Context: an optimization exercise on an open-source flow, tuned for small area. The choices shown serve that exercise and are no tape-out recipe. Where RTL was checked, it was by simulation tests only, not by an equivalence proof against the original. Some runs may be left out. An edit can pass the tests and still lose a function that they never use. Function not checked in runs 3 and 9: the RTL went through the layout flow alone. No driver is modelled on the clock port, so clocking that relies on it looks cheaper here than on a real chip.

Figure 1. Close-up of the layout (run 1).
Scale bar: 10 µm. Region (74, 110) to (104, 140) µm. Cells in grey, sequential cells in the stronger grey; small squares are vias.
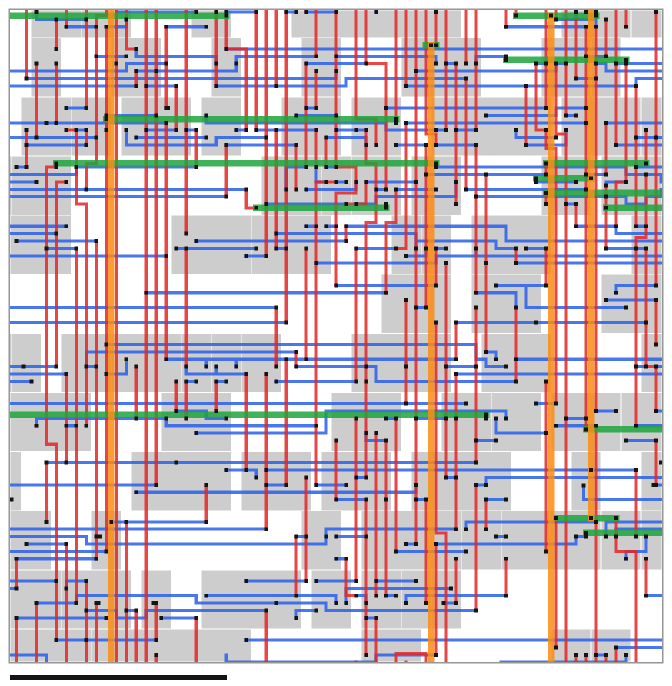
Figure 2. Routed metal per tile (run 1).
Scale bar: 50 µm. The die is cut into 36 by 36 equal tiles; black is low, pale yellow is high, scaled to the fullest tile. Values are wire area over tile area, all layers added.
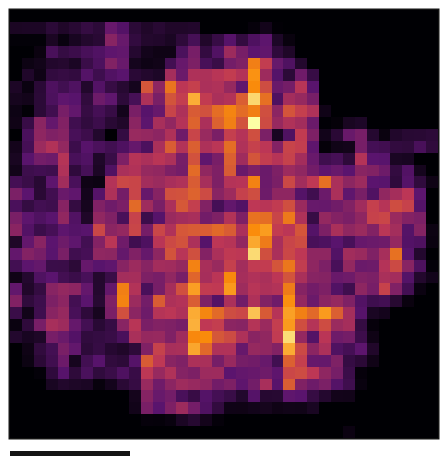
Figure 3. Sequential cells coloured by instance or generate block (run 1).
Other cells in grey.
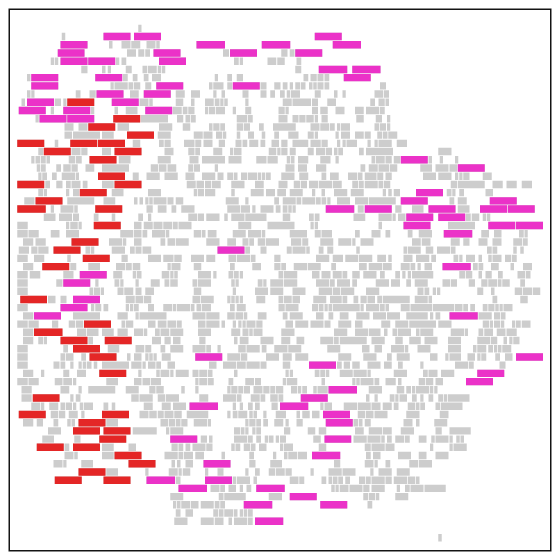
Figure 4. The clock tree on the layout (run 1).
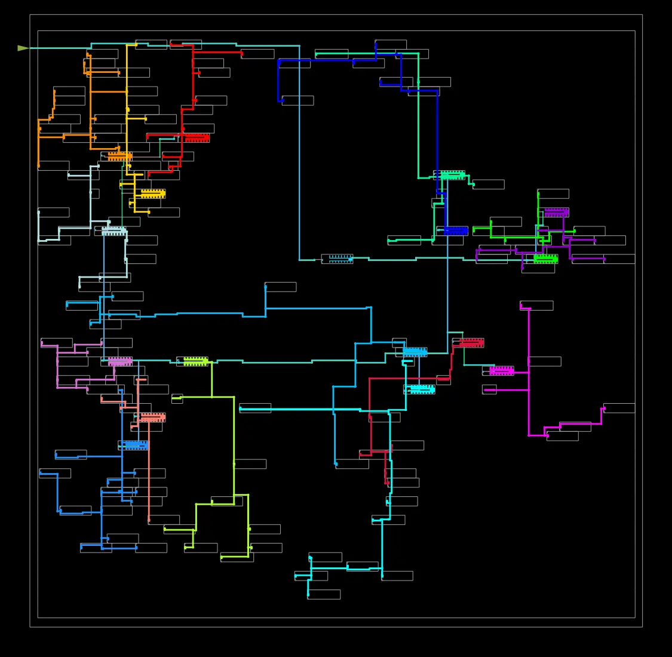
--- run.sh ---
#!/bin/bash
# synth_recipe.tcl (not shown) runs the flow's synth.tcl, then flattens the netlist and writes it again
# the make line also repeats each setting of config.mk as NAME=value (left out here)
make -C /OpenROAD-flow-scripts/flow DESIGN_CONFIG=/design/flow/config.mk WORK_HOME=/design/flow/orfs CLKGATE_MAP_FILE= SYNTH_SCRIPT=/design/flow/synth_recipe.tcl finish
--- constraint.sdc ---
create_clock -name core_clock -period 10.0 [get_ports {clk}]
set_input_delay 2.0000 -clock core_clock [delete_from_list [all_inputs] [get_ports {clk}]]
set_output_delay 2.0000 -clock core_clock [all_outputs]
set_load 0.01 [all_outputs]
--- design.v ---
module vga_sync(clk, ce, reset, in_r, in_g, in_b,
	px, py, vga_r, vga_g, vga_b, hsync, vsync, vga_sync, vga_blank, vga_clk);
	input clk, ce;
	input reset;
	input [9:0] in_r, in_g, in_b;
	output reg [9:0] px, py;  
	output [9:0] vga_r, vga_b, vga_g;
	output reg hsync, vsync;
	output vga_sync, vga_blank;
	output vga_clk;
	reg video_on;
	reg [9:0] hcount, vcount;
	always @(posedge clk or posedge reset) begin
		if(reset) hcount<=0;
		else if(ce) begin
			if(hcount==799) hcount<=0;
			else hcount <= hcount+1;
		end
	end
	always @(posedge clk or posedge reset) begin
		if(reset) hsync <= 1;
		else if(ce) if((hcount>=659)&&(hcount<=755)) hsync <= 0;
		else hsync <= 1;
	end
	always @(posedge clk or posedge reset) begin
		if(reset)
			vcount <= 0;
		else if (ce && hcount==799) begin
			if(vcount == 524) vcount <= 0;
			else vcount <= vcount +1;
		end
	end
	always @(posedge clk or posedge reset) begin
		if(reset) vsync <= 1;
		else if(ce) if((vcount >= 493)&&(vcount <= 494)) vsync <= 0;
		else vsync <= 1;
	end
	always @(posedge clk or posedge reset) begin
		if(reset) begin
			video_on <= 0;
			px <= 0;
			py <= 0;
		end else if(ce) begin
			video_on <= (hcount <=639) && (vcount <= 479);
			px <= hcount;
			py <= vcount;
		end
	end
	assign vga_clk = ce;
	assign vga_blank = hsync & vsync;
	assign vga_sync = 1'b0;
	assign vga_r = video_on ? in_r : 10'h000;
	assign vga_g = video_on ? in_g : 10'h000;
	assign vga_b = video_on ? in_b : 10'h000;
endmodule
module vga_datapath(clk, reset, pixel,
	ovga_clk, ovga_r, ovga_g, ovga_b,
	ovga_hs, ovga_vs, ovga_sync_n, ovga_blank_n, px, py);
	input clk, reset;
	input [23:0] pixel;
	output reg ovga_clk;
	output reg [7:0] ovga_r, ovga_g, ovga_b;
	output reg ovga_hs, ovga_vs;
	output reg ovga_sync_n;
	output reg ovga_blank_n;
	output [9:0] px, py;
	wire [7:0] in_r, in_g, in_b;
	wire [7:0] vga_r, vga_g, vga_b;
	wire hsync, vsync, vga_sync, vga_blank, vga_clk;
	reg clk25;
	always @(posedge clk or posedge reset) begin
		if(reset) clk25 <= 0;
		else clk25 <= ~clk25;
	end
	vga_sync u1 (clk, ~clk25, reset, in_r, in_g, in_b, px, py, vga_r, vga_g, vga_b, hsync, vsync, vga_sync, vga_blank, vga_clk);
	always @* begin
		ovga_clk = vga_clk;
		{ovga_r, ovga_g, ovga_b} = {vga_r, vga_g, vga_b};
		{ovga_hs, ovga_vs} = {hsync, vsync};
		ovga_sync_n = vga_sync;
		ovga_blank_n = vga_blank;
	end
	assign in_r = pixel[23:16];
	assign in_g = pixel[15:8];
	assign in_b = pixel[7:0];
endmodule
module monitor_output(clk, reset, pixel, ovga_clk, ovga_r, ovga_g, ovga_b,
	ovga_hs, ovga_vs, ovga_sync_n, ovga_blank_n, px, py);
	input clk, reset;
	input [23:0] pixel;
	output ovga_clk;
	output [7:0] ovga_r, ovga_g, ovga_b;
	output ovga_hs, ovga_vs;
	output ovga_sync_n;
	output ovga_blank_n;
	output [9:0] px, py;
	vga_datapath u1 (clk, reset, pixel, ovga_clk, ovga_r, ovga_g, ovga_b,
		ovga_hs, ovga_vs, ovga_sync_n, ovga_blank_n, px, py);
endmodule
module game_controller(clk, reset, ready_button, right, left,
		sig_dead,  ready_sig, start_sig,  play_sig,  pause_sig, left_sig, right_sig);
	input clk, reset, ready_button;
	input right, left;
	input sig_dead;
	output reg ready_sig, start_sig, play_sig, pause_sig, left_sig, right_sig;
	parameter S0=0, S1=1, S2=2, S3=3, S4=4;
	reg [3:0] state;
	always @(posedge clk or posedge reset) begin
		if(reset) begin	 
			state <= S0;
			play_sig <= 0;
			pause_sig <= 0;
			ready_sig <= 0;
			start_sig <= 0;
			left_sig <= 0;
			right_sig <= 0;
			end
		else begin
			ready_sig <= 0;
			start_sig <= 0;
			left_sig <= 0;
			right_sig <= 0;
			case(state)
			S0 : if(ready_button) begin  
					ready_sig <= 1;
					play_sig <= 0;
					pause_sig <= 0;
					state <= S1;
					end
			S1 : begin
					start_sig <= 1;
					play_sig <= 1;
					state <= S2;
				  end
			S2 : if (sig_dead) begin state <= S3; play_sig <= 0; end
				  else if (left) left_sig <= 1;
				  else if (right) right_sig <= 1;
			S3 : begin
					ready_sig <= 0;
					play_sig <= 0;
					start_sig <= 0;
					pause_sig <= 1;
					state <= S0;
					end
			default : state <= S0;
			endcase
		end  
	end  
endmodule
module game_datapath(clk, game_clk, reset, px, py,
	ready_sig, start_sig, play_sig, pause_sig, left_sig, right_sig,
	pixel, sig_dead);
	input clk, game_clk, reset;
	input [9:0] px, py;
	input ready_sig, start_sig, play_sig, pause_sig, left_sig, right_sig;
	output reg [23:0] pixel;
	output reg sig_dead;
	reg [7:0] player_bar_size_x, player_bar_size_y;
	reg [9:0] player_bar_x, player_bar_y;  
	reg [7:0] player_bar_vx;
	reg [7:0] ai_bar_size_x, ai_bar_size_y;
	reg [9:0] ai_bar_x, ai_bar_y;  
	reg [7:0] ai_bar_vx;
	reg [7:0] ball_size;
	reg [9:0] ball_x, ball_y;  
	reg [7:0] ball_vx, ball_vy; 
	reg ball_vxd, ball_vyd;	 
	always @(posedge clk or posedge reset) begin
		if(reset) pixel <= 24'h000000;
		else if (pause_sig) pixel <= 24'h000000;
		else begin  
			pixel <= 24'h000000;
			if ((px>=player_bar_x)&&(px<player_bar_x+player_bar_size_x)&&(py>=player_bar_y)&&(py<player_bar_y+player_bar_size_y)) begin
				if (!pause_sig && play_sig) pixel <= 24'h00ffff;  
			end else if ((px>=ai_bar_x)&&(px<=ai_bar_x+ai_bar_size_x)&&(py>=ai_bar_y)&&(py<=ai_bar_y+ai_bar_size_y)) begin
				if (!pause_sig && play_sig) pixel <= 24'hf000ff;
			end else if ((px>=ball_x)&&(px<ball_x+ball_size)&&(py>=ball_y)&&(py<ball_y+ball_size)) begin  
				if((px-ball_x >= 3)&&(px-ball_x<7)&&(py-ball_y==0||py-ball_y==9)) begin
					if(!pause_sig && play_sig) pixel <= 24'hfff0ff; 
				end else if((px-ball_x>=1) && (px-ball_x<9) &&(py-ball_y>=1 && py-ball_y<3 || py-ball_y>=7 && py-ball_y<9)) begin
					if(!pause_sig && play_sig) pixel <= 24'hfff0ff;
				end else if(py-ball_y>=3 && py-ball_y<7) begin
					if(!pause_sig && play_sig) pixel<=24'hfff0ff;
				end else begin  
						pixel<=24'h000000;
				end  
			end  
		end  
	end  
	always @(posedge clk or posedge reset) begin	 
		if(reset) begin
			player_bar_x<=290;
			player_bar_y<=450;
			player_bar_vx<=0;
			player_bar_size_x<=0;
			player_bar_size_y<=0;
		end else begin  
			if(ready_sig) begin
				player_bar_x<=290;
				player_bar_y<=450;
				player_bar_vx<=0;
				player_bar_size_x<=60;
				player_bar_size_y<=10;
			end else if(start_sig) begin
				player_bar_vx <= 10;
			end else begin  
				if(play_sig && !pause_sig) begin
					if(game_clk) begin	 
						if(left_sig) begin  
							if(player_bar_x-player_bar_vx <= 0 || player_bar_x-player_bar_vx > 640) player_bar_x <= 0;
							else player_bar_x<=player_bar_x-player_bar_vx;
						end
						else if(right_sig) begin  
							if(player_bar_x+player_bar_vx+player_bar_size_x>=640||player_bar_x+player_bar_size_x+player_bar_vx < 0) 
								player_bar_x <= 640-player_bar_size_x;
							else player_bar_x <= player_bar_x+player_bar_vx;
						end  
					end  
				end  
			end  
		end  
	end  
	always @(posedge clk or posedge reset) begin  
		if(reset) begin
			ai_bar_x <= 290;
			ai_bar_y <= 30;
			ai_bar_vx <= 0;
			ai_bar_size_x <= 0;
			ai_bar_size_y <= 0;
		end else begin  
			if(ready_sig) begin
				ai_bar_x <= 290;
				ai_bar_y <= 30;
				ai_bar_vx <= 0;
				ai_bar_size_x <= 60;
				ai_bar_size_y <= 10;
			end else if (start_sig) begin
				ai_bar_vx <= 20;
				ai_bar_x <= 290;
			end else begin  
				if(play_sig && !pause_sig)	begin
					if(ball_x+ball_size < ai_bar_x) ai_bar_x <= ball_x - 30;
					else if (ball_x > ai_bar_x+ai_bar_size_x) ai_bar_x <= ball_x + 30;
					else if(ai_bar_x-ai_bar_vx<=0 || ai_bar_x-ai_bar_vx>640) ai_bar_x <= 0;
					else if(ai_bar_x+ai_bar_vx+ai_bar_size_x>=640) ai_bar_x <= 640-ai_bar_size_x;
				end 
			end  
		end  
	end  
	always @(posedge clk or posedge reset) begin  
		if(reset) begin  
			ball_y <= 430;
			ball_vy <= 0;
			ball_vyd <= 0;
			ball_x <= 315;
			ball_vx <= 0;
			ball_vxd <= 0;
			ball_size <= 0;
			sig_dead <= 0;
		end else begin  
			sig_dead <= 0;
			if(ready_sig) begin  
				ball_y <= 430;
				ball_vy <= 0;
				ball_x <= 315;
				ball_vx <= 0;
				ball_size <= 10;
			end else if(start_sig) begin  
				ball_vy <= 1; 
				ball_vyd <= 1;  
				ball_vx <=1; 
				ball_vxd <= 1;  
			end else begin  
				if(play_sig&&!pause_sig) begin  
					if(game_clk) begin
						if(ball_vyd) begin  
							if(ball_y+ball_vy+ball_size>=480) begin ball_vyd <= ~ball_vyd; sig_dead <= 1; end 	 
							else if ( ball_x + ball_size > player_bar_x
									&& ball_x < player_bar_x + player_bar_size_x
									&& ball_y + ball_vy + ball_size >= player_bar_y
									&& ball_y + ball_vy <= player_bar_y + player_bar_size_y ) ball_vyd <= ~ball_vyd;
							else ball_y <= ball_y+ball_vy;
						end  
						else begin  
							if(ball_y-ball_vy <= 0) begin sig_dead <= 1; ball_vyd <= ~ball_vyd; end
							else if (ball_x+ball_size > ai_bar_x
									&& ball_x < ai_bar_x + ai_bar_size_x
									&& ball_y - ball_vy <= ai_bar_y + ai_bar_size_y
									&& ball_y+ball_size-ball_vy > ai_bar_y) ball_vyd <= ~ball_vyd;
							else ball_y <= ball_y-ball_vy;
						end  
						if(ball_vxd) begin  
								if(ball_x>=479) ball_vxd <= ~ball_vxd;
								else ball_x <= ball_x + ball_vx;
						end  
						else begin  
								if(ball_x<=1) ball_vxd <= ~ball_vxd;
								else ball_x <= ball_x - ball_vx;
						end  
						end  
					end  
				end  
			end  
		end  
endmodule	
module pong_main(clk, reset, right, left, ready_button,
	px, py, pixel );
	input clk, reset;
	input [9:0] px, py;
	input right, left;
	input ready_button;
	output [23:0] pixel;
	reg [19:0] game_clk_counter;  
	reg game_clk;
	wire sig_dead;
	wire ready_sig, start_sig, play_sig, pause_sig, left_sig, right_sig;
	always @(posedge clk or posedge reset) begin
		if(reset) begin
			game_clk_counter<=20'h00000;
			game_clk<=0;
		end else begin
			game_clk<=0;
			if(game_clk_counter<20'h003E7) begin
				game_clk_counter<=game_clk_counter+1;
			end else begin
				game_clk_counter<=20'h00000;
				game_clk<=1;
			end
		end
	end
	game_controller u1 (clk, reset, ready_button, right, left, sig_dead,
		ready_sig, start_sig, play_sig, pause_sig, left_sig, right_sig);
	game_datapath u2 (clk, game_clk, reset, px, py, ready_sig, start_sig,
		play_sig, pause_sig, left_sig, right_sig, pixel, sig_dead);
endmodule
module pongproject(clk, reset, 
	ready_button, 
	right, left,
	ovga_clk, ovga_r, ovga_g, ovga_b,
	ovga_hs, ovga_vs, ovga_sync_n, ovga_blank_n);
	input clk, reset;
	input ready_button;
	input right, left;
	output ovga_clk;
	output [7:0] ovga_r, ovga_g, ovga_b;
	output ovga_hs, ovga_vs;
	output ovga_sync_n;
	output ovga_blank_n;
	wire [9:0] px, py;
	wire [23:0] pixel;
	monitor_output u2 (clk, reset, pixel, ovga_clk, ovga_r, ovga_g,
		ovga_b, ovga_hs, ovga_vs, ovga_sync_n, ovga_blank_n, px, py);
	pong_main u1(clk, reset, right, left, ready_button, px, py, pixel);
endmodule
--- config.mk ---
export PLATFORM = sky130hd
export DESIGN_NAME = pongproject
export DESIGN_NICKNAME = pongproject
export VERILOG_FILES = /design/flow/design.v
export SDC_FILE = /design/flow/constraint.sdc
export NUM_CORES = 4
export LEC_CHECK = 0
export CAP_MARGIN = 20
export CORE_MARGIN = 2
export CORE_UTILIZATION = 40
export SLEW_MARGIN = 20
==> flow_metrics.py, run 1 <==
metrics = {
    "critical_path": {
        "cp.arrival_ps": 5030,
        "worst_setup_path_end_kind": "flip-flop",
        "max_stage_delay_ps": 750,
        "worstSetupPathType": "reg -> reg",
        "r2r_cells": 16,
        "r2r_slack_ps": 5310,
    },
    "finish": {
        "comb.multi_input.count": 1128,
        "layout-drive-gt1-share": 0.0763,
        "largest_reg_flops": 20,
        "synthToLayoutAreaGrowth_pct": 9.39,
        "final_nets": 1613,
    },
    "outcome": {
        "status": "timing/DRC/antenna clean",
    },
    "logic_synthesis": {
        "synth-compound-area-share": 0.197,
        "synthCells": 1406,
        "synthMostInstantiatedCell": "ha_1",
        "ys.warnings.count": 11,
        "ys_seq_elements": 122,
        "synth_ff_type": "dfrtp_1",
        "synth_area_um2": 12200,
        "synth_area_leaders": "dfrtp_1 (21%), ha_1 (19%), xnor2_1 (4.9%), dfstp_2 (4.3%), a21oi_1 (3.4%)",
        "synth_mux_area_frac": 0.0284,
    },
    "placed_design": {
        "place_area_um2": 12800,
        "port_buffers": 32,
        "hpwlAfterDp_um": 26200,
        "placed_cells": 1786,
        "gp_congestion": 0.916,
        "pre_cts_ws_ps": 5370,
    },
    "timing": {
        "hold_violations": 0,
        "worst_slack_ps": 5310,
        "slew_headroom": 0.417,
        "hold_ws_ps": 470,
        "period_needed_ps": 4690,
        "rsz0062_at_grt": "false",
        "finalSetupViolations": 0,
        "finalMaxSlewViolations": 0,
    },
    "drt": {
        "antenna_left": 0,
        "wl_met3_um": 1450,
        "wl_um": 34600,
    },
    "clock_tree": {
        "post_cts_buffers": 0,
        "numCtsBuffers": 17,
    },
    "hold_path": {
        "hold_end": "u1.u1.left_sig$_DFF_PP0_",
        "hp-start": "u1.u2.sig_dead$_DFF_PP0_",
        "hold_path.class": "reg -> reg",
    },
    "job": {
        "drv_cap": 0,
    },
    "global_routing": {
        "grt_pass1_vias": 10400,
        "grt_pass1_wl_um": 56000,
        "grt.overflow.total": 0,
    },
    "die": {
        "num_tap_cells": 390,
    },
}
About Figure 1:
- red: M2
- blue: M1
- green: M3
- orange: M4
- sequential cells in the window: 0
- cells with their middle in the window: 72
- most frequent: ha_1 (9), inv_1 (6), nand2_1 (6)

About Figure 2:
- mean over tiles: 0.17
- densest ninth of the die: centre
- nearly empty tiles: 24%
- emptiest ninth of the die: upper right
- fullest tile: 0.68

About Figure 3:
- red: u2 (placed flops 44)
- magenta: u1 (placed flops 78; where widely spread)
fin util: 0.448
full die area: 32000 µm²

About Figure 4:
flip-flop and latch count: 122
CTS Sinks: 122
CTS root buffer: clkbuf_16

## run 1: how the worst max path moves through the flow
| stage | slack, ps | cells after the start | endpoint | from |
|---|---|---|---|---|
| 6_report | 5310 | 16 | u1.u2.ai_bar_x[2]$_DFFE_PP0P_ | u1.u2.ball_size[1]$_DFFE_PP0P_ |
| 3_3_place_gp | 5510 | 16 | u1.u2.ai_bar_x[5]$_DFFE_PP1P_ | u1.u2.ball_size[1]$_DFFE_PP0P_ |
| 5_1_grt | 4920 | 16 | u1.u2.ai_bar_x[2]$_DFFE_PP0P_ | u1.u2.ball_size[1]$_DFFE_PP0P_ |
| 2_1_floorplan | 4790 | 1 | u1.game_clk$_DFF_PP0_ | reset |
| 3_5_place_dp | 5370 | 16 | u1.u2.ai_bar_x[2]$_DFFE_PP0P_ | u1.u2.ball_size[1]$_DFFE_PP0P_ |
| 4_1_cts | 5330 | 16 | u1.u2.ai_bar_x[2]$_DFFE_PP0P_ | u1.u2.ball_size[1]$_DFFE_PP0P_ |
## run 1: per-layer routing
metal | GRT usage | vias up
li1 | - | 5146
met1 | 0.310 | 5095
met2 | 0.363 | 263
met3 | 0.0310 | 54
met4 | 0.0701 | 0
met5 | 0 | -
==> run 2: a larger rewrite; changed files in full <==
==> design.v <==
module pongproject(clk, reset,
	ready_button,
	right, left,
	ovga_clk, ovga_r, ovga_g, ovga_b,
	ovga_hs, ovga_vs, ovga_sync_n, ovga_blank_n);
	input clk, reset;
	input ready_button;
	input right, left;
	output ovga_clk;
	output [7:0] ovga_r, ovga_g, ovga_b;
	output ovga_hs, ovga_vs;
	output ovga_sync_n;
	output ovga_blank_n;
	reg clk25;
	reg [9:0] px, py;
	wire ce = ~clk25;
	wire hend = px[9] & px[8] & (&px[4:0]);       
	wire vend = py[9] & py[3] & py[2];            
	always @(posedge clk or posedge reset)
		if (reset) clk25 <= 1'b0;
		else clk25 <= ~clk25;
	always @(posedge clk or posedge reset)
		if (reset) begin
			px <= 10'd799;
			py <= 10'd524;
		end else if (ce) begin
			px <= hend ? 10'd0 : px + 10'd1;
			if (hend) py <= vend ? 10'd0 : py + 10'd1;
		end
	wire hs = ~((px >= 10'd659) & (px <= 10'd755));
	wire vs = ~((py == 10'd493) | (py == 10'd494));
	reg [9:0] gc;
	wire tick = (gc == 10'b1000111000);
	always @(posedge clk or posedge reset)
		if (reset) gc <= 10'b0000111000;
		else gc <= {gc[8:0], gc[9] ^ gc[6] ^ tick};
	reg p, q1, q0;
	reg lsig, rsig;
	wire init = q0;             
	wire run  = p & ~q0;        
	wire dead;
	always @(posedge clk or posedge reset)
		if (reset) begin
			p <= 1'b0; q1 <= 1'b0; q0 <= 1'b0;
			lsig <= 1'b0; rsig <= 1'b0;
		end else begin
			p  <= q0 | (p & ~q1);
			q0 <= ~p & (q0 | (~q1 & ready_button));
			q1 <= p & (q1 | dead);
			lsig <= p & ~q1 & left;
			rsig <= p & ~q1 & ~left & right;
		end
	reg [8:0] bx, by;           
	reg vxd, vyd;
	reg [8:0] plh;              
	reg [9:0] ax;               
	wire [9:0] plx = {plh, 1'b0};
	wire move = tick & run;
	wire pick_pl = tick & vyd;
	wire [9:0] ysel = pick_pl ? plx : ax;
	wire [10:0] db = {2'b10, bx} - {1'b0, ysel};
	wire hit_x = (db >= 11'd1015) & (db <= 11'd1083);
	wire far_l = (db <= 11'd1013);
	wire far_r = (db >= 11'd1085);
	wire hit_pl = hit_x & (by >= 9'd439) & (by <= 9'd459);
	wire hit_ai = hit_x & (by >= 9'd22) & (by <= 9'd41);
	wire bot = (by >= 9'd469);
	wire top = (by <= 9'd1);
	assign dead = move & (vyd ? bot : top);
	always @(posedge clk or posedge reset)
		if (reset) begin
			bx <= 9'd315; by <= 9'd430; vxd <= 1'b0; vyd <= 1'b0;
		end else if (init) begin
			bx <= 9'd315; by <= 9'd430; vxd <= 1'b1; vyd <= 1'b1;
		end else if (move) begin
			if (vyd) begin
				if (bot | hit_pl) vyd <= 1'b0;
				else by <= by + 9'd1;
			end else begin
				if (top | hit_ai) vyd <= 1'b1;
				else by <= by - 9'd1;
			end
			if (vxd) begin
				if (bx >= 9'd479) vxd <= 1'b0;
				else bx <= bx + 9'd1;
			end else begin
				if (bx <= 9'd1) vxd <= 1'b1;
				else bx <= bx - 9'd1;
			end
		end
	always @(posedge clk or posedge reset)
		if (reset) plh <= 9'd145;
		else if (init) plh <= 9'd145;
		else if (tick & lsig) plh <= (plh <= 9'd5) ? 9'd0 : plh - 9'd5;
		else if (tick & rsig) plh <= (plh >= 9'd285) ? 9'd290 : plh + 9'd5;
	always @(posedge clk or posedge reset)
		if (reset) ax <= 10'd290;
		else if (init) ax <= 10'd290;
		else if (run & ~tick) begin
			if (far_l) ax <= {1'b0, bx} - 10'd30;
			else if (far_r) ax <= {1'b0, bx} + 10'd30;
			else if (ax <= 10'd20) ax <= 10'd0;
		end
	wire pl_row = (py >= 10'd450) & (py < 10'd460);
	wire ai_row = (py >= 10'd30) & (py <= 10'd40);
	wire [9:0] xrow = py[8] ? plx : ax;
	wire [10:0] dpx = {1'b0, px} - {1'b0, xrow};
	wire in_pl = pl_row & ~dpx[10] & (dpx[9:0] <= 10'd59) & ~(ce & (px == 10'd639));
	wire in_ai = ai_row & ~dpx[10] & (dpx[9:0] <= 10'd60);
	wire [9:0] pbx = px - {1'b0, bx};
	wire [9:0] pby = py - {1'b0, by};
	wire in_bx = (px >= {1'b0, bx}) & (pbx < 10'd10) & (py >= {1'b0, by}) & (pby < 10'd10);
	wire edge_row = (pby == 10'd0) | (pby == 10'd9);
	wire near_row = (pby == 10'd1) | (pby == 10'd2) | (pby == 10'd7) | (pby == 10'd8);
	wire shape = edge_row ? (pbx >= 10'd3 && pbx < 10'd7) :
	             near_row ? (pbx >= 10'd1 && pbx < 10'd9) : 1'b1;
	wire in_ball = in_bx & shape;
	reg [1:0] c;
	always @(posedge clk or posedge reset)
		if (reset) c <= 2'b00;
		else if (~p) c <= 2'b00;
		else if (in_pl) c <= 2'b01;
		else if (in_ai) c <= 2'b10;
		else if (in_ball) c <= 2'b11;
		else c <= 2'b00;
	wire b_on = c[1] | c[0];
	assign ovga_r = {{4{c[1]}}, {4{c[1] & c[0]}}};
	assign ovga_g = {{4{c[0]}}, {4{c[0] & ~c[1]}}};
	assign ovga_b = {8{b_on}};
	assign ovga_clk = ce;
	assign ovga_hs = hs;
	assign ovga_vs = vs;
	assign ovga_sync_n = 1'b0;
	assign ovga_blank_n = hs & vs;
endmodule
==> config.mk <==
export PLATFORM = sky130hd
export DESIGN_NAME = pongproject
export DESIGN_NICKNAME = pongproject
export VERILOG_FILES = /design/flow/design.v
export SDC_FILE = /design/flow/constraint.sdc
export NUM_CORES = 4
export LEC_CHECK = 0
export CAP_MARGIN = 20
export CORE_MARGIN = 2
export CORE_UTILIZATION = 70
export SLEW_MARGIN = 20
Figure 5. Close-up of the layout (run 2).
Scale bar: 10 µm. Region (38, 59) to (68, 89) µm. Cells in grey, sequential cells in the stronger grey; small squares are vias.
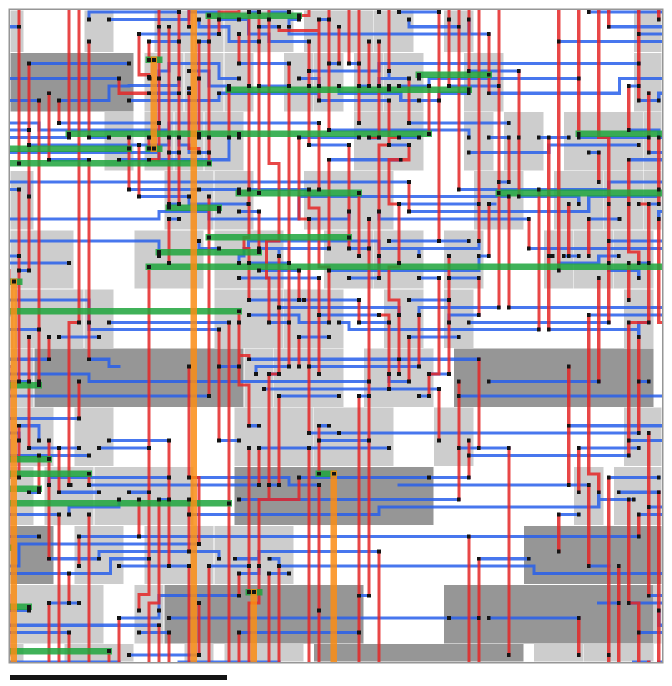
- red: M2
- orange: M4
- blue: M1
- green: M3
- sequential cells in the window: 7
- netlist names of flops here include: plh (3), ax (2), by (2)
- cells with their middle in the window: 73
- most frequent: nor2_1 (12), o21ai_0 (6), nand2_1 (6)

Figure 6. Routed metal per tile (run 2).
Scale bar: 20 µm. The die is cut into 21 by 21 equal tiles; black is low, pale yellow is high, scaled to the fullest tile. Values are wire area over tile area, all layers added.
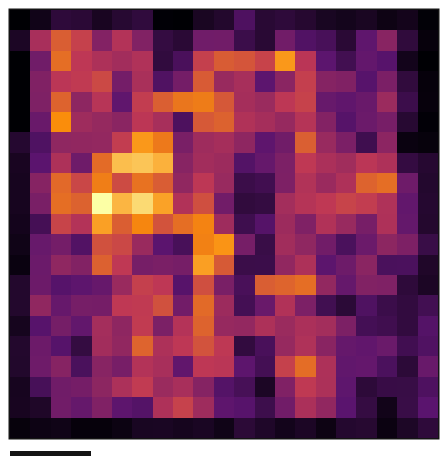
- fullest tile: 0.82
- tiles over half the peak: 19%
- mean over tiles: 0.27

==> flow_metrics.py, run 2 <==
metrics = {
    "critical_path": {
        "max_stage_delay_ps": 680,
        "r2r_cells": 18,
        "cp.arrival_ps": 5720,
        "r2r_slack_ps": 4610,
        "crit_end": "by[8]$_DFFE_PP1P_",
        "cp.depth": 18,
        "worst_setup_path_end_kind": "flip-flop",
        "startpoint": "gc[5]$_DFF_PP1_",
        "worst_ep_required_time_ps": 10330,
        "cp_top_family": "simple AND/OR/NAND/NOR gates",
    },
    "finish": {
        "final_nets": 925,
        "fin_util": 0.747,
        "synthToLayoutAreaGrowth_pct": 5.26,
        "layout-drive-gt1-share": 0.0821,
    },
    "timing": {
        "rsz0062_at_grt": "false",
        "finalMaxSlewViolations": 0,
        "slew_headroom": 0.481,
        "hold_ws_ps": 374,
        "period_needed_ps": 5390,
        "hold_violations": 0,
    },
    "hold_path": {
        "hold_path.class": "reg -> reg",
        "hp-start": "gc[4]$_DFF_PP1_",
        "hold_end": "gc[5]$_DFF_PP1_",
    },
    "clock_tree": {
        "post_cts_buffers": 0,
        "numCtsBuffers": 9,
        "tritoncts": "built",
        "cts.sinks": 77,
    },
    "logic_synthesis": {
        "ys.warnings.count": 1,
        "ys_seq_elements": 77,
        "synth_ff_type": "dfrtp_1",
        "synth_area_leaders": "dfrtp_1 (16%), dfstp_2 (11%), ha_1 (9.7%), o21ai_0 (4.2%), nor2_1 (3.9%)",
        "synthMostInstantiatedCell": "nor2_1",
        "synthCells": 875,
        "synth_area_um2": 7230,
    },
    "drt": {
        "wl_um": 18300,
        "antenna_left": 0,
        "wl_met3_um": 1360,
    },
    "placed_design": {
        "gp_congestion": 0.938,
        "pre_cts_ws_ps": 4750,
        "hpwlAfterDp_um": 13600,
        "port_buffers": 32,
        "placed_cells": 985,
    },
    "global_routing": {
        "grt_pass1_wl_um": 30400,
        "grt_use_met3": 0.0519,
        "grt_use_met2": 0.547,
        "met1_usage": 0.451,
    },
    "outcome": {
        "status": "timing/DRC/antenna clean",
    },
    "job": {
        "drv_cap": 0,
    },
}
Figure 7. The clock tree on the layout (run 2).
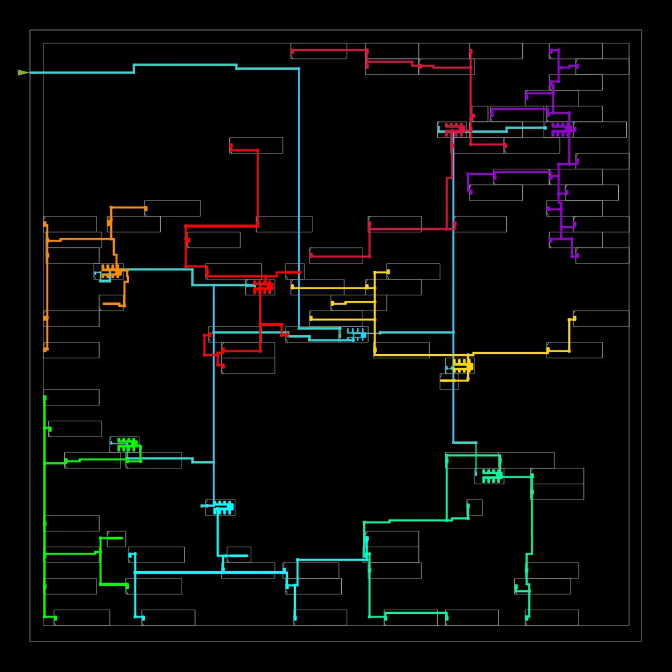
CTS root buffer: clkbuf_8
H-tree depth: 3

Figure 8. M2 wires (run 2).
Scale bar: 20 µm.
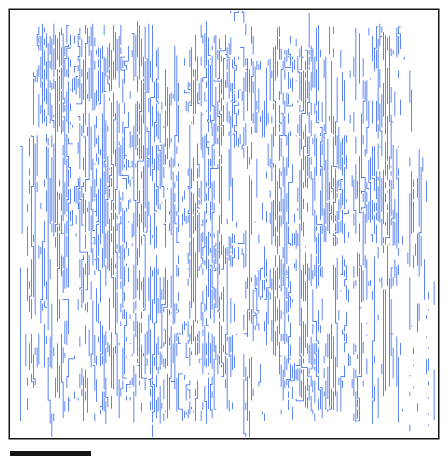
- wire length on this layer: 8510 µm
- share of all routed wire: 46%
- longest straight run: 44.9 µm

[run 2: cell types whose count changed after synthesis, moves of 21 or more]
cell | previous run | this run
dfrtp_1 | 102 | 46
ha_1 | 182 | 56
nand3_1 | 42 | 17
xnor2_1 | 68 | 30
nand2_1 | 84 | 58
inv_1 | 104 | 53
nor2_1 | 97 | 76
a21oi_1 | 84 | 49
[run 2: kinds of logic after synthesis]
logic type	after synthesis	synth area share
other	1	0.000519
AND/OR/NAND/NOR	298	0.214
flip-flops	77	0.272
AO/OA/AOI/OAI	248	0.235
multiplexers	32	0.0452
XOR/XNOR	44	0.0533
buffers and inverters	115	0.0718
adder cells (fa/ha/maj)	60	0.108
[run 2: cell type report]
type,count,share of cell area
flip-flops and latches,77,0.258
inverters,55,0.0271
well taps,136,0.0224
clock buffers,9,0.0163
multi-input cells,683,0.623
clock inverters,7,0.00839
repair buffers,34,0.0441
--- run 3 (changed files replaced; the others as in run 2) ---
removed: run.sh
==> design.v <==
module pongproject(clk, reset,
	ready_button,
	right, left,
	ovga_clk, ovga_r, ovga_g, ovga_b,
	ovga_hs, ovga_vs, ovga_sync_n, ovga_blank_n);
	input clk, reset;
	input ready_button;
	input right, left;
	output ovga_clk;
	output [7:0] ovga_r, ovga_g, ovga_b;
	output ovga_hs, ovga_vs;
	output ovga_sync_n;
	output ovga_blank_n;
	function [10:0] add11;       
		input [10:0] a, b;
		input ci;
		reg c;
		integer i;
		begin
			c = ci;
			for (i = 0; i < 11; i = i + 1) begin
				add11[i] = a[i] ^ b[i] ^ c;
				c = (a[i] & b[i]) | (a[i] & c) | (b[i] & c);
			end
		end
	endfunction
	function ge11;               
		input [10:0] a, b;
		reg c;
		integer i;
		begin
			c = 1'b1;
			for (i = 0; i < 11; i = i + 1)
				c = (a[i] & ~b[i]) | (a[i] & c) | (~b[i] & c);
			ge11 = c;
		end
	endfunction
	reg clk25;
	reg [9:0] px, py;
	wire ce = ~clk25;
	wire hend = px[9] & px[8] & (&px[4:0]);       
	wire vend = py[9] & py[3] & py[2];            
	always @(posedge clk or posedge reset)
		if (reset) clk25 <= 1'b0;
		else clk25 <= ~clk25;
	always @(posedge clk or posedge reset)
		if (reset) begin
			px <= 10'd799;
			py <= 10'd524;
		end else if (ce) begin
			px <= hend ? 10'd0 : add11({1'b0, px}, 11'd0, 1'b1);
			if (hend) py <= vend ? 10'd0 : add11({1'b0, py}, 11'd0, 1'b1);
		end
	wire hs = ~(ge11({1'b0, px}, 11'd659) & ~ge11({1'b0, px}, 11'd756));
	wire vs = ~((py == 10'd493) | (py == 10'd494));
	reg [9:0] gc;
	wire tick = (gc == 10'b1000111000);
	always @(posedge clk or posedge reset)
		if (reset) gc <= 10'b0000111000;
		else gc <= {gc[8:0], gc[9] ^ gc[6] ^ tick};
	reg p, q1, q0;
	reg lsig, rsig;
	wire init = q0;             
	wire run  = p & ~q0;        
	wire dead;
	always @(posedge clk or posedge reset)
		if (reset) begin
			p <= 1'b0; q1 <= 1'b0; q0 <= 1'b0;
			lsig <= 1'b0; rsig <= 1'b0;
		end else begin
			p  <= q0 | (p & ~q1);
			q0 <= ~p & (q0 | (~q1 & ready_button));
			q1 <= p & (q1 | dead);
			lsig <= p & ~q1 & left;
			rsig <= p & ~q1 & ~left & right;
		end
	reg [8:0] bx, by;           
	reg vxd, vyd;
	reg [8:0] plh;              
	reg [9:0] ta;               
	wire [9:0] plx = {plh, 1'b0};
	wire ta_off = ~ge11({1'b0, ta}, 11'd30);
	wire move = tick & run;
	wire pick_pl = tick & vyd;
	wire [9:0] ysel = pick_pl ? plx : ta;
	wire [10:0] db = add11({2'b10, bx}, ~{1'b0, ysel}, 1'b1);
	wire hit_plx = ge11(db, 11'd1015) & ~ge11(db, 11'd1084);               
	wire hit_aix = ~ta_off & ge11(db, 11'd985) & ~ge11(db, 11'd1054);      
	wire far_l = ta_off | ~ge11(db, 11'd984);                              
	wire far_r = ge11(db, 11'd1055);                                       
	wire hit_pl = hit_plx & ge11({2'b0, by}, 11'd439) & ~ge11({2'b0, by}, 11'd460);
	wire hit_ai = hit_aix & ge11({2'b0, by}, 11'd22) & ~ge11({2'b0, by}, 11'd42);
	wire bot = ge11({2'b0, by}, 11'd469);
	wire top = ~ge11({2'b0, by}, 11'd2);
	assign dead = move & (vyd ? bot : top);
	wire ystop = vyd ? (bot | hit_pl) : (top | hit_ai);
	wire xstop = vxd ? ge11({2'b0, bx}, 11'd479) : ~ge11({2'b0, bx}, 11'd2);
	wire [10:0] by_n = add11({2'b0, by}, {11{~vyd}}, vyd);
	wire [10:0] bx_n = add11({2'b0, bx}, {11{~vxd}}, vxd);
	always @(posedge clk or posedge reset)
		if (reset) begin
			bx <= 9'd315; by <= 9'd430; vxd <= 1'b0; vyd <= 1'b0;
		end else if (init) begin
			bx <= 9'd315; by <= 9'd430; vxd <= 1'b1; vyd <= 1'b1;
		end else if (move) begin
			if (ystop) vyd <= ~vyd;
			else by <= by_n[8:0];
			if (xstop) vxd <= ~vxd;
			else bx <= bx_n[8:0];
		end
	always @(posedge clk or posedge reset)
		if (reset) plh <= 9'd145;
		else if (init) plh <= 9'd145;
		else if (tick & lsig) plh <= ~ge11({2'b0, plh}, 11'd6) ? 9'd0 : add11({2'b0, plh}, 11'h7fb, 1'b0);
		else if (tick & rsig) plh <= ge11({2'b0, plh}, 11'd285) ? 9'd290 : add11({2'b0, plh}, 11'd5, 1'b0);
	always @(posedge clk or posedge reset)
		if (reset) ta <= 10'd320;
		else if (init) ta <= 10'd320;
		else if (run & ~tick) begin
			if (far_l) ta <= {1'b0, bx};
			else if (far_r) ta <= add11({2'b0, bx}, 11'd60, 1'b0);
			else if (~ge11({1'b0, ta}, 11'd51)) ta <= 10'd30;
		end
	wire pl_row = ge11({1'b0, py}, 11'd450) & ~ge11({1'b0, py}, 11'd460);
	wire ai_row = ge11({1'b0, py}, 11'd30) & ~ge11({1'b0, py}, 11'd41);
	wire [9:0] xrow = py[8] ? plx : ta;
	wire [10:0] dpx = add11({1'b1, px}, ~{1'b0, xrow}, 1'b1);
	wire in_pl = pl_row & ge11(dpx, 11'd1024) & ~ge11(dpx, 11'd1084) & ~(ce & (px == 10'd639));
	wire in_ai = ai_row & ~ta_off & ge11(dpx, 11'd994) & ~ge11(dpx, 11'd1055);
	wire [10:0] pbx = add11({1'b0, px}, ~{2'b0, bx}, 1'b1);
	wire [10:0] pby = add11({1'b0, py}, ~{2'b0, by}, 1'b1);
	wire in_bx = ~pbx[10] & (pbx[9:4] == 6'd0) & (pbx[3:0] < 4'd10) & ~pby[10] & (pby[9:4] == 6'd0) & (pby[3:0] < 4'd10);
	wire edge_row = (pby[3:0] == 4'd0) | (pby[3:0] == 4'd9);
	wire near_row = (pby[3:0] == 4'd1) | (pby[3:0] == 4'd2) | (pby[3:0] == 4'd7) | (pby[3:0] == 4'd8);
	wire shape = edge_row ? (pbx[3:0] >= 4'd3 && pbx[3:0] < 4'd7) :
	             near_row ? (pbx[3:0] >= 4'd1 && pbx[3:0] < 4'd9) : 1'b1;
	wire in_ball = in_bx & shape;
	reg [1:0] c;
	always @(posedge clk or posedge reset)
		if (reset) c <= 2'b00;
		else if (~p) c <= 2'b00;
		else if (in_pl) c <= 2'b01;
		else if (in_ai) c <= 2'b10;
		else if (in_ball) c <= 2'b11;
		else c <= 2'b00;
	wire b_on = c[1] | c[0];
	assign ovga_r = {{4{c[1]}}, {4{c[1] & c[0]}}};
	assign ovga_g = {{4{c[0]}}, {4{c[0] & ~c[1]}}};
	assign ovga_b = {8{b_on}};
	assign ovga_clk = ce;
	assign ovga_hs = hs;
	assign ovga_vs = vs;
	assign ovga_sync_n = 1'b0;
	assign ovga_blank_n = hs & vs;
endmodule
==> flow/run.sh <==
#!/bin/bash
# Layout flow: the standard synthesis, then the combinational logic of
# that netlist is re-mapped for area with ABC (the flip-flops are kept as
# the standard synthesis made them: same instances, names and cells), then
# the standard layout from floorplan to finish.
set -euo pipefail
WORK=$(pwd)
R=$WORK/orfs/results/$FLOW_PLATFORM/pongproject/base
LIB=$FLOW_HOME/platforms/$FLOW_PLATFORM/lib/sky130_fd_sc_hd__tt_025C_1v80.lib
YOSYS=${YOSYS_EXE:-$(command -v yosys || echo $FLOW_HOME/../tools/install/yosys/bin/yosys)}

bash standard.sh synth > $WORK/flow_synth.log 2>&1
cp $R/1_2_yosys.v $WORK/std_synth.v

sed -e "s#@LIB@#$LIB#g" -e "s#@IN@#$WORK/std_synth.v#g" -e "s#@OUT@#$WORK/reopt.v#g" \
    -e "s#@ABC@#$WORK/flow/area.abc#g" -e "s#@TOP@#$FLOW_TOP#g" \
    flow/reopt.ys > $WORK/reopt.ys
$YOSYS -s $WORK/reopt.ys > $WORK/flow_reopt.log 2>&1

cp $WORK/reopt.v $R/1_2_yosys.v
rm -f $R/1_synth.odb $R/1_synth.sdc
bash standard.sh finish > $WORK/flow_finish.log 2>&1
==> flow/area.abc <==
strash; &get -n; &deepsyn -T 60; &put; dch -f; map -a; topo; dnsize
==> flow/reopt.ys <==
# Cell functions from the library; flip-flops stay black boxes so that
# they pass through untouched.
read_liberty -ignore_miss_func @LIB@
blackbox sky130_fd_sc_hd__df* sky130_fd_sc_hd__dl* sky130_fd_sc_hd__sdf* sky130_fd_sc_hd__edf* sky130_fd_sc_hd__sedf*
read_verilog @IN@
hierarchy -top @TOP@
flatten
opt -purge
abc -liberty @LIB@ -dont_use *probe* -dont_use *lpflow* -script @ABC@
opt_clean -purge
setundef -zero
hilomap -singleton -hicell sky130_fd_sc_hd__conb_1 HI -locell sky130_fd_sc_hd__conb_1 LO
insbuf -buf sky130_fd_sc_hd__buf_4 A X
splitnets
opt_clean -purge
stat -liberty @LIB@
write_verilog -noattr -nohex -nodec @OUT@
==> standard.sh <==
#!/bin/bash
# synth_recipe.tcl (not shown) runs the flow's synth.tcl, then flattens the netlist and writes it again
# the make line also repeats each setting of config.mk as NAME=value (left out here)
make -C /OpenROAD-flow-scripts/flow DESIGN_CONFIG=/design/flow/config.mk WORK_HOME=/design/flow/orfs CLKGATE_MAP_FILE= SYNTH_SCRIPT=/design/flow/synth_recipe.tcl "${@:-finish}"
Figure 9. Close-up of the layout (run 3).
Scale bar: 10 µm. Region (31, 50) to (61, 80) µm. Cells in grey, sequential cells in the stronger grey; small squares are vias.
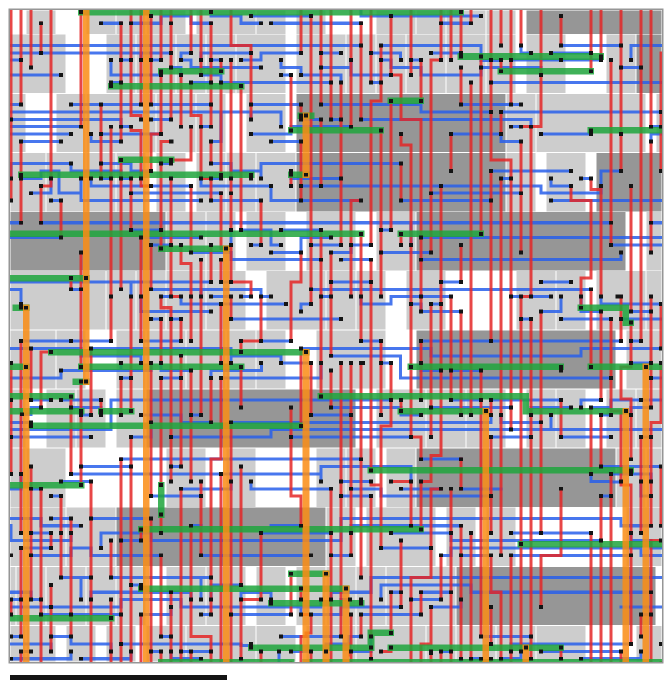
- orange: M4
- green: M3
- red: M2
- blue: M1
- cells with their middle in the window: 118
- netlist names of flops here include: by (6), ta (2)
- most frequent: clkinv_1 (19), nor2_1 (19), nand2_1 (19)
- sequential cells in the window: 9

Figure 10. M2 wires (run 3).
Scale bar: 20 µm.
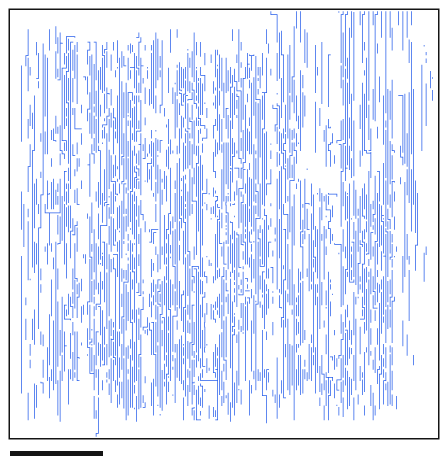
- nets with wire on the layer: 756
- main direction: vertical
- wire length on this layer: 7430 µm
- share of all routed wire: 47%
- longest straight run: 32.6 µm

==> flow_metrics.py, run 3 <==
metrics = {
    "outcome": {
        "status": "timing/DRC/antenna clean",
    },
    "finish": {
        "fin_util": 0.779,
        "layout-drive-gt1-share": 0.0563,
        "final_nets": 853,
    },
    "global_routing": {
        "grt.overflow.total": 0,
        "met1_usage": 0.473,
        "grt_pass1_wl_um": 25500,
        "grt_use_met2": 0.633,
    },
    "critical_path": {
        "max_stage_delay_ps": 590,
        "worstSetupPathType": "reg -> reg",
        "cp_top_family": "simple AND/OR/NAND/NOR gates",
    },
    "timing": {
        "slew_headroom": 0.351,
        "rsz0062_at_grt": "false",
        "finalSetupViolations": 0,
    },
    "die": {
        "die_area_um2": 8550,
    },
    "logic_synthesis": {
        "ys.warnings.count": 1,
        "synth_area_um2": 5480,
        "synthCells": 826,
    },
    "placed_design": {
        "gp_congestion": 0.990,
        "hpwlAfterDp_um": 11900,
        "port_buffers": 32,
    },
    "hold_path": {
        "hold_path.class": "reg -> reg",
    },
    "job": {
        "drv_cap": 0,
    },
    "drt": {
        "wl_um": 15800,
    },
    "clock_tree": {
        "cts.sinks": 77,
        "post_cts_buffers": 0,
        "tritoncts": "built",
        "h-tree-depth": 3,
    },
}
Figure 11. Met3 routing (run 3).
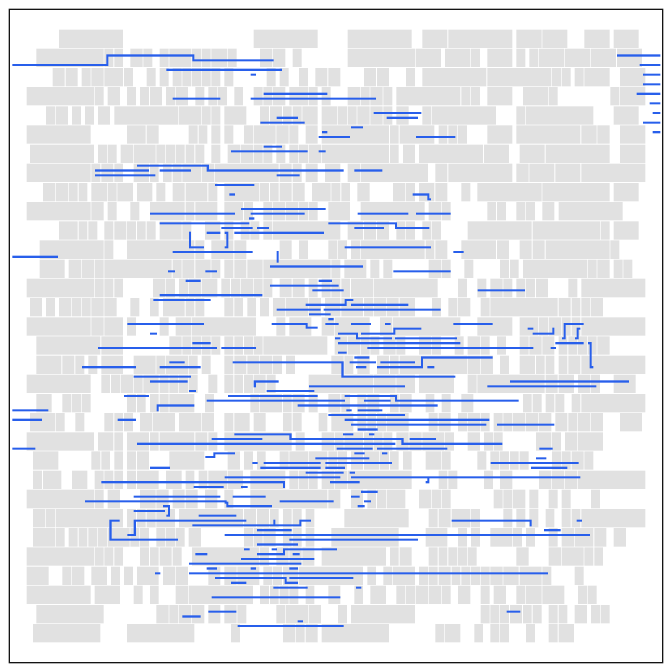
- longest straight run: 51.5 µm
- share of all routed wire: 9.7%
- main direction: horizontal
- nets with wire on the layer: 131
- wire length on this layer: 1530 µm

Figure 12. The clock tree on the layout (run 3).
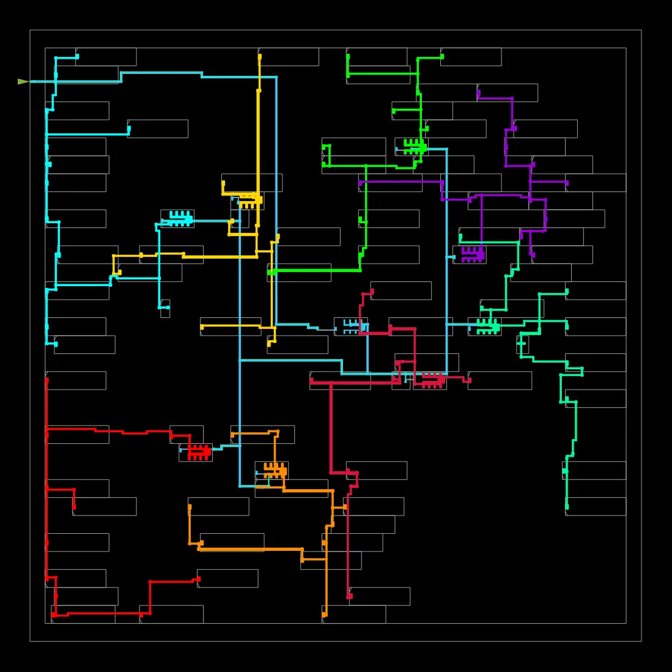
flip-flop and latch count: 77
CTS buffer count: 9

-- run 3: cell type report --
cell class / instances / area, µm²
well taps: 102 / 128
fillers: 557 / 1690
flip-flops and latches: 77 / 1960
multi-input cells: 592 / 2840
clock inverters: 4 / 50.0
repair buffers: 33 / 328
inverters: 135 / 507
clock buffers: 11 / 141
-- run 3: path summary, 6_finish.rpt --
| kind | endpoint | slack [ps] | start | depth (start not counted) |
|---|---|---|---|---|
| worst max-delay path | by[8]$_DFFE_PP1P_ | 3750 | gc[5]$_DFF_PP1_ | 39 |
| worst min-delay path | gc[5]$_DFF_PP1_ | 370 | gc[4]$_DFF_PP1_ | 0 |
| worst max register to register | by[8]$_DFFE_PP1P_ | 3750 | gc[5]$_DFF_PP1_ | 39 |
| worst min register to register | gc[5]$_DFF_PP1_ | 370 | gc[4]$_DFF_PP1_ | 0 |
| max in group asynchronous | gc[6]$_DFF_PP0_ | 7100 | reset | 3 |
| min in group asynchronous | px[7]$_DFFE_PP0N_ | 2270 | reset | 3 |
-- run 3: metal layers --
metal,routed length (µm),share of wire,vias to the layer above
met5,0,0,-
met4,655,0.042,0
met3,1530,0.097,84
met2,7430,0.47,353
met1,6150,0.39,2704
li1,-,-,2774
==> inputs of run 4 (changes only) <==
--- a/design.v
+++ b/design.v
@@ -26,2 +26,28 @@
 	endfunction
+	function [9:0] ud9x;         
+		input [9:0] x;
+		input en;
+		reg t;
+		integer i;
+		begin
+			t = en;
+			for (i = 0; i < 10; i = i + 1) begin
+				ud9x[i] = x[i] ^ t;
+				t = t & x[i];
+			end
+		end
+	endfunction
+	function [8:0] ud9;          
+		input [8:0] x;
+		input en, dn;
+		reg t;
+		integer i;
+		begin
+			t = en;
+			for (i = 0; i < 9; i = i + 1) begin
+				ud9[i] = x[i] ^ t;
+				t = t & (x[i] ^ dn);
+			end
+		end
+	endfunction
 	function ge11;               
@@ -49,5 +75,5 @@
 			py <= 10'd524;
-		end else if (ce) begin
-			px <= hend ? 10'd0 : add11({1'b0, px}, 11'd0, 1'b1);
-			if (hend) py <= vend ? 10'd0 : add11({1'b0, py}, 11'd0, 1'b1);
+		end else begin
+			px <= (ce & hend) ? 10'd0 : ud9x(px, ce);
+			py <= (ce & hend & vend) ? 10'd0 : ud9x(py, ce & hend);
 		end
@@ -55,7 +81,12 @@
 	wire vs = ~((py == 10'd493) | (py == 10'd494));
-	reg [9:0] gc;
-	wire tick = (gc == 10'b1000111000);
+	reg [2:0] pm5;              
 	always @(posedge clk or posedge reset)
-		if (reset) gc <= 10'b0000111000;
-		else gc <= {gc[8:0], gc[9] ^ gc[6] ^ tick};
+		if (reset) pm5 <= 3'd4;
+		else if (ce & hend) pm5 <= (pm5 == 3'd4) ? 3'd0 : pm5 + 3'd1;
+	wire tick = ce & (
+		((pm5 == 3'd0) & (px == 10'd499)) |
+		((pm5 == 3'd1) & ((px == 10'd199) | (px == 10'd699))) |
+		((pm5 == 3'd2) & (px == 10'd399)) |
+		((pm5 == 3'd3) & ((px == 10'd99) | (px == 10'd599))) |
+		((pm5 == 3'd4) & ((px == 10'd299) | (px == 10'd799))));
 	reg p, q1, q0;
@@ -97,23 +128,19 @@
 	wire xstop = vxd ? ge11({2'b0, bx}, 11'd479) : ~ge11({2'b0, bx}, 11'd2);
-	wire [10:0] by_n = add11({2'b0, by}, {11{~vyd}}, vyd);
-	wire [10:0] bx_n = add11({2'b0, bx}, {11{~vxd}}, vxd);
-	always @(posedge clk or posedge reset)
-		if (reset) begin
-			bx <= 9'd315; by <= 9'd430; vxd <= 1'b0; vyd <= 1'b0;
-		end else if (init) begin
+	always @(posedge clk)
+		if (init) begin
 			bx <= 9'd315; by <= 9'd430; vxd <= 1'b1; vyd <= 1'b1;
-		end else if (move) begin
-			if (ystop) vyd <= ~vyd;
-			else by <= by_n[8:0];
-			if (xstop) vxd <= ~vxd;
-			else bx <= bx_n[8:0];
+		end else begin
+			vyd <= vyd ^ (move & ystop);
+			by <= ud9(by, move & ~ystop, ~vyd);
+			vxd <= vxd ^ (move & xstop);
+			bx <= ud9(bx, move & ~xstop, ~vxd);
 		end
-	always @(posedge clk or posedge reset)
-		if (reset) plh <= 9'd145;
-		else if (init) plh <= 9'd145;
-		else if (tick & lsig) plh <= ~ge11({2'b0, plh}, 11'd6) ? 9'd0 : add11({2'b0, plh}, 11'h7fb, 1'b0);
-		else if (tick & rsig) plh <= ge11({2'b0, plh}, 11'd285) ? 9'd290 : add11({2'b0, plh}, 11'd5, 1'b0);
-	always @(posedge clk or posedge reset)
-		if (reset) ta <= 10'd320;
-		else if (init) ta <= 10'd320;
+	wire pl_l = tick & lsig & (plh != 9'd0);
+	wire pl_r = tick & rsig & (plh != 9'd290);
+	wire [10:0] pl_step = pl_l ? 11'h7fb : pl_r ? 11'd5 : 11'd0;
+	always @(posedge clk)
+		if (init) plh <= 9'd145;
+		else plh <= add11({2'b0, plh}, pl_step, 1'b0);
+	always @(posedge clk)
+		if (init) ta <= 10'd320;
 		else if (run & ~tick) begin
--- a/flow/run.sh
+++ b/flow/run.sh
@@ -4,3 +4,3 @@
 # the standard synthesis made them: same instances, names and cells), then
-# the standard layout from floorplan to finish.
+# the standard layout from floorplan to finish, with small port buffers.
 set -euo pipefail
@@ -21,2 +21,6 @@
 rm -f $R/1_synth.odb $R/1_synth.sdc
+# Port buffers of the smallest size (every port still gets its own buffer),
+# and no dummy clock loads from CTS.
+export BUFFER_PORTS_ARGS="-buffer_cell sky130_fd_sc_hd__buf_1"
+export CTS_ARGS="-sink_clustering_enable -repair_clock_nets -dont_use_dummy_load -buf_list sky130_fd_sc_hd__clkbuf_4 -sink_clustering_size 12 -sink_clustering_max_diameter 50"
 bash standard.sh finish > $WORK/flow_finish.log 2>&1
==> flow/area.abc (replaced) <==
strash; &get -n; &deepsyn -T 120; &put; &get -n; &nf -R 1000 -a; &put; topo; dnsize
--- a/flow/reopt.ys
+++ b/flow/reopt.ys
@@ -8,3 +8,3 @@
 opt -purge
-abc -liberty @LIB@ -dont_use *probe* -dont_use *lpflow* -script @ABC@
+abc -liberty @LIB@ -dont_use *probe* -dont_use *lpflow* -dont_use sky130_fd_sc_hd__inv_1 -dont_use sky130_fd_sc_hd__clkinv_1 -script @ABC@
 opt_clean -purge
Figure 13. Met3 routing (run 4).
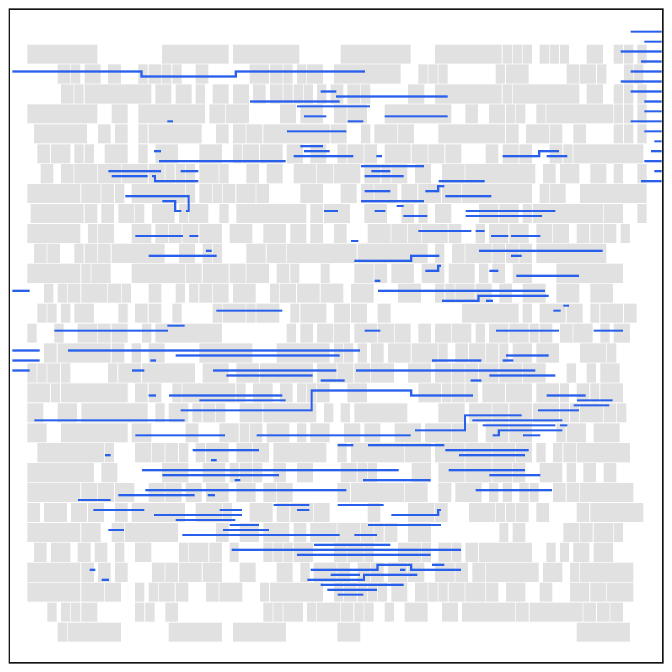
- wire length on this layer: 1180 µm
- share of all routed wire: 9.1%
- longest straight run: 39.6 µm
- nets with wire on the layer: 104

Figure 14. Routed metal per tile (run 4).
Scale bar: 20 µm. The die is cut into 18 by 18 equal tiles; black is low, pale yellow is high, scaled to the fullest tile. Values are wire area over tile area, all layers added.
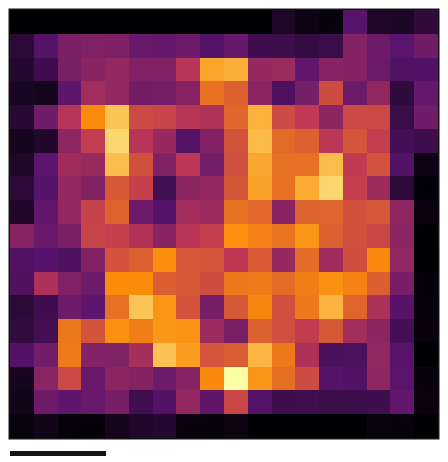
- fullest tile: 0.73
- densest ninth of the die: centre
- emptiest ninth of the die: lower right
- mean over tiles: 0.28
- nearly empty tiles: 7.7%
Avg WL per Cell: 16.9 µm
vias: 5010

==> flow_metrics.py, run 4 <==
metrics = {
    "finish": {
        "layout-drive-gt1-share": 0.0740,
        "dominant_cells": "multi-input gates",
        "inverters": 27,
        "clock_cell_area_share": 0.0129,
        "fin_util": 0.757,
        "fill_cells": 562,
        "multi_input_area_um2": 3230,
        "layout.non_clock_buffers": 34,
        "comb.multi_input.count": 536,
        "bufAreaShareNonClock": 0.0258,
        "synthToLayoutAreaGrowth_pct": 3.44,
        "sh_seq_area": 0.300,
        "multi_input_area_share": 0.619,
    },
    "critical_path": {
        "cp.arrival_ps": 6680,
        "worstSetupPathType": "reg -> reg",
        "worst_ep_required_time_ps": 10330,
    },
    "timing": {
        "hold_ws_ps": 473,
        "period_needed_ps": 6350,
        "finalSetupViolations": 0,
        "slew_headroom": 0.389,
    },
    "job": {
        "drv_cap": 0,
    },
    "clock_tree": {
        "cts.sinks": 70,
        "numCtsBuffers": 9,
        "tritoncts": "built",
    },
    "placed_design": {
        "placed_cells": 763,
        "pre_cts_ws_ps": 3450,
    },
    "die": {
        "die_area_um2": 7920,
    },
    "logic_synthesis": {
        "synth_area_um2": 5050,
        "synthCells": 655,
    },
    "global_routing": {
        "grt_pass1_vias": 4418,
        "met1_usage": 0.460,
    },
    "drt": {
        "wl_met3_um": 1180,
        "antenna_left": 0,
    },
    "outcome": {
        "status": "timing/DRC/antenna clean",
    },
}
Figure 15. M2 wires (run 4).
Scale bar: 20 µm.
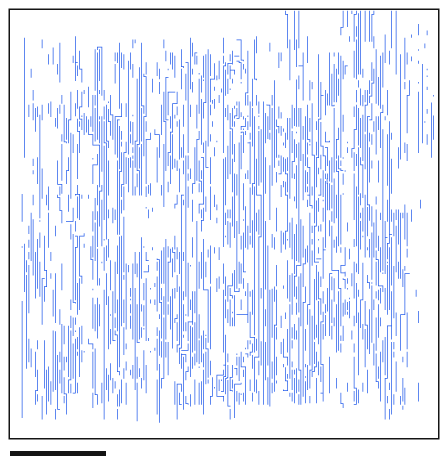
- longest straight run: 62.9 µm
- share of all routed wire: 45%
- nets with wire on the layer: 571
- wire length on this layer: 5860 µm
- main direction: vertical
met2 GRT Util: 0.538
final wirelength: 13000 µm

Figure 16. Close-up of the layout (run 4).
Scale bar: 10 µm. Region (29, 47) to (59, 77) µm. Cells in grey, sequential cells in the stronger grey; small squares are vias.
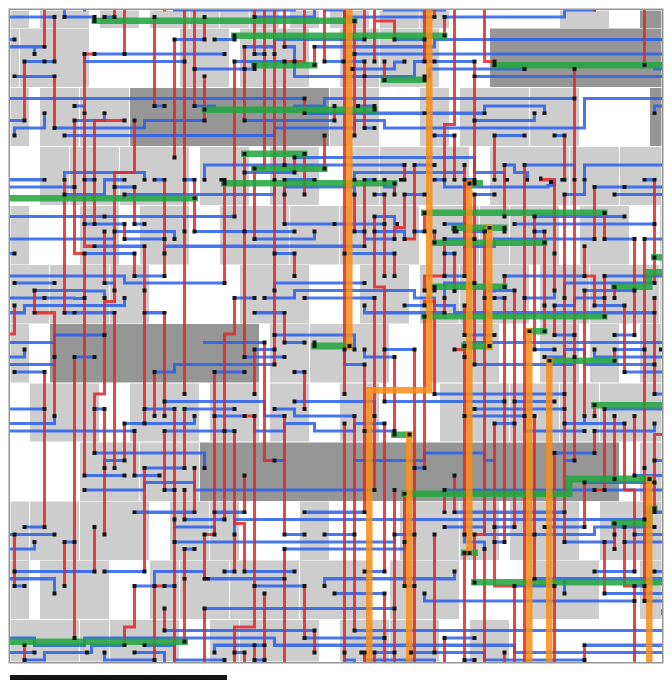
- blue: M1
- green: M3
- orange: M4
- red: M2
- cells with their middle in the window: 89
- sequential cells in the window: 5
- most frequent: xnor2_1 (11)
- netlist names of flops here include: px (3), py (2)

==> run 4: final timing paths <==
path,startpoint,to,slack [ps],depth (start not counted)
min in group asynchronous,reset,py[1]$_DFF_PP0_,1660,2
max in group asynchronous,reset,py[8]$_DFF_PP0_,7900,2
max reg2reg,px[3]$_DFF_PP1_,by[8]$_SDFF_PP1_,3650,27
min reg2reg,clk25$_DFF_PP0_,px[0]$_DFF_PP1_,470,1
min,clk25$_DFF_PP0_,px[0]$_DFF_PP1_,470,1
max,px[3]$_DFF_PP1_,by[8]$_SDFF_PP1_,3650,27
==> run 4: critical path: stages (launching register included) <==
cell	delay (ps)
dfstp_2	660
inv_2	70
nor2_1	140
nand3b_1	110
a221oi_1	330
a21oi_1	170
nor4_4	670
o21ai_0	290
maj3_1	430
nor2_1	160
a211oi_1	90
a21o_1	180
o21ai_0	280
xnor2_1	200
and3_1	210
o21ai_0	100
a21boi_0	700
nand4_1	150
o21ai_0	170
o21ai_0	130
nand3_1	200
a221o_1	180
a21oi_1	80
o2111ai_1	170
nand2b_1	190
nor2_1	50
nor2_1	90
nand2_1	60
==> inputs of run 5 (changes only) <==
--- a/flow/run.sh
+++ b/flow/run.sh
@@ -24,3 +24,3 @@
 export BUFFER_PORTS_ARGS="-buffer_cell sky130_fd_sc_hd__buf_1"
-export CTS_ARGS="-sink_clustering_enable -repair_clock_nets -dont_use_dummy_load -buf_list sky130_fd_sc_hd__clkbuf_4 -sink_clustering_size 12 -sink_clustering_max_diameter 50"
+export CTS_ARGS="-sink_clustering_enable -repair_clock_nets -dont_use_dummy_load -root_buf sky130_fd_sc_hd__clkbuf_8 -buf_list sky130_fd_sc_hd__clkbuf_4 -sink_clustering_size 16 -sink_clustering_max_diameter 60"
 bash standard.sh finish > $WORK/flow_finish.log 2>&1
Figure 17. Met3 routing (run 5).
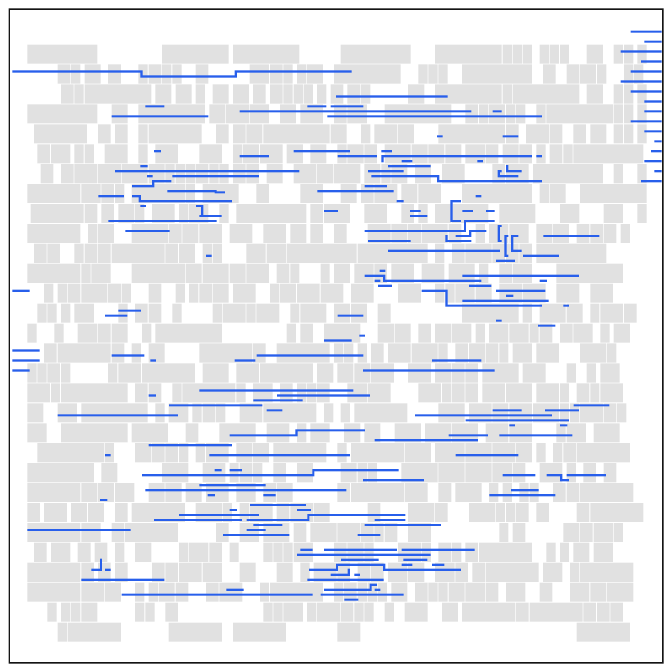
- nets with wire on the layer: 118
- main direction: horizontal
- wire length on this layer: 1160 µm

Figure 18. The clock tree on the layout (run 5).
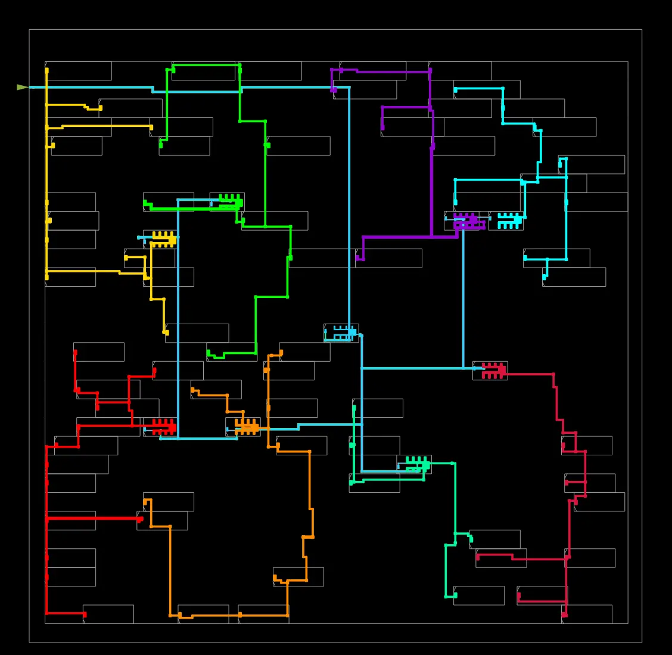
CTS Sinks: 70
flip-flop and latch count: 70

==> flow_metrics.py, run 5 <==
metrics = {
    "critical_path": {
        "cp.depth": 27,
        "startpoint": "px[3]$_DFF_PP1_",
        "cp.buffers_inverters": 1,
        "max_stage_delay_ps": 690,
        "r2r-end": "by[8]$_SDFF_PP1_",
        "reg2reg_from": "px[3]$_DFF_PP1_",
        "worstSetupPathType": "reg -> reg",
        "cp_top_family": "compound AO/OA/AOI/OAI gates",
        "worst_ep_required_time_ps": 10250,
        "cpMostUsedCell": "o21ai_0",
        "crit_end": "by[8]$_SDFF_PP1_",
        "cp.arrival_ps": 6600,
        "r2r_cells": 27,
    },
    "drt": {
        "drt-wirelength-per-cell_um": 17.3,
        "antenna_left": 0,
        "wl_um": 13300,
        "num_vias": 5108,
    },
    "finish": {
        "layout-drive-gt1-share": 0.0740,
        "final_nets": 683,
        "fill_cells": 560,
        "regArea_um2": 1570,
        "multi_input_area_um2": 3230,
        "synthToLayoutAreaGrowth_pct": 4.55,
    },
    "outcome": {
        "status": "timing/DRC/antenna clean",
    },
    "die": {
        "die_area_um2": 7920,
    },
    "timing": {
        "finalMaxSlewViolations": 0,
        "hold_violations": 0,
        "finalSetupViolations": 0,
        "period_needed_ps": 6350,
        "rsz0062_at_grt": "false",
    },
    "placed_design": {
        "port_buffers": 32,
        "gp_congestion": 1.02,
        "hpwlAfterDp_um": 9680,
    },
    "hold_path": {
        "hold_path.class": "reg -> reg",
        "hold_path_depth": 1,
        "hold_end": "px[0]$_DFF_PP1_",
    },
    "job": {
        "drv_cap": 0,
    },
    "clock_tree": {
        "tritoncts": "built",
        "numCtsBuffers": 9,
        "cts-root-buf": "clkbuf_8",
        "h-tree-depth": 3,
    },
    "global_routing": {
        "grt.overflow.total": 0,
        "grt_pass1_vias": 4469,
        "grt_pass1_wl_um": 21500,
    },
    "logic_synthesis": {
        "ys.warnings.count": 1,
        "synth_area_um2": 5050,
    },
}
Figure 19. M2 wires (run 5).
Scale bar: 20 µm.
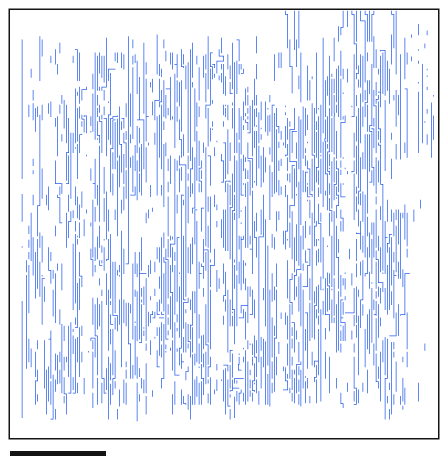
- main direction: vertical
- nets with wire on the layer: 583

Figure 20. Close-up of the layout (run 5).
Scale bar: 10 µm. Region (29, 47) to (59, 77) µm. Cells in grey, sequential cells in the stronger grey; small squares are vias.
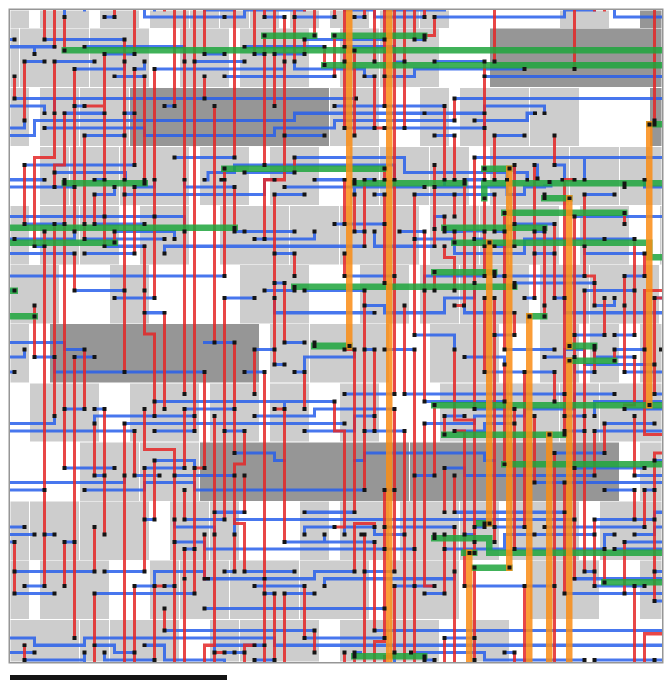
- orange: M4
- blue: M1
- green: M3
- red: M2
- netlist names of flops here include: px (3), py (2)
- cells with their middle in the window: 90
- most frequent: xnor2_1 (11)
- sequential cells in the window: 5

-- run 5: routing by layer --
metal | share of wire | GRT usage | vias up
li1 | - | - | 2403
met1 | 0.41 | 0.467 | 2346
met2 | 0.45 | 0.556 | 285
met3 | 0.087 | 0.0619 | 74
met4 | 0.049 | 0.164 | 0
met5 | 0 | 0 | -
-- run 5: area by class of cell --
| class | instances | share of cell area |
|---|---|---|
| multi-input combinational | 536 | 0.612 |
| timing repair buffer | 34 | 0.0256 |
| tap | 96 | 0.0227 |
| clock buffer | 9 | 0.0234 |
| inverter | 27 | 0.0192 |
| sequential | 70 | 0.297 |
-- run 5: through the flow --
stage          area, µm²  utilization  hold slack, ps  worst slack, ps
2_1_floorplan       5050            -             429             3790
3_3_place_gp        5150        0.746             436             3770
3_5_place_dp        5150        0.746             456             3450
4_1_cts             5280        0.764             478             3390
5_1_grt             5290        0.765             492             3150
6_report            5290        0.765             467             3650
==> inputs of run 6 (changes only) <==
--- a/flow/run.sh
+++ b/flow/run.sh
@@ -24,3 +24,3 @@
 export BUFFER_PORTS_ARGS="-buffer_cell sky130_fd_sc_hd__buf_1"
-export CTS_ARGS="-sink_clustering_enable -repair_clock_nets -dont_use_dummy_load -root_buf sky130_fd_sc_hd__clkbuf_8 -buf_list sky130_fd_sc_hd__clkbuf_4 -sink_clustering_size 16 -sink_clustering_max_diameter 60"
+export CTS_ARGS="-sink_clustering_enable -repair_clock_nets -dont_use_dummy_load -root_buf sky130_fd_sc_hd__clkbuf_8 -buf_list sky130_fd_sc_hd__clkbuf_4 -sink_clustering_size 12 -sink_clustering_max_diameter 50"
 bash standard.sh finish > $WORK/flow_finish.log 2>&1
--- a/flow/reopt.ys
+++ b/flow/reopt.ys
@@ -12,3 +12,3 @@
 hilomap -singleton -hicell sky130_fd_sc_hd__conb_1 HI -locell sky130_fd_sc_hd__conb_1 LO
-insbuf -buf sky130_fd_sc_hd__buf_4 A X
+insbuf -buf sky130_fd_sc_hd__buf_1 A X
 splitnets
Figure 21. Met3 routing (run 6).
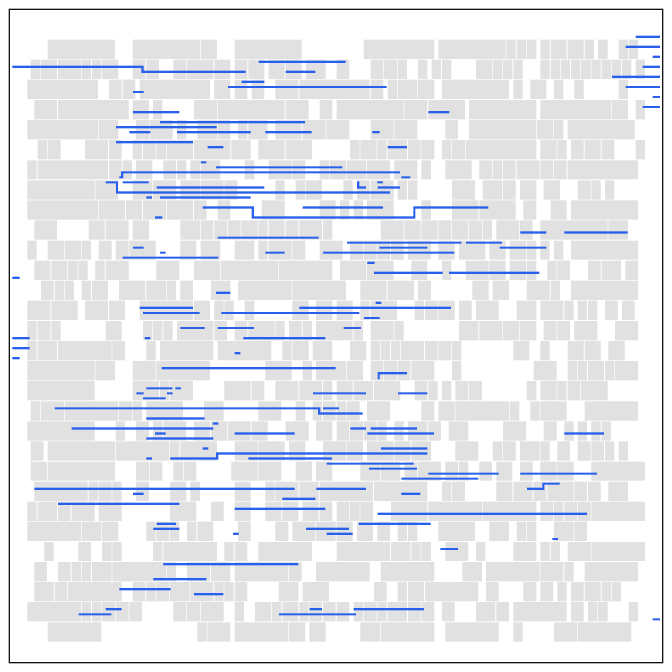
- main direction: horizontal
- longest straight run: 37.5 µm
- nets with wire on the layer: 89

Figure 22. Close-up of the layout (run 6).
Scale bar: 10 µm. Region (29, 47) to (59, 77) µm. Cells in grey, sequential cells in the stronger grey; small squares are vias.
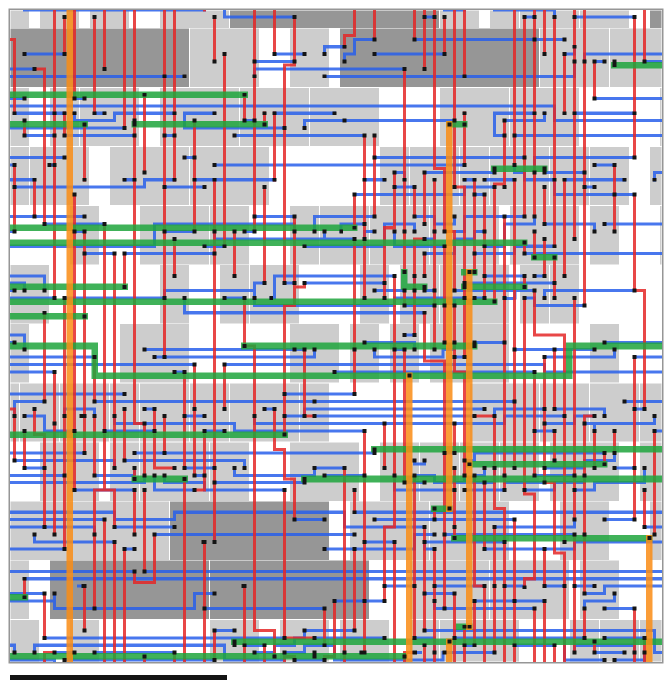
- red: M2
- blue: M1
- green: M3
- orange: M4
- most frequent: nand2_1 (10), o21ai_0 (9)
- netlist names of flops here include: ta (3), px (2)
- cells with their middle in the window: 85
- sequential cells in the window: 5

==> flow_metrics.py, run 6 <==
metrics = {
    "die": {
        "die_area_um2": 7790,
    },
    "hold_path": {
        "hold_end": "px[0]$_DFF_PP1_",
    },
    "logic_synthesis": {
        "synthCells": 655,
    },
    "critical_path": {
        "r2r-end": "by[8]$_SDFF_PP1_",
        "startpoint": "px[3]$_DFF_PP1_",
        "cp_slowest_cell": "a21boi_0",
        "r2r_slack_ps": 3610,
        "cp.depth": 28,
        "reg2reg_from": "px[3]$_DFF_PP1_",
        "crit_end": "by[8]$_SDFF_PP1_",
    },
    "finish": {
        "final_nets": 683,
    },
    "placed_design": {
        "gp_congestion": 0.950,
        "hpwlAfterDp_um": 9960,
        "port_buffers": 32,
    },
    "timing": {
        "hold_violations": 0,
        "worst_slack_ps": 3610,
        "rsz0062_at_grt": "false",
        "finalSetupViolations": 0,
        "period_needed_ps": 6390,
    },
    "outcome": {
        "status": "timing/DRC/antenna clean",
    },
    "global_routing": {
        "grt_pass1_wl_um": 21600,
    },
    "clock_tree": {
        "cts.sinks": 70,
    },
    "job": {
        "drv_cap": 0,
    },
}
Figure 23. The clock tree on the layout (run 6).
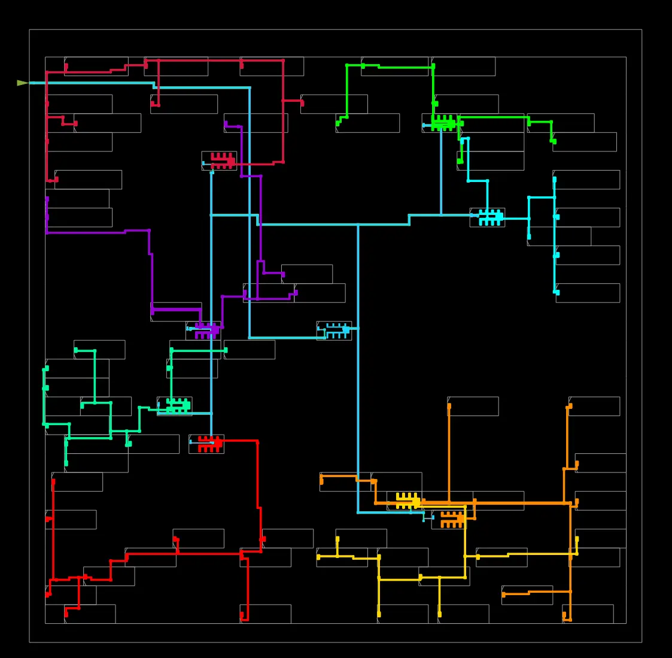

Figure 24. M2 wires (run 6).
Scale bar: 20 µm.
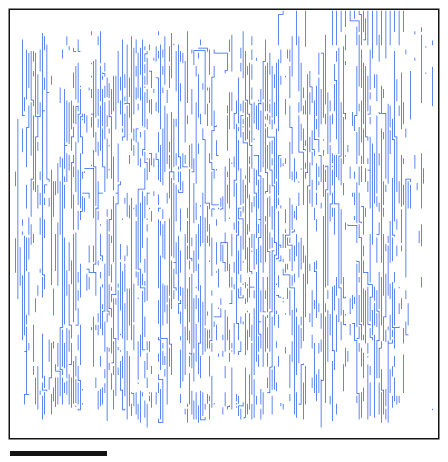
- longest straight run: 49.8 µm
- share of all routed wire: 46%
- wire length on this layer: 6270 µm
- nets with wire on the layer: 586
vias: 5064
met2 GRT Util: 0.589
final wirelength: 13500 µm

run 6: worst register-to-register path: cells and delay by family (launching register included):
family / cells / cell delay, ps
buffers and inverters: 1 / 70
AND/OR/NAND/NOR: 10 / 1750
AO/OA/AOI/OAI: 16 / 3570
flip-flops: 1 / 660
adder cells (fa/ha/maj): 1 / 260
run 6: layer usage:
layer / up-vias / track usage / routed length, µm
met5: - / 0 / 0
li1: 2406 / - / -
met4: 0 / 0.132 / 453
met3: 46 / 0.0494 / 1000
met1: 2382 / 0.481 / 5760
met2: 230 / 0.589 / 6270
run 6: layout make-up:
cell class / instances / area, µm²
timing repair buffer: 34 / 135
inverter: 27 / 101
multi-input combinational: 536 / 3230
clock buffer: 9 / 124
sequential: 70 / 1570
tap: 96 / 120
fill: 521 / 1550
run 6: through the flow:
stage	hold slack [ps]	area (µm²)	utilization	instances
6_report	470	5290	0.774	772
5_1_grt	486	5290	0.774	772
4_1_cts	472	5280	0.772	772
3_5_place_dp	461	5150	0.754	763
3_3_place_gp	445	5150	0.754	763
2_1_floorplan	429	4970	-	655
==> inputs of run 7 (changes only) <==
--- a/flow/run.sh
+++ b/flow/run.sh
@@ -24,3 +24,3 @@
 export BUFFER_PORTS_ARGS="-buffer_cell sky130_fd_sc_hd__buf_1"
-export CTS_ARGS="-sink_clustering_enable -repair_clock_nets -dont_use_dummy_load -root_buf sky130_fd_sc_hd__clkbuf_8 -buf_list sky130_fd_sc_hd__clkbuf_4 -sink_clustering_size 12 -sink_clustering_max_diameter 50"
+export CTS_ARGS="-sink_clustering_enable -repair_clock_nets -dont_use_dummy_load -buf_list sky130_fd_sc_hd__clkbuf_4 -sink_clustering_size 9 -sink_clustering_max_diameter 40"
 bash standard.sh finish > $WORK/flow_finish.log 2>&1
Figure 25. The clock tree on the layout (run 7).
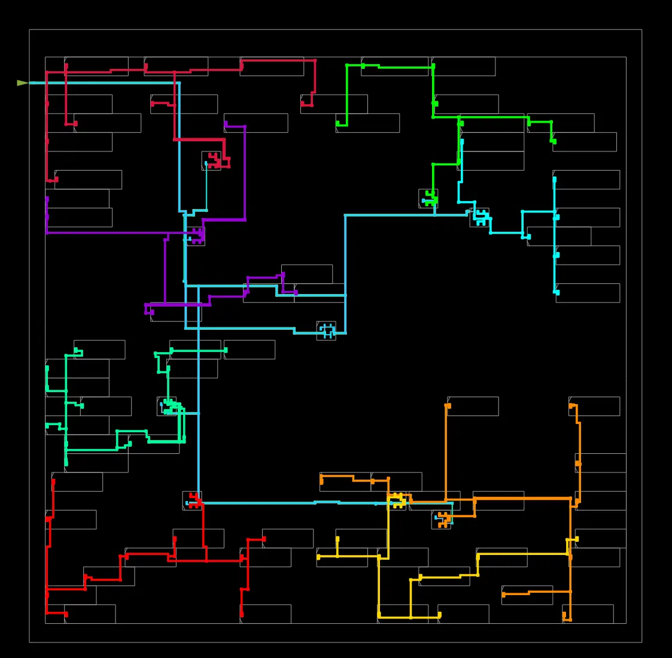
CTS root buffer: clkbuf_4

Figure 26. Met3 routing (run 7).
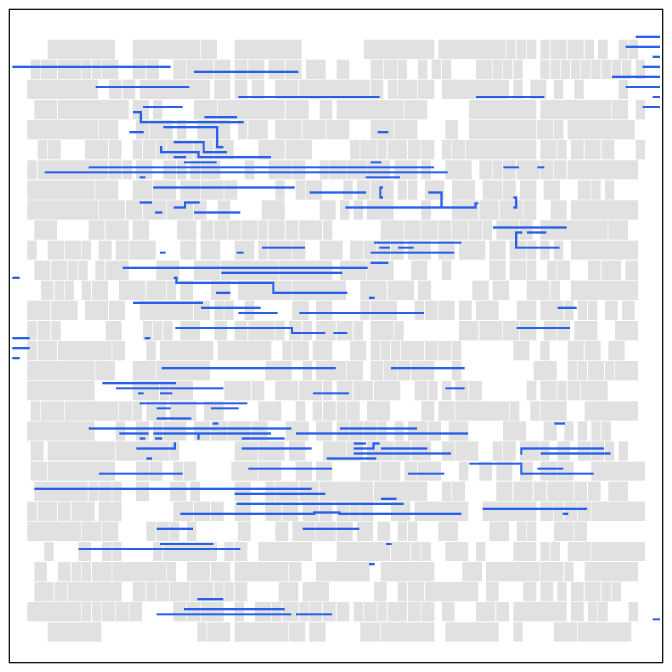
- share of all routed wire: 7.7%
- wire length on this layer: 1040 µm

==> flow_metrics.py, run 7 <==
metrics = {
    "outcome": {
        "status": "timing/DRC/antenna clean",
    },
    "finish": {
        "fin_util": 0.765,
        "synthToLayoutAreaGrowth_pct": 5.16,
        "layout-drive-gt1-share": 0.0740,
        "fill_cells": 532,
        "instances_no_fill": 772,
        "fin_area_um2": 5230,
        "final_nets": 683,
    },
    "clock_tree": {
        "tritoncts": "built",
        "numCtsBuffers": 9,
        "cts.sinks": 70,
    },
    "placed_design": {
        "placed_cells": 763,
        "pre_cts_ws_ps": 3430,
        "gp_congestion": 0.950,
    },
    "critical_path": {
        "r2r_slack_ps": 3570,
        "startpoint": "px[3]$_DFF_PP1_",
        "cp.depth": 27,
        "cp.buffers_inverters": 1,
        "reg2reg_from": "px[3]$_DFF_PP1_",
        "cp_slowest_cell": "a21boi_0",
        "worst_ep_required_time_ps": 10340,
        "worst_setup_path_end_kind": "flip-flop",
        "cp.arrival_ps": 6770,
        "r2r-end": "by[8]$_SDFF_PP1_",
        "cp_top_family": "compound AO/OA/AOI/OAI gates",
        "crit_end": "by[8]$_SDFF_PP1_",
        "max_stage_delay_ps": 830,
        "cpMostUsedCell": "o21ai_0",
        "worstSetupPathType": "reg -> reg",
        "r2r_cells": 27,
    },
    "global_routing": {
        "grt_use_met2": 0.589,
        "grt_use_met3": 0.0653,
        "top_usage_layer": "met2",
        "grt_pass1_wl_um": 21500,
        "grt.overflow.total": 0,
    },
    "logic_synthesis": {
        "synthCells": 655,
        "ys.warnings.count": 1,
        "synth_area_um2": 4970,
    },
    "timing": {
        "worst_slack_ps": 3570,
        "slew_headroom": 0.310,
        "period_needed_ps": 6430,
        "finalSetupViolations": 0,
        "hold_ws_ps": 476,
        "finalMaxSlewViolations": 0,
    },
    "job": {
        "drv_cap": 0,
    },
    "drt": {
        "drt-met1-wl_um": 5830,
        "wl_um": 13500,
        "drt-wirelength-per-cell_um": 17.5,
        "antenna_left": 0,
    },
}
Figure 27. Routed metal per tile (run 7).
Scale bar: 20 µm. The die is cut into 18 by 18 equal tiles; black is low, pale yellow is high, scaled to the fullest tile. Values are wire area over tile area, all layers added.
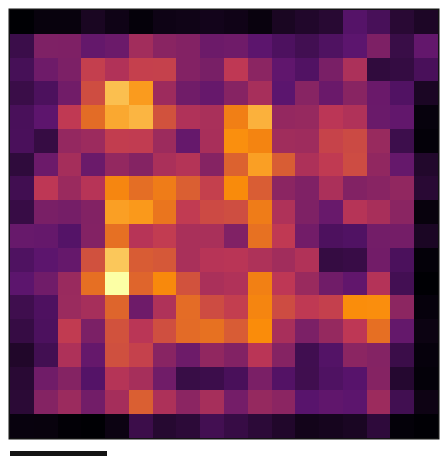
- mean over tiles: 0.29
- nearly empty tiles: 3.7%
- densest ninth of the die: centre

Figure 28. M2 wires (run 7).
Scale bar: 20 µm.
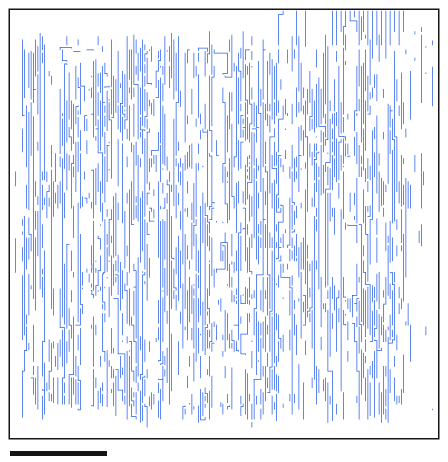
- share of all routed wire: 46%
- wire length on this layer: 6260 µm
- longest straight run: 52.7 µm
- main direction: vertical

[run 7: worst min-delay path by stage]
stage                          startpoint         endpoint  slack [ps]  cells after the start
after global placement       q1$_DFF_PP0_   rsig$_DFF_PP0_         450                      1
after floorplan              q1$_DFF_PP0_   rsig$_DFF_PP0_         430                      1
after global routing      clk25$_DFF_PP0_  px[0]$_DFF_PP1_         490                      1
final                     clk25$_DFF_PP0_  px[0]$_DFF_PP1_         480                      1
after detailed placement  clk25$_DFF_PP0_  px[0]$_DFF_PP1_         460                      1
after CTS                 clk25$_DFF_PP0_  px[0]$_DFF_PP1_         480                      1
[run 7: layout make-up]
type / count / area [µm²] / share of cell area
clock buffer: 9 / 67.6 / 0.0129
inverter: 27 / 101 / 0.0194
multi-input combinational: 536 / 3230 / 0.619
sequential: 70 / 1570 / 0.300
tap: 96 / 120 / 0.0230
timing repair buffer: 34 / 135 / 0.0258
==> inputs of run 8 (changes only) <==
--- a/flow/run.sh
+++ b/flow/run.sh
@@ -24,3 +24,3 @@
 export BUFFER_PORTS_ARGS="-buffer_cell sky130_fd_sc_hd__buf_1"
-export CTS_ARGS="-sink_clustering_enable -repair_clock_nets -dont_use_dummy_load -buf_list sky130_fd_sc_hd__clkbuf_4 -sink_clustering_size 9 -sink_clustering_max_diameter 40"
+export CTS_ARGS="-sink_clustering_enable -repair_clock_nets -dont_use_dummy_load"
 bash standard.sh finish > $WORK/flow_finish.log 2>&1
==> flow/area.abc (replaced) <==
strash; &get -n; &deepsyn -T 60; &put; dch -f; map -a; topo; dnsize
--- a/flow/reopt.ys
+++ b/flow/reopt.ys
@@ -8,3 +8,3 @@
 opt -purge
-abc -liberty @LIB@ -dont_use *probe* -dont_use *lpflow* -dont_use sky130_fd_sc_hd__inv_1 -dont_use sky130_fd_sc_hd__clkinv_1 -script @ABC@
+abc -liberty @LIB@ -dont_use *probe* -dont_use *lpflow* -script @ABC@
 opt_clean -purge
@@ -12,3 +12,3 @@
 hilomap -singleton -hicell sky130_fd_sc_hd__conb_1 HI -locell sky130_fd_sc_hd__conb_1 LO
-insbuf -buf sky130_fd_sc_hd__buf_1 A X
+insbuf -buf sky130_fd_sc_hd__buf_4 A X
 splitnets
Figure 29. Routed metal per tile (run 8).
Scale bar: 20 µm. The die is cut into 18 by 18 equal tiles; black is low, pale yellow is high, scaled to the fullest tile. Values are wire area over tile area, all layers added.
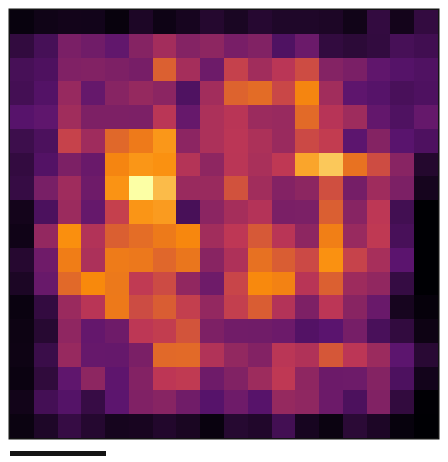
- nearly empty tiles: 2.2%
- densest ninth of the die: centre
- tiles over half the peak: 22%
- mean over tiles: 0.31
- fullest tile: 0.88
final wirelength: 14500 µm
Avg WL per Cell: 15.5 µm

Figure 30. M2 wires (run 8).
Scale bar: 20 µm.
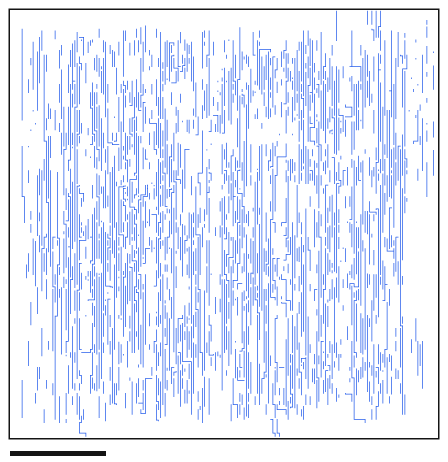
- nets with wire on the layer: 724
- share of all routed wire: 44%
- longest straight run: 36.9 µm
- wire length on this layer: 6330 µm

==> flow_metrics.py, run 8 <==
metrics = {
    "drt": {
        "routed.top_layer": "met4",
        "met2_length_um": 6330,
        "antenna_left": 0,
        "drt-met1-wl_um": 6190,
    },
    "finish": {
        "final_nets": 844,
        "fin_util": 0.746,
        "bufAreaShareNonClock": 0.0276,
        "nClkBuffers": 9,
        "inverters": 121,
        "comb.multi_input.count": 604,
        "seq_cells": 70,
        "fill_cells": 593,
        "multi_input_area_share": 0.548,
        "clock_cell_area_share": 0.0232,
        "fin_area_um2": 5350,
        "instances_no_fill": 936,
        "synthToLayoutAreaGrowth_pct": 4.50,
        "sh_seq_area": 0.293,
    },
    "placed_design": {
        "gp_congestion": 1.10,
        "hpwlAfterDp_um": 11300,
        "pre_cts_ws_ps": 3430,
    },
    "critical_path": {
        "startpoint": "px[9]$_DFF_PP1_",
        "r2r_slack_ps": 3150,
        "r2r-end": "by[8]$_SDFF_PP1_",
        "r2r_cells": 41,
        "worst_setup_path_end_kind": "flip-flop",
        "cp_slowest_cell": "dfstp_2",
    },
    "die": {
        "die_area_um2": 8010,
        "num_tap_cells": 99,
    },
    "job": {
        "drv_cap": 0,
    },
    "global_routing": {
        "grt_pass1_vias": 5008,
        "top_usage_layer": "met2",
        "met1_usage": 0.504,
        "grt.overflow.total": 0,
    },
    "timing": {
        "worst_slack_ps": 3150,
        "period_needed_ps": 6850,
    },
    "clock_tree": {
        "post_cts_buffers": 0,
        "cts.sinks": 70,
        "numCtsBuffers": 9,
    },
    "hold_path": {
        "hold_path.class": "reg -> reg",
        "hold_end": "px[0]$_DFF_PP1_",
    },
    "outcome": {
        "status": "timing/DRC/antenna clean",
    },
}
Figure 31. Met3 routing (run 8).
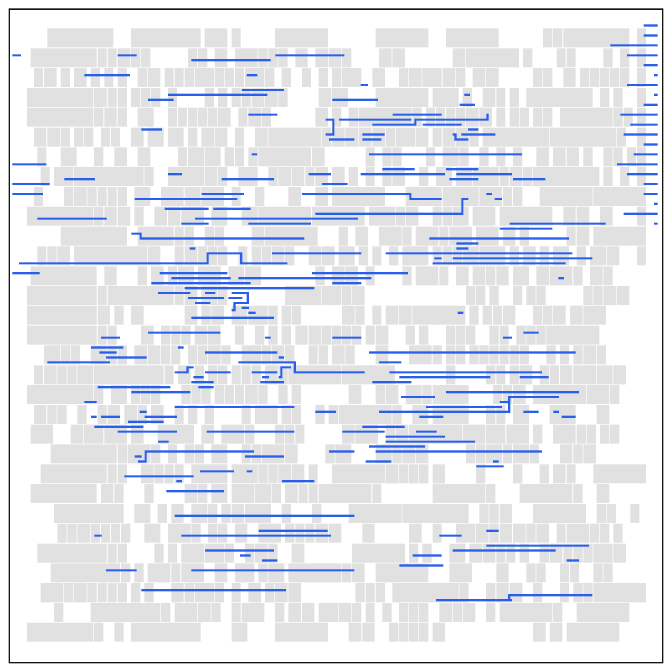
- nets with wire on the layer: 141
- longest straight run: 28.1 µm
- wire length on this layer: 1290 µm
- share of all routed wire: 8.9%
- main direction: horizontal
met3 usage: 0.0674
vias: 5670

Figure 32. Close-up of the layout (run 8).
Scale bar: 10 µm. Region (30, 48) to (60, 78) µm. Cells in grey, sequential cells in the stronger grey; small squares are vias.
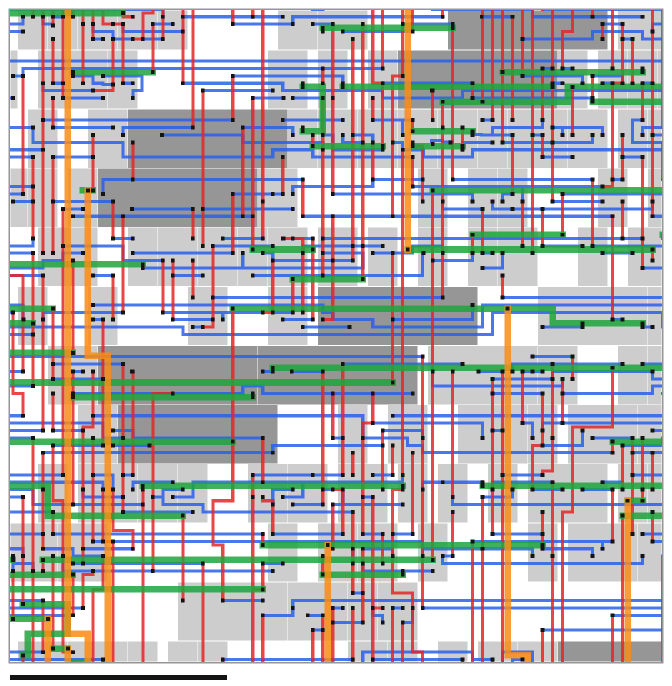
- blue: M1
- green: M3
- red: M2
- orange: M4
- cells with their middle in the window: 100
- most frequent: nor2_1 (22), o21ai_0 (14), clkinv_1 (13)
- sequential cells in the window: 8
- netlist names of flops here include: by (5), bx (3)

[run 8: cell types whose count changed in the layout (fill, tap and decap cells not counted), moves of 9 or more]
cell / previous run / this run
and2_0: 11 / 0
nand2b_1: 22 / 0
nand2_1: 69 / 127
clkinv_1: 0 / 121
nor2_1: 61 / 177
o21ai_0: 49 / 72
xnor2_1: 32 / 7
mux2i_1: 16 / 0
nor2b_1: 15 / 0
clkbuf_8: 0 / 9
and3_1: 15 / 0
inv_2: 27 / 0
clkbuf_4: 9 / 0
[run 8: worst max-delay path, delay by kind of cell, from the launching register on]
family / cells / cell delay, ps
AND/OR/NAND/NOR: 16 / 2250
flip-flops: 1 / 550
buffers and inverters: 8 / 1100
AO/OA/AOI/OAI: 16 / 2710
adder cells (fa/ha/maj): 1 / 170
==> inputs of run 9 (changes only) <==
--- a/design.v
+++ b/design.v
@@ -64,3 +64,5 @@
 	reg clk25;
-	reg [9:0] px, py;
+	reg [9:0] pxs, pys;
+	wire [9:0] px = pxs ^ 10'd799;
+	wire [9:0] py = pys ^ 10'd524;
 	wire ce = ~clk25;
@@ -73,7 +75,7 @@
 		if (reset) begin
-			px <= 10'd799;
-			py <= 10'd524;
+			pxs <= 10'd0;
+			pys <= 10'd0;
 		end else begin
-			px <= (ce & hend) ? 10'd0 : ud9x(px, ce);
-			py <= (ce & hend & vend) ? 10'd0 : ud9x(py, ce & hend);
+			pxs <= ((ce & hend) ? 10'd0 : ud9x(px, ce)) ^ 10'd799;
+			pys <= ((ce & hend & vend) ? 10'd0 : ud9x(py, ce & hend)) ^ 10'd524;
 		end
@@ -81,6 +83,7 @@
 	wire vs = ~((py == 10'd493) | (py == 10'd494));
-	reg [2:0] pm5;              
+	reg [2:0] pm5s;             
+	wire [2:0] pm5 = pm5s ^ 3'd4;
 	always @(posedge clk or posedge reset)
-		if (reset) pm5 <= 3'd4;
-		else if (ce & hend) pm5 <= (pm5 == 3'd4) ? 3'd0 : pm5 + 3'd1;
+		if (reset) pm5s <= 3'd0;
+		else if (ce & hend) pm5s <= ((pm5 == 3'd4) ? 3'd0 : pm5 + 3'd1) ^ 3'd4;
 	wire tick = ce & (
@@ -156,5 +159,5 @@
 	wire in_ai = ai_row & ~ta_off & ge11(dpx, 11'd994) & ~ge11(dpx, 11'd1055);
-	wire [10:0] pbx = add11({1'b0, px}, ~{2'b0, bx}, 1'b1);
-	wire [10:0] pby = add11({1'b0, py}, ~{2'b0, by}, 1'b1);
-	wire in_bx = ~pbx[10] & (pbx[9:4] == 6'd0) & (pbx[3:0] < 4'd10) & ~pby[10] & (pby[9:4] == 6'd0) & (pby[3:0] < 4'd10);
+	wire [10:0] pbx = add11({2'b0, px[8:0]}, ~{2'b0, bx}, 1'b1);
+	wire [10:0] pby = add11({2'b0, py[8:0]}, ~{2'b0, by}, 1'b1);
+	wire in_bx = ~px[9] & ~py[9] & ~pbx[10] & (pbx[8:4] == 5'd0) & (pbx[3:0] < 4'd10) & ~pby[10] & (pby[8:4] == 5'd0) & (pby[3:0] < 4'd10);
 	wire edge_row = (pby[3:0] == 4'd0) | (pby[3:0] == 4'd9);
--- a/flow/run.sh
+++ b/flow/run.sh
@@ -22,5 +22,7 @@
 # Port buffers of the smallest size (every port still gets its own buffer),
-# and no dummy clock loads from CTS.
+# no dummy clock loads from CTS, small clock buffers with a larger one at
+# the root of the tree.
 export BUFFER_PORTS_ARGS="-buffer_cell sky130_fd_sc_hd__buf_1"
-export CTS_ARGS="-sink_clustering_enable -repair_clock_nets -dont_use_dummy_load"
+export CTS_ARGS="-sink_clustering_enable -repair_clock_nets -dont_use_dummy_load -buf_list sky130_fd_sc_hd__clkbuf_4 -sink_clustering_size 9 -sink_clustering_max_diameter 40"
+export POST_CTS_TCL=$WORK/flow/post_cts.tcl
 bash standard.sh finish > $WORK/flow_finish.log 2>&1
==> flow/area.abc (replaced) <==
strash; &get -n; &deepsyn -T 120; &put; &get -n; &nf -R 1000 -a; &put; topo; dnsize
==> flow/post_cts.tcl (new file) <==
# After CTS: drive the top of the clock tree with a larger buffer, and
# upsize any clock buffer whose estimated output slew is high, so that
# every flip-flop clock pin gets a sharp edge; then legalise the placement.
if { [llength [get_cells -quiet clkbuf_0_clk]] == 1 } {
  replace_cell clkbuf_0_clk sky130_fd_sc_hd__clkbuf_8
}
estimate_parasitics -placement
foreach c [get_cells -quiet clkbuf_*] {
  set n [get_full_name $c]
  set s [get_property [get_pins $n/X] slew_max]
  puts "clock buffer $n [get_property [get_lib_cells -of_objects $c] name] slew $s"
  if { $s > 0.105 && [get_property [get_lib_cells -of_objects $c] name] ne "sky130_fd_sc_hd__clkbuf_8" } {
    replace_cell $n sky130_fd_sc_hd__clkbuf_8
    puts "  upsized $n"
  }
}
detailed_placement
check_placement -verbose
--- a/flow/reopt.ys
+++ b/flow/reopt.ys
@@ -8,3 +8,3 @@
 opt -purge
-abc -liberty @LIB@ -dont_use *probe* -dont_use *lpflow* -script @ABC@
+abc -liberty @LIB@ -dont_use *probe* -dont_use *lpflow* -dont_use sky130_fd_sc_hd__inv_1 -dont_use sky130_fd_sc_hd__clkinv_1 -script @ABC@
 opt_clean -purge
@@ -12,3 +12,3 @@
 hilomap -singleton -hicell sky130_fd_sc_hd__conb_1 HI -locell sky130_fd_sc_hd__conb_1 LO
-insbuf -buf sky130_fd_sc_hd__buf_4 A X
+insbuf -buf sky130_fd_sc_hd__buf_1 A X
 splitnets
Figure 33. Met3 routing (run 9).
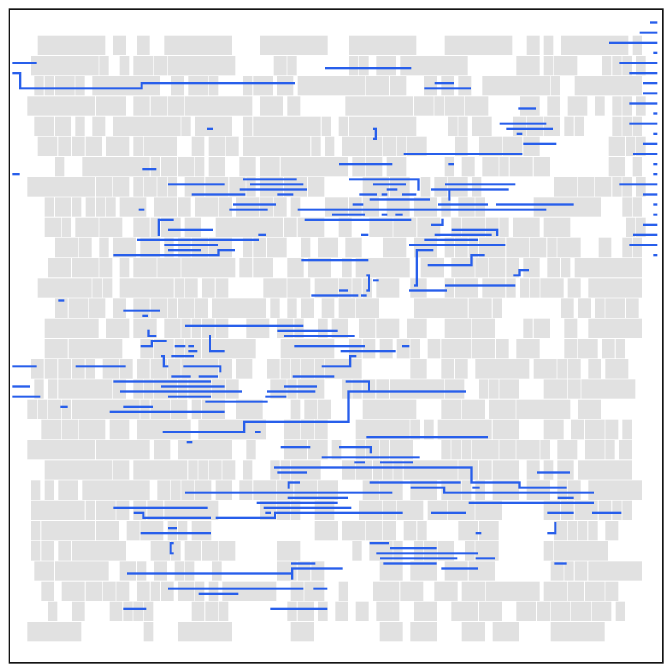
- wire length on this layer: 1100 µm
- main direction: horizontal
- nets with wire on the layer: 125
final wirelength: 13300 µm
met3 usage: 0.0547
vias: 5040

Figure 34. Close-up of the layout (run 9).
Scale bar: 10 µm. Region (29, 46) to (59, 76) µm. Cells in grey, sequential cells in the stronger grey; small squares are vias.
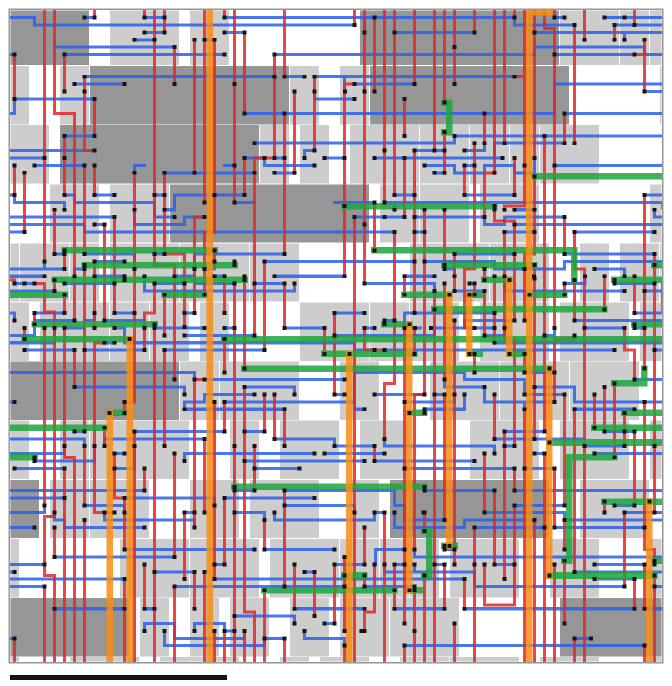
- green: M3
- red: M2
- blue: M1
- orange: M4
- netlist names of flops here include: pxs (5), ta (2)
- most frequent: xnor2_1 (11), nand2_1 (9), nor2_1 (8)
- cells with their middle in the window: 82
- sequential cells in the window: 9

==> flow_metrics.py, run 9 <==
metrics = {
    "finish": {
        "layout-drive-gt1-share": 0.0574,
        "fin_util": 0.762,
        "clock_cell_area_share": 0.0167,
        "dominant_cells": "multi-input gates",
        "instances_no_fill": 758,
        "regArea_um2": 1560,
        "multi_input_area_um2": 3180,
        "inverters": 25,
    },
    "critical_path": {
        "worst_setup_path_end_kind": "flip-flop",
        "r2r_cells": 27,
        "cp_slowest_cell": "dfrtp_1",
        "worst_ep_required_time_ps": 10230,
        "max_stage_delay_ps": 650,
        "cp.buffers_inverters": 0,
        "cp.depth": 27,
        "r2r_slack_ps": 2210,
        "worstSetupPathType": "reg -> reg",
        "reg2reg_from": "pxs[4]$_DFF_PP0_",
        "startpoint": "pxs[4]$_DFF_PP0_",
    },
    "global_routing": {
        "grt_pass1_vias": 4545,
    },
    "logic_synthesis": {
        "ys.warnings.count": 1,
        "synth_area_um2": 4910,
    },
    "timing": {
        "period_needed_ps": 7790,
        "hold_ws_ps": 502,
        "slew_headroom": 0.457,
        "finalSetupViolations": 0,
    },
    "placed_design": {
        "pre_cts_ws_ps": 2460,
        "placed_cells": 749,
    },
    "clock_tree": {
        "tritoncts": "built",
    },
    "outcome": {
        "status": "timing/DRC/antenna clean",
    },
    "die": {
        "num_tap_cells": 96,
    },
    "hold_path": {
        "hold_path.class": "reg -> reg",
        "hold_path_depth": 2,
    },
    "drt": {
        "antenna_left": 0,
    },
    "job": {
        "drv_cap": 0,
    },
}
Figure 35. M2 wires (run 9).
Scale bar: 20 µm.
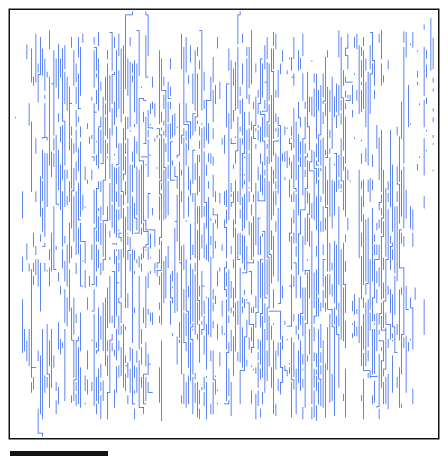
- share of all routed wire: 47%
- main direction: vertical
- longest straight run: 36.5 µm
- wire length on this layer: 6200 µm

Figure 36. Routed metal per tile (run 9).
Scale bar: 20 µm. The die is cut into 18 by 18 equal tiles; black is low, pale yellow is high, scaled to the fullest tile. Values are wire area over tile area, all layers added.
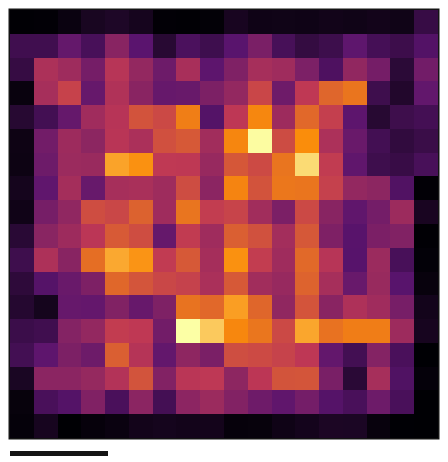
- densest ninth of the die: centre
- mean over tiles: 0.29
- nearly empty tiles: 5.9%
- tiles over half the peak: 26%
- fullest tile: 0.83
Total Routing Usage GR: 0.359
Avg WL per Cell: 17.6 µm

[run 9: routing by layer]
| metal | global-route usage | vias up | share of wire |
|---|---|---|---|
| li1 | - | 2328 | - |
| met1 | 0.472 | 2359 | 0.42 |
| met2 | 0.594 | 298 | 0.47 |
| met3 | 0.0547 | 55 | 0.083 |
| met4 | 0.140 | 0 | 0.034 |
| met5 | 0 | - | 0 |
[run 9: worst min-delay path by stage]
stage	startpoint	to	slack (ps)
finish	ta[7]$_SDFFE_PP0P_	ta[7]$_SDFFE_PP0P_	500
global route	ta[7]$_SDFFE_PP0P_	ta[7]$_SDFFE_PP0P_	530
detailed placement	ta[7]$_SDFFE_PP0P_	ta[7]$_SDFFE_PP0P_	480
global placement	clk25$_DFF_PP0_	clk25$_DFF_PP0_	470
floorplan	q1$_DFF_PP0_	rsig$_DFF_PP0_	450
[run 9: tightest hold or removal path: stages, from the launching register on]
cell	delay, ps
dfxtp_1	360
nand2_1	70
nand2_1	40
==> inputs of run 10 (changes only) <==
--- a/design.v
+++ b/design.v
@@ -102,3 +102,2 @@
 			p <= 1'b0; q1 <= 1'b0; q0 <= 1'b0;
-			lsig <= 1'b0; rsig <= 1'b0;
 		end else begin
@@ -107,5 +106,7 @@
 			q1 <= p & (q1 | dead);
-			lsig <= p & ~q1 & left;
-			rsig <= p & ~q1 & ~left & right;
 		end
+	always @(posedge clk) begin
+		lsig <= p & ~q1 & left;
+		rsig <= p & ~q1 & ~left & right;
+	end
 	reg [8:0] bx, by;           
Figure 37. Routed metal per tile (run 10).
Scale bar: 20 µm. The die is cut into 18 by 18 equal tiles; black is low, pale yellow is high, scaled to the fullest tile. Values are wire area over tile area, all layers added.
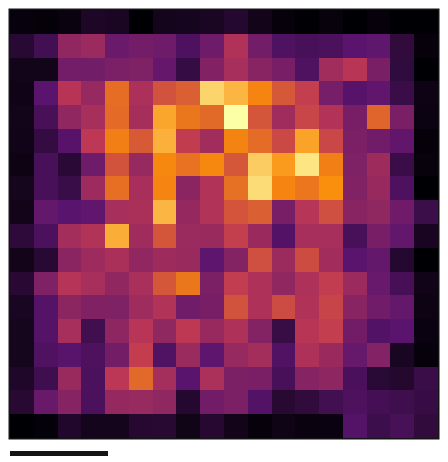
- fullest tile: 0.82
- densest ninth of the die: centre
- mean over tiles: 0.27
- nearly empty tiles: 6.2%
- tiles over half the peak: 19%
Avg WL per Cell: 16.3 µm
Total Routing Usage GR: 0.340
vias: 4973
final wirelength: 12600 µm

Figure 38. Met3 routing (run 10).
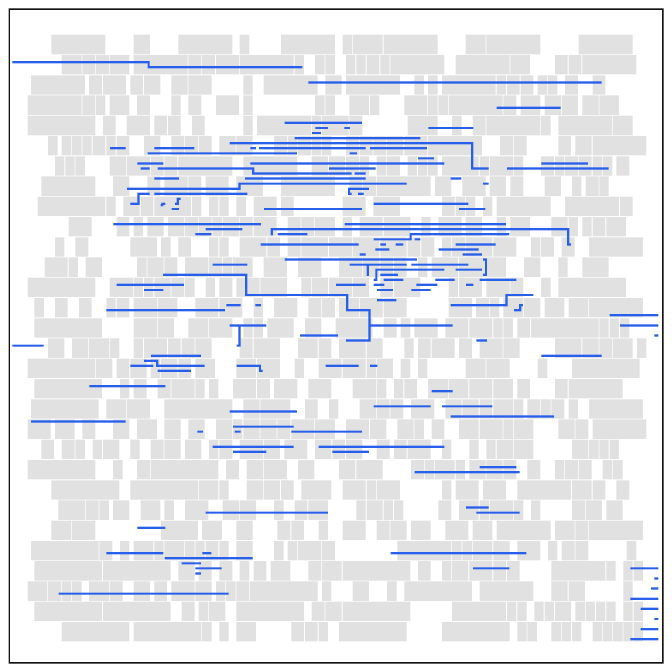
- share of all routed wire: 8.2%
- nets with wire on the layer: 88
- wire length on this layer: 1030 µm
- longest straight run: 39.8 µm
- main direction: horizontal

==> flow_metrics.py, run 10 <==
metrics = {
    "global_routing": {
        "grt_pass1_vias": 4395,
        "grt_pass1_wl_um": 20400,
        "grt.overflow.total": 0,
    },
    "finish": {
        "fin_util": 0.760,
        "synthToLayoutAreaGrowth_pct": 5.58,
        "clock_cell_area_share": 0.0179,
        "instances_no_fill": 770,
        "sh_seq_area": 0.299,
    },
    "logic_synthesis": {
        "synthCells": 652,
    },
    "placed_design": {
        "hpwlAfterDp_um": 9210,
        "port_buffers": 32,
        "pre_cts_ws_ps": 3620,
        "placed_cells": 761,
        "gp_congestion": 0.928,
        "place_area_um2": 5070,
    },
    "clock_tree": {
        "cts.sinks": 70,
        "tritoncts": "built",
    },
    "critical_path": {
        "cp_slowest_cell": "dfrtp_1",
        "worst_setup_path_end_kind": "flip-flop",
    },
    "timing": {
        "rsz0062_at_grt": "false",
        "slew_headroom": 0.467,
        "finalMaxSlewViolations": 0,
    },
    "hold_path": {
        "hold_path_depth": 1,
    },
    "die": {
        "die_area_um2": 7670,
    },
    "outcome": {
        "status": "timing/DRC/antenna clean",
    },
}
Figure 39. M2 wires (run 10).
Scale bar: 20 µm.
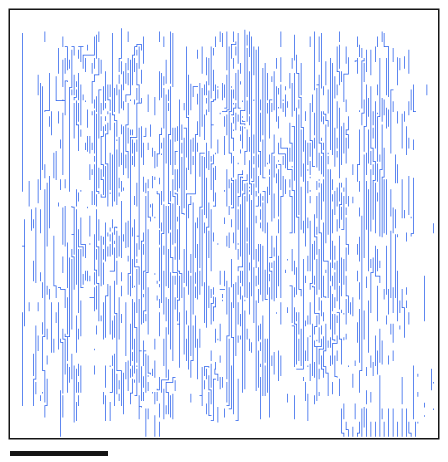
- longest straight run: 32.3 µm
- share of all routed wire: 47%
- main direction: vertical
met2 GRT Util: 0.552

Figure 40. Close-up of the layout (run 10).
Scale bar: 10 µm. Region (29, 46) to (59, 76) µm. Cells in grey, sequential cells in the stronger grey; small squares are vias.
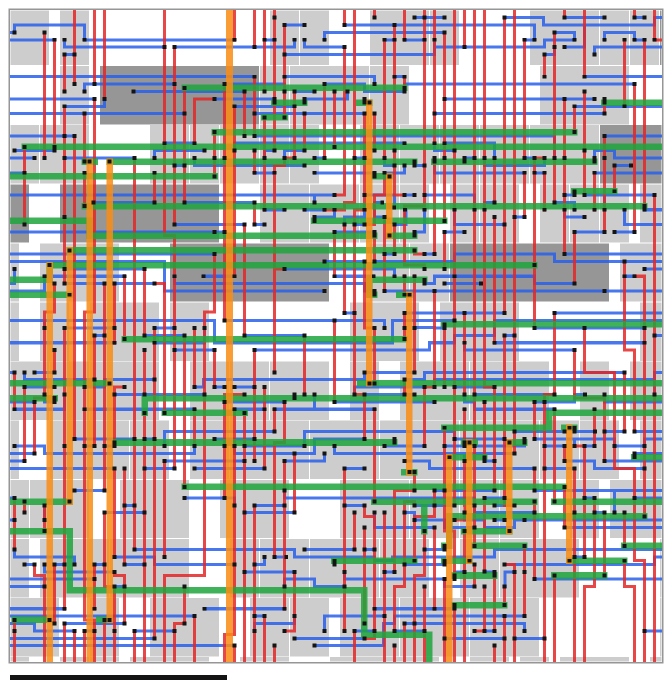
- orange: M4
- green: M3
- red: M2
- blue: M1
- most frequent: nor2_1 (12), a21oi_1 (10)
- netlist names of flops here include: ta (4)
- sequential cells in the window: 4
- cells with their middle in the window: 95

-- run 10: critical path, delay by kind of cell (launching register included) --
family | cells | cell delay (ps)
simple gates | 8 | 1340
compound gates | 16 | 3620
flops | 1 | 570
buf+inv | 1 | 220
xor+xnor | 2 | 290
mux | 1 | 320
-- run 10: routing by layer --
metal	part of all wire	vias to the layer above	track usage
li1	-	2391	-
met1	0.42	2295	0.454
met2	0.47	243	0.552
met3	0.082	44	0.0631
met4	0.026	0	0.124
met5	0	-	0
-- run 10: worst paths after layout --
path | from | slack (ps) | end
worst max-delay path | pxs[7]$_DFF_PP0_ | 3540 | by[7]$_SDFF_PP1_
worst min-delay path | clk25$_DFF_PP0_ | 480 | clk25$_DFF_PP0_
worst max register to register | pxs[7]$_DFF_PP0_ | 3540 | by[7]$_SDFF_PP1_
worst min register to register | clk25$_DFF_PP0_ | 480 | clk25$_DFF_PP0_
max in group asynchronous | reset | 7890 | pxs[1]$_DFF_PP0_
min in group asynchronous | reset | 1680 | q0$_DFF_PP0_

## Gallery

Routed metal per tile.
Scale bar: 20 µm. The die is cut into 18 by 18 equal tiles; black is low, pale yellow is high, scaled to the fullest tile. Values are wire area over tile area, all layers added.
picture 1
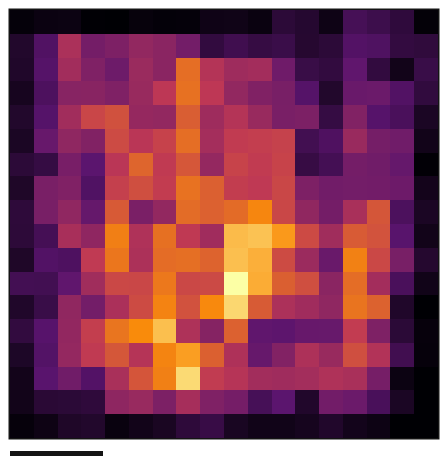
picture 2
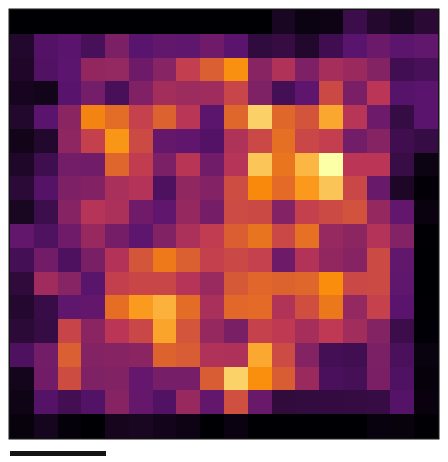
picture 3
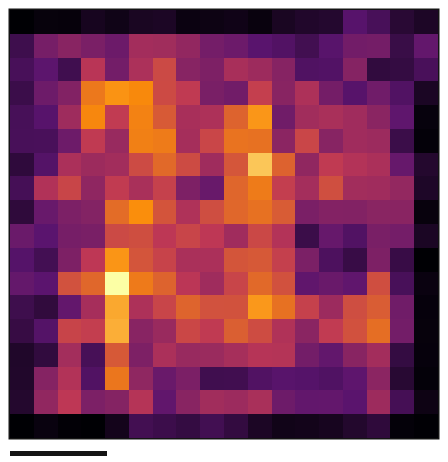
For run 5, see picture 2.
For run 3, see picture 1.
For run 6, see picture 3.

Key to picture 3:
- mean over tiles: 0.29
- densest ninth of the die: centre
- fullest tile: 0.80
- nearly empty tiles: 4.3%

## separate check: timing with driven ports
The results above use ideal ports. As a check the final layouts listed here were re-extracted and re-timed, cells and wires unchanged. Step 1 sets driving cells, clkbuf_16 on the clock port and buf_2 on the other inputs (assumed; they add their load-dependent delay and slew). Step 2 also shifts input and output timing later by t, the mid clock arrival at the registers, as if the neighbouring blocks saw the same clock. Three values: ideal, step 1, step 2; two values: the first two.
run	t (ns)	slack for setup (ns)	worst setup path after step 2
run 1	0.488	5.315 / 5.315 / 5.315	register to register
run 2	0.415	4.607 / 4.607 / 4.607	register to register
run 3	0.390	3.752 / 3.752 / 3.752	register to register
run 4	0.439	3.652 / 3.652 / 3.652	register to register
run 5	0.376	3.654 / 3.654 / 3.654	register to register
run 6	0.380	3.610 / 3.610 / 3.610	register to register
run 7	0.440	3.571 / 3.571 / 3.571	register to register
run 8	0.375	3.153 / 3.153 / 3.153	register to register
run 9	0.383	2.209 / 2.209 / 2.209	register to register
run 10	0.385	3.544 / 3.544 / 3.544	register to register
After both steps every run listed still meets setup and hold.
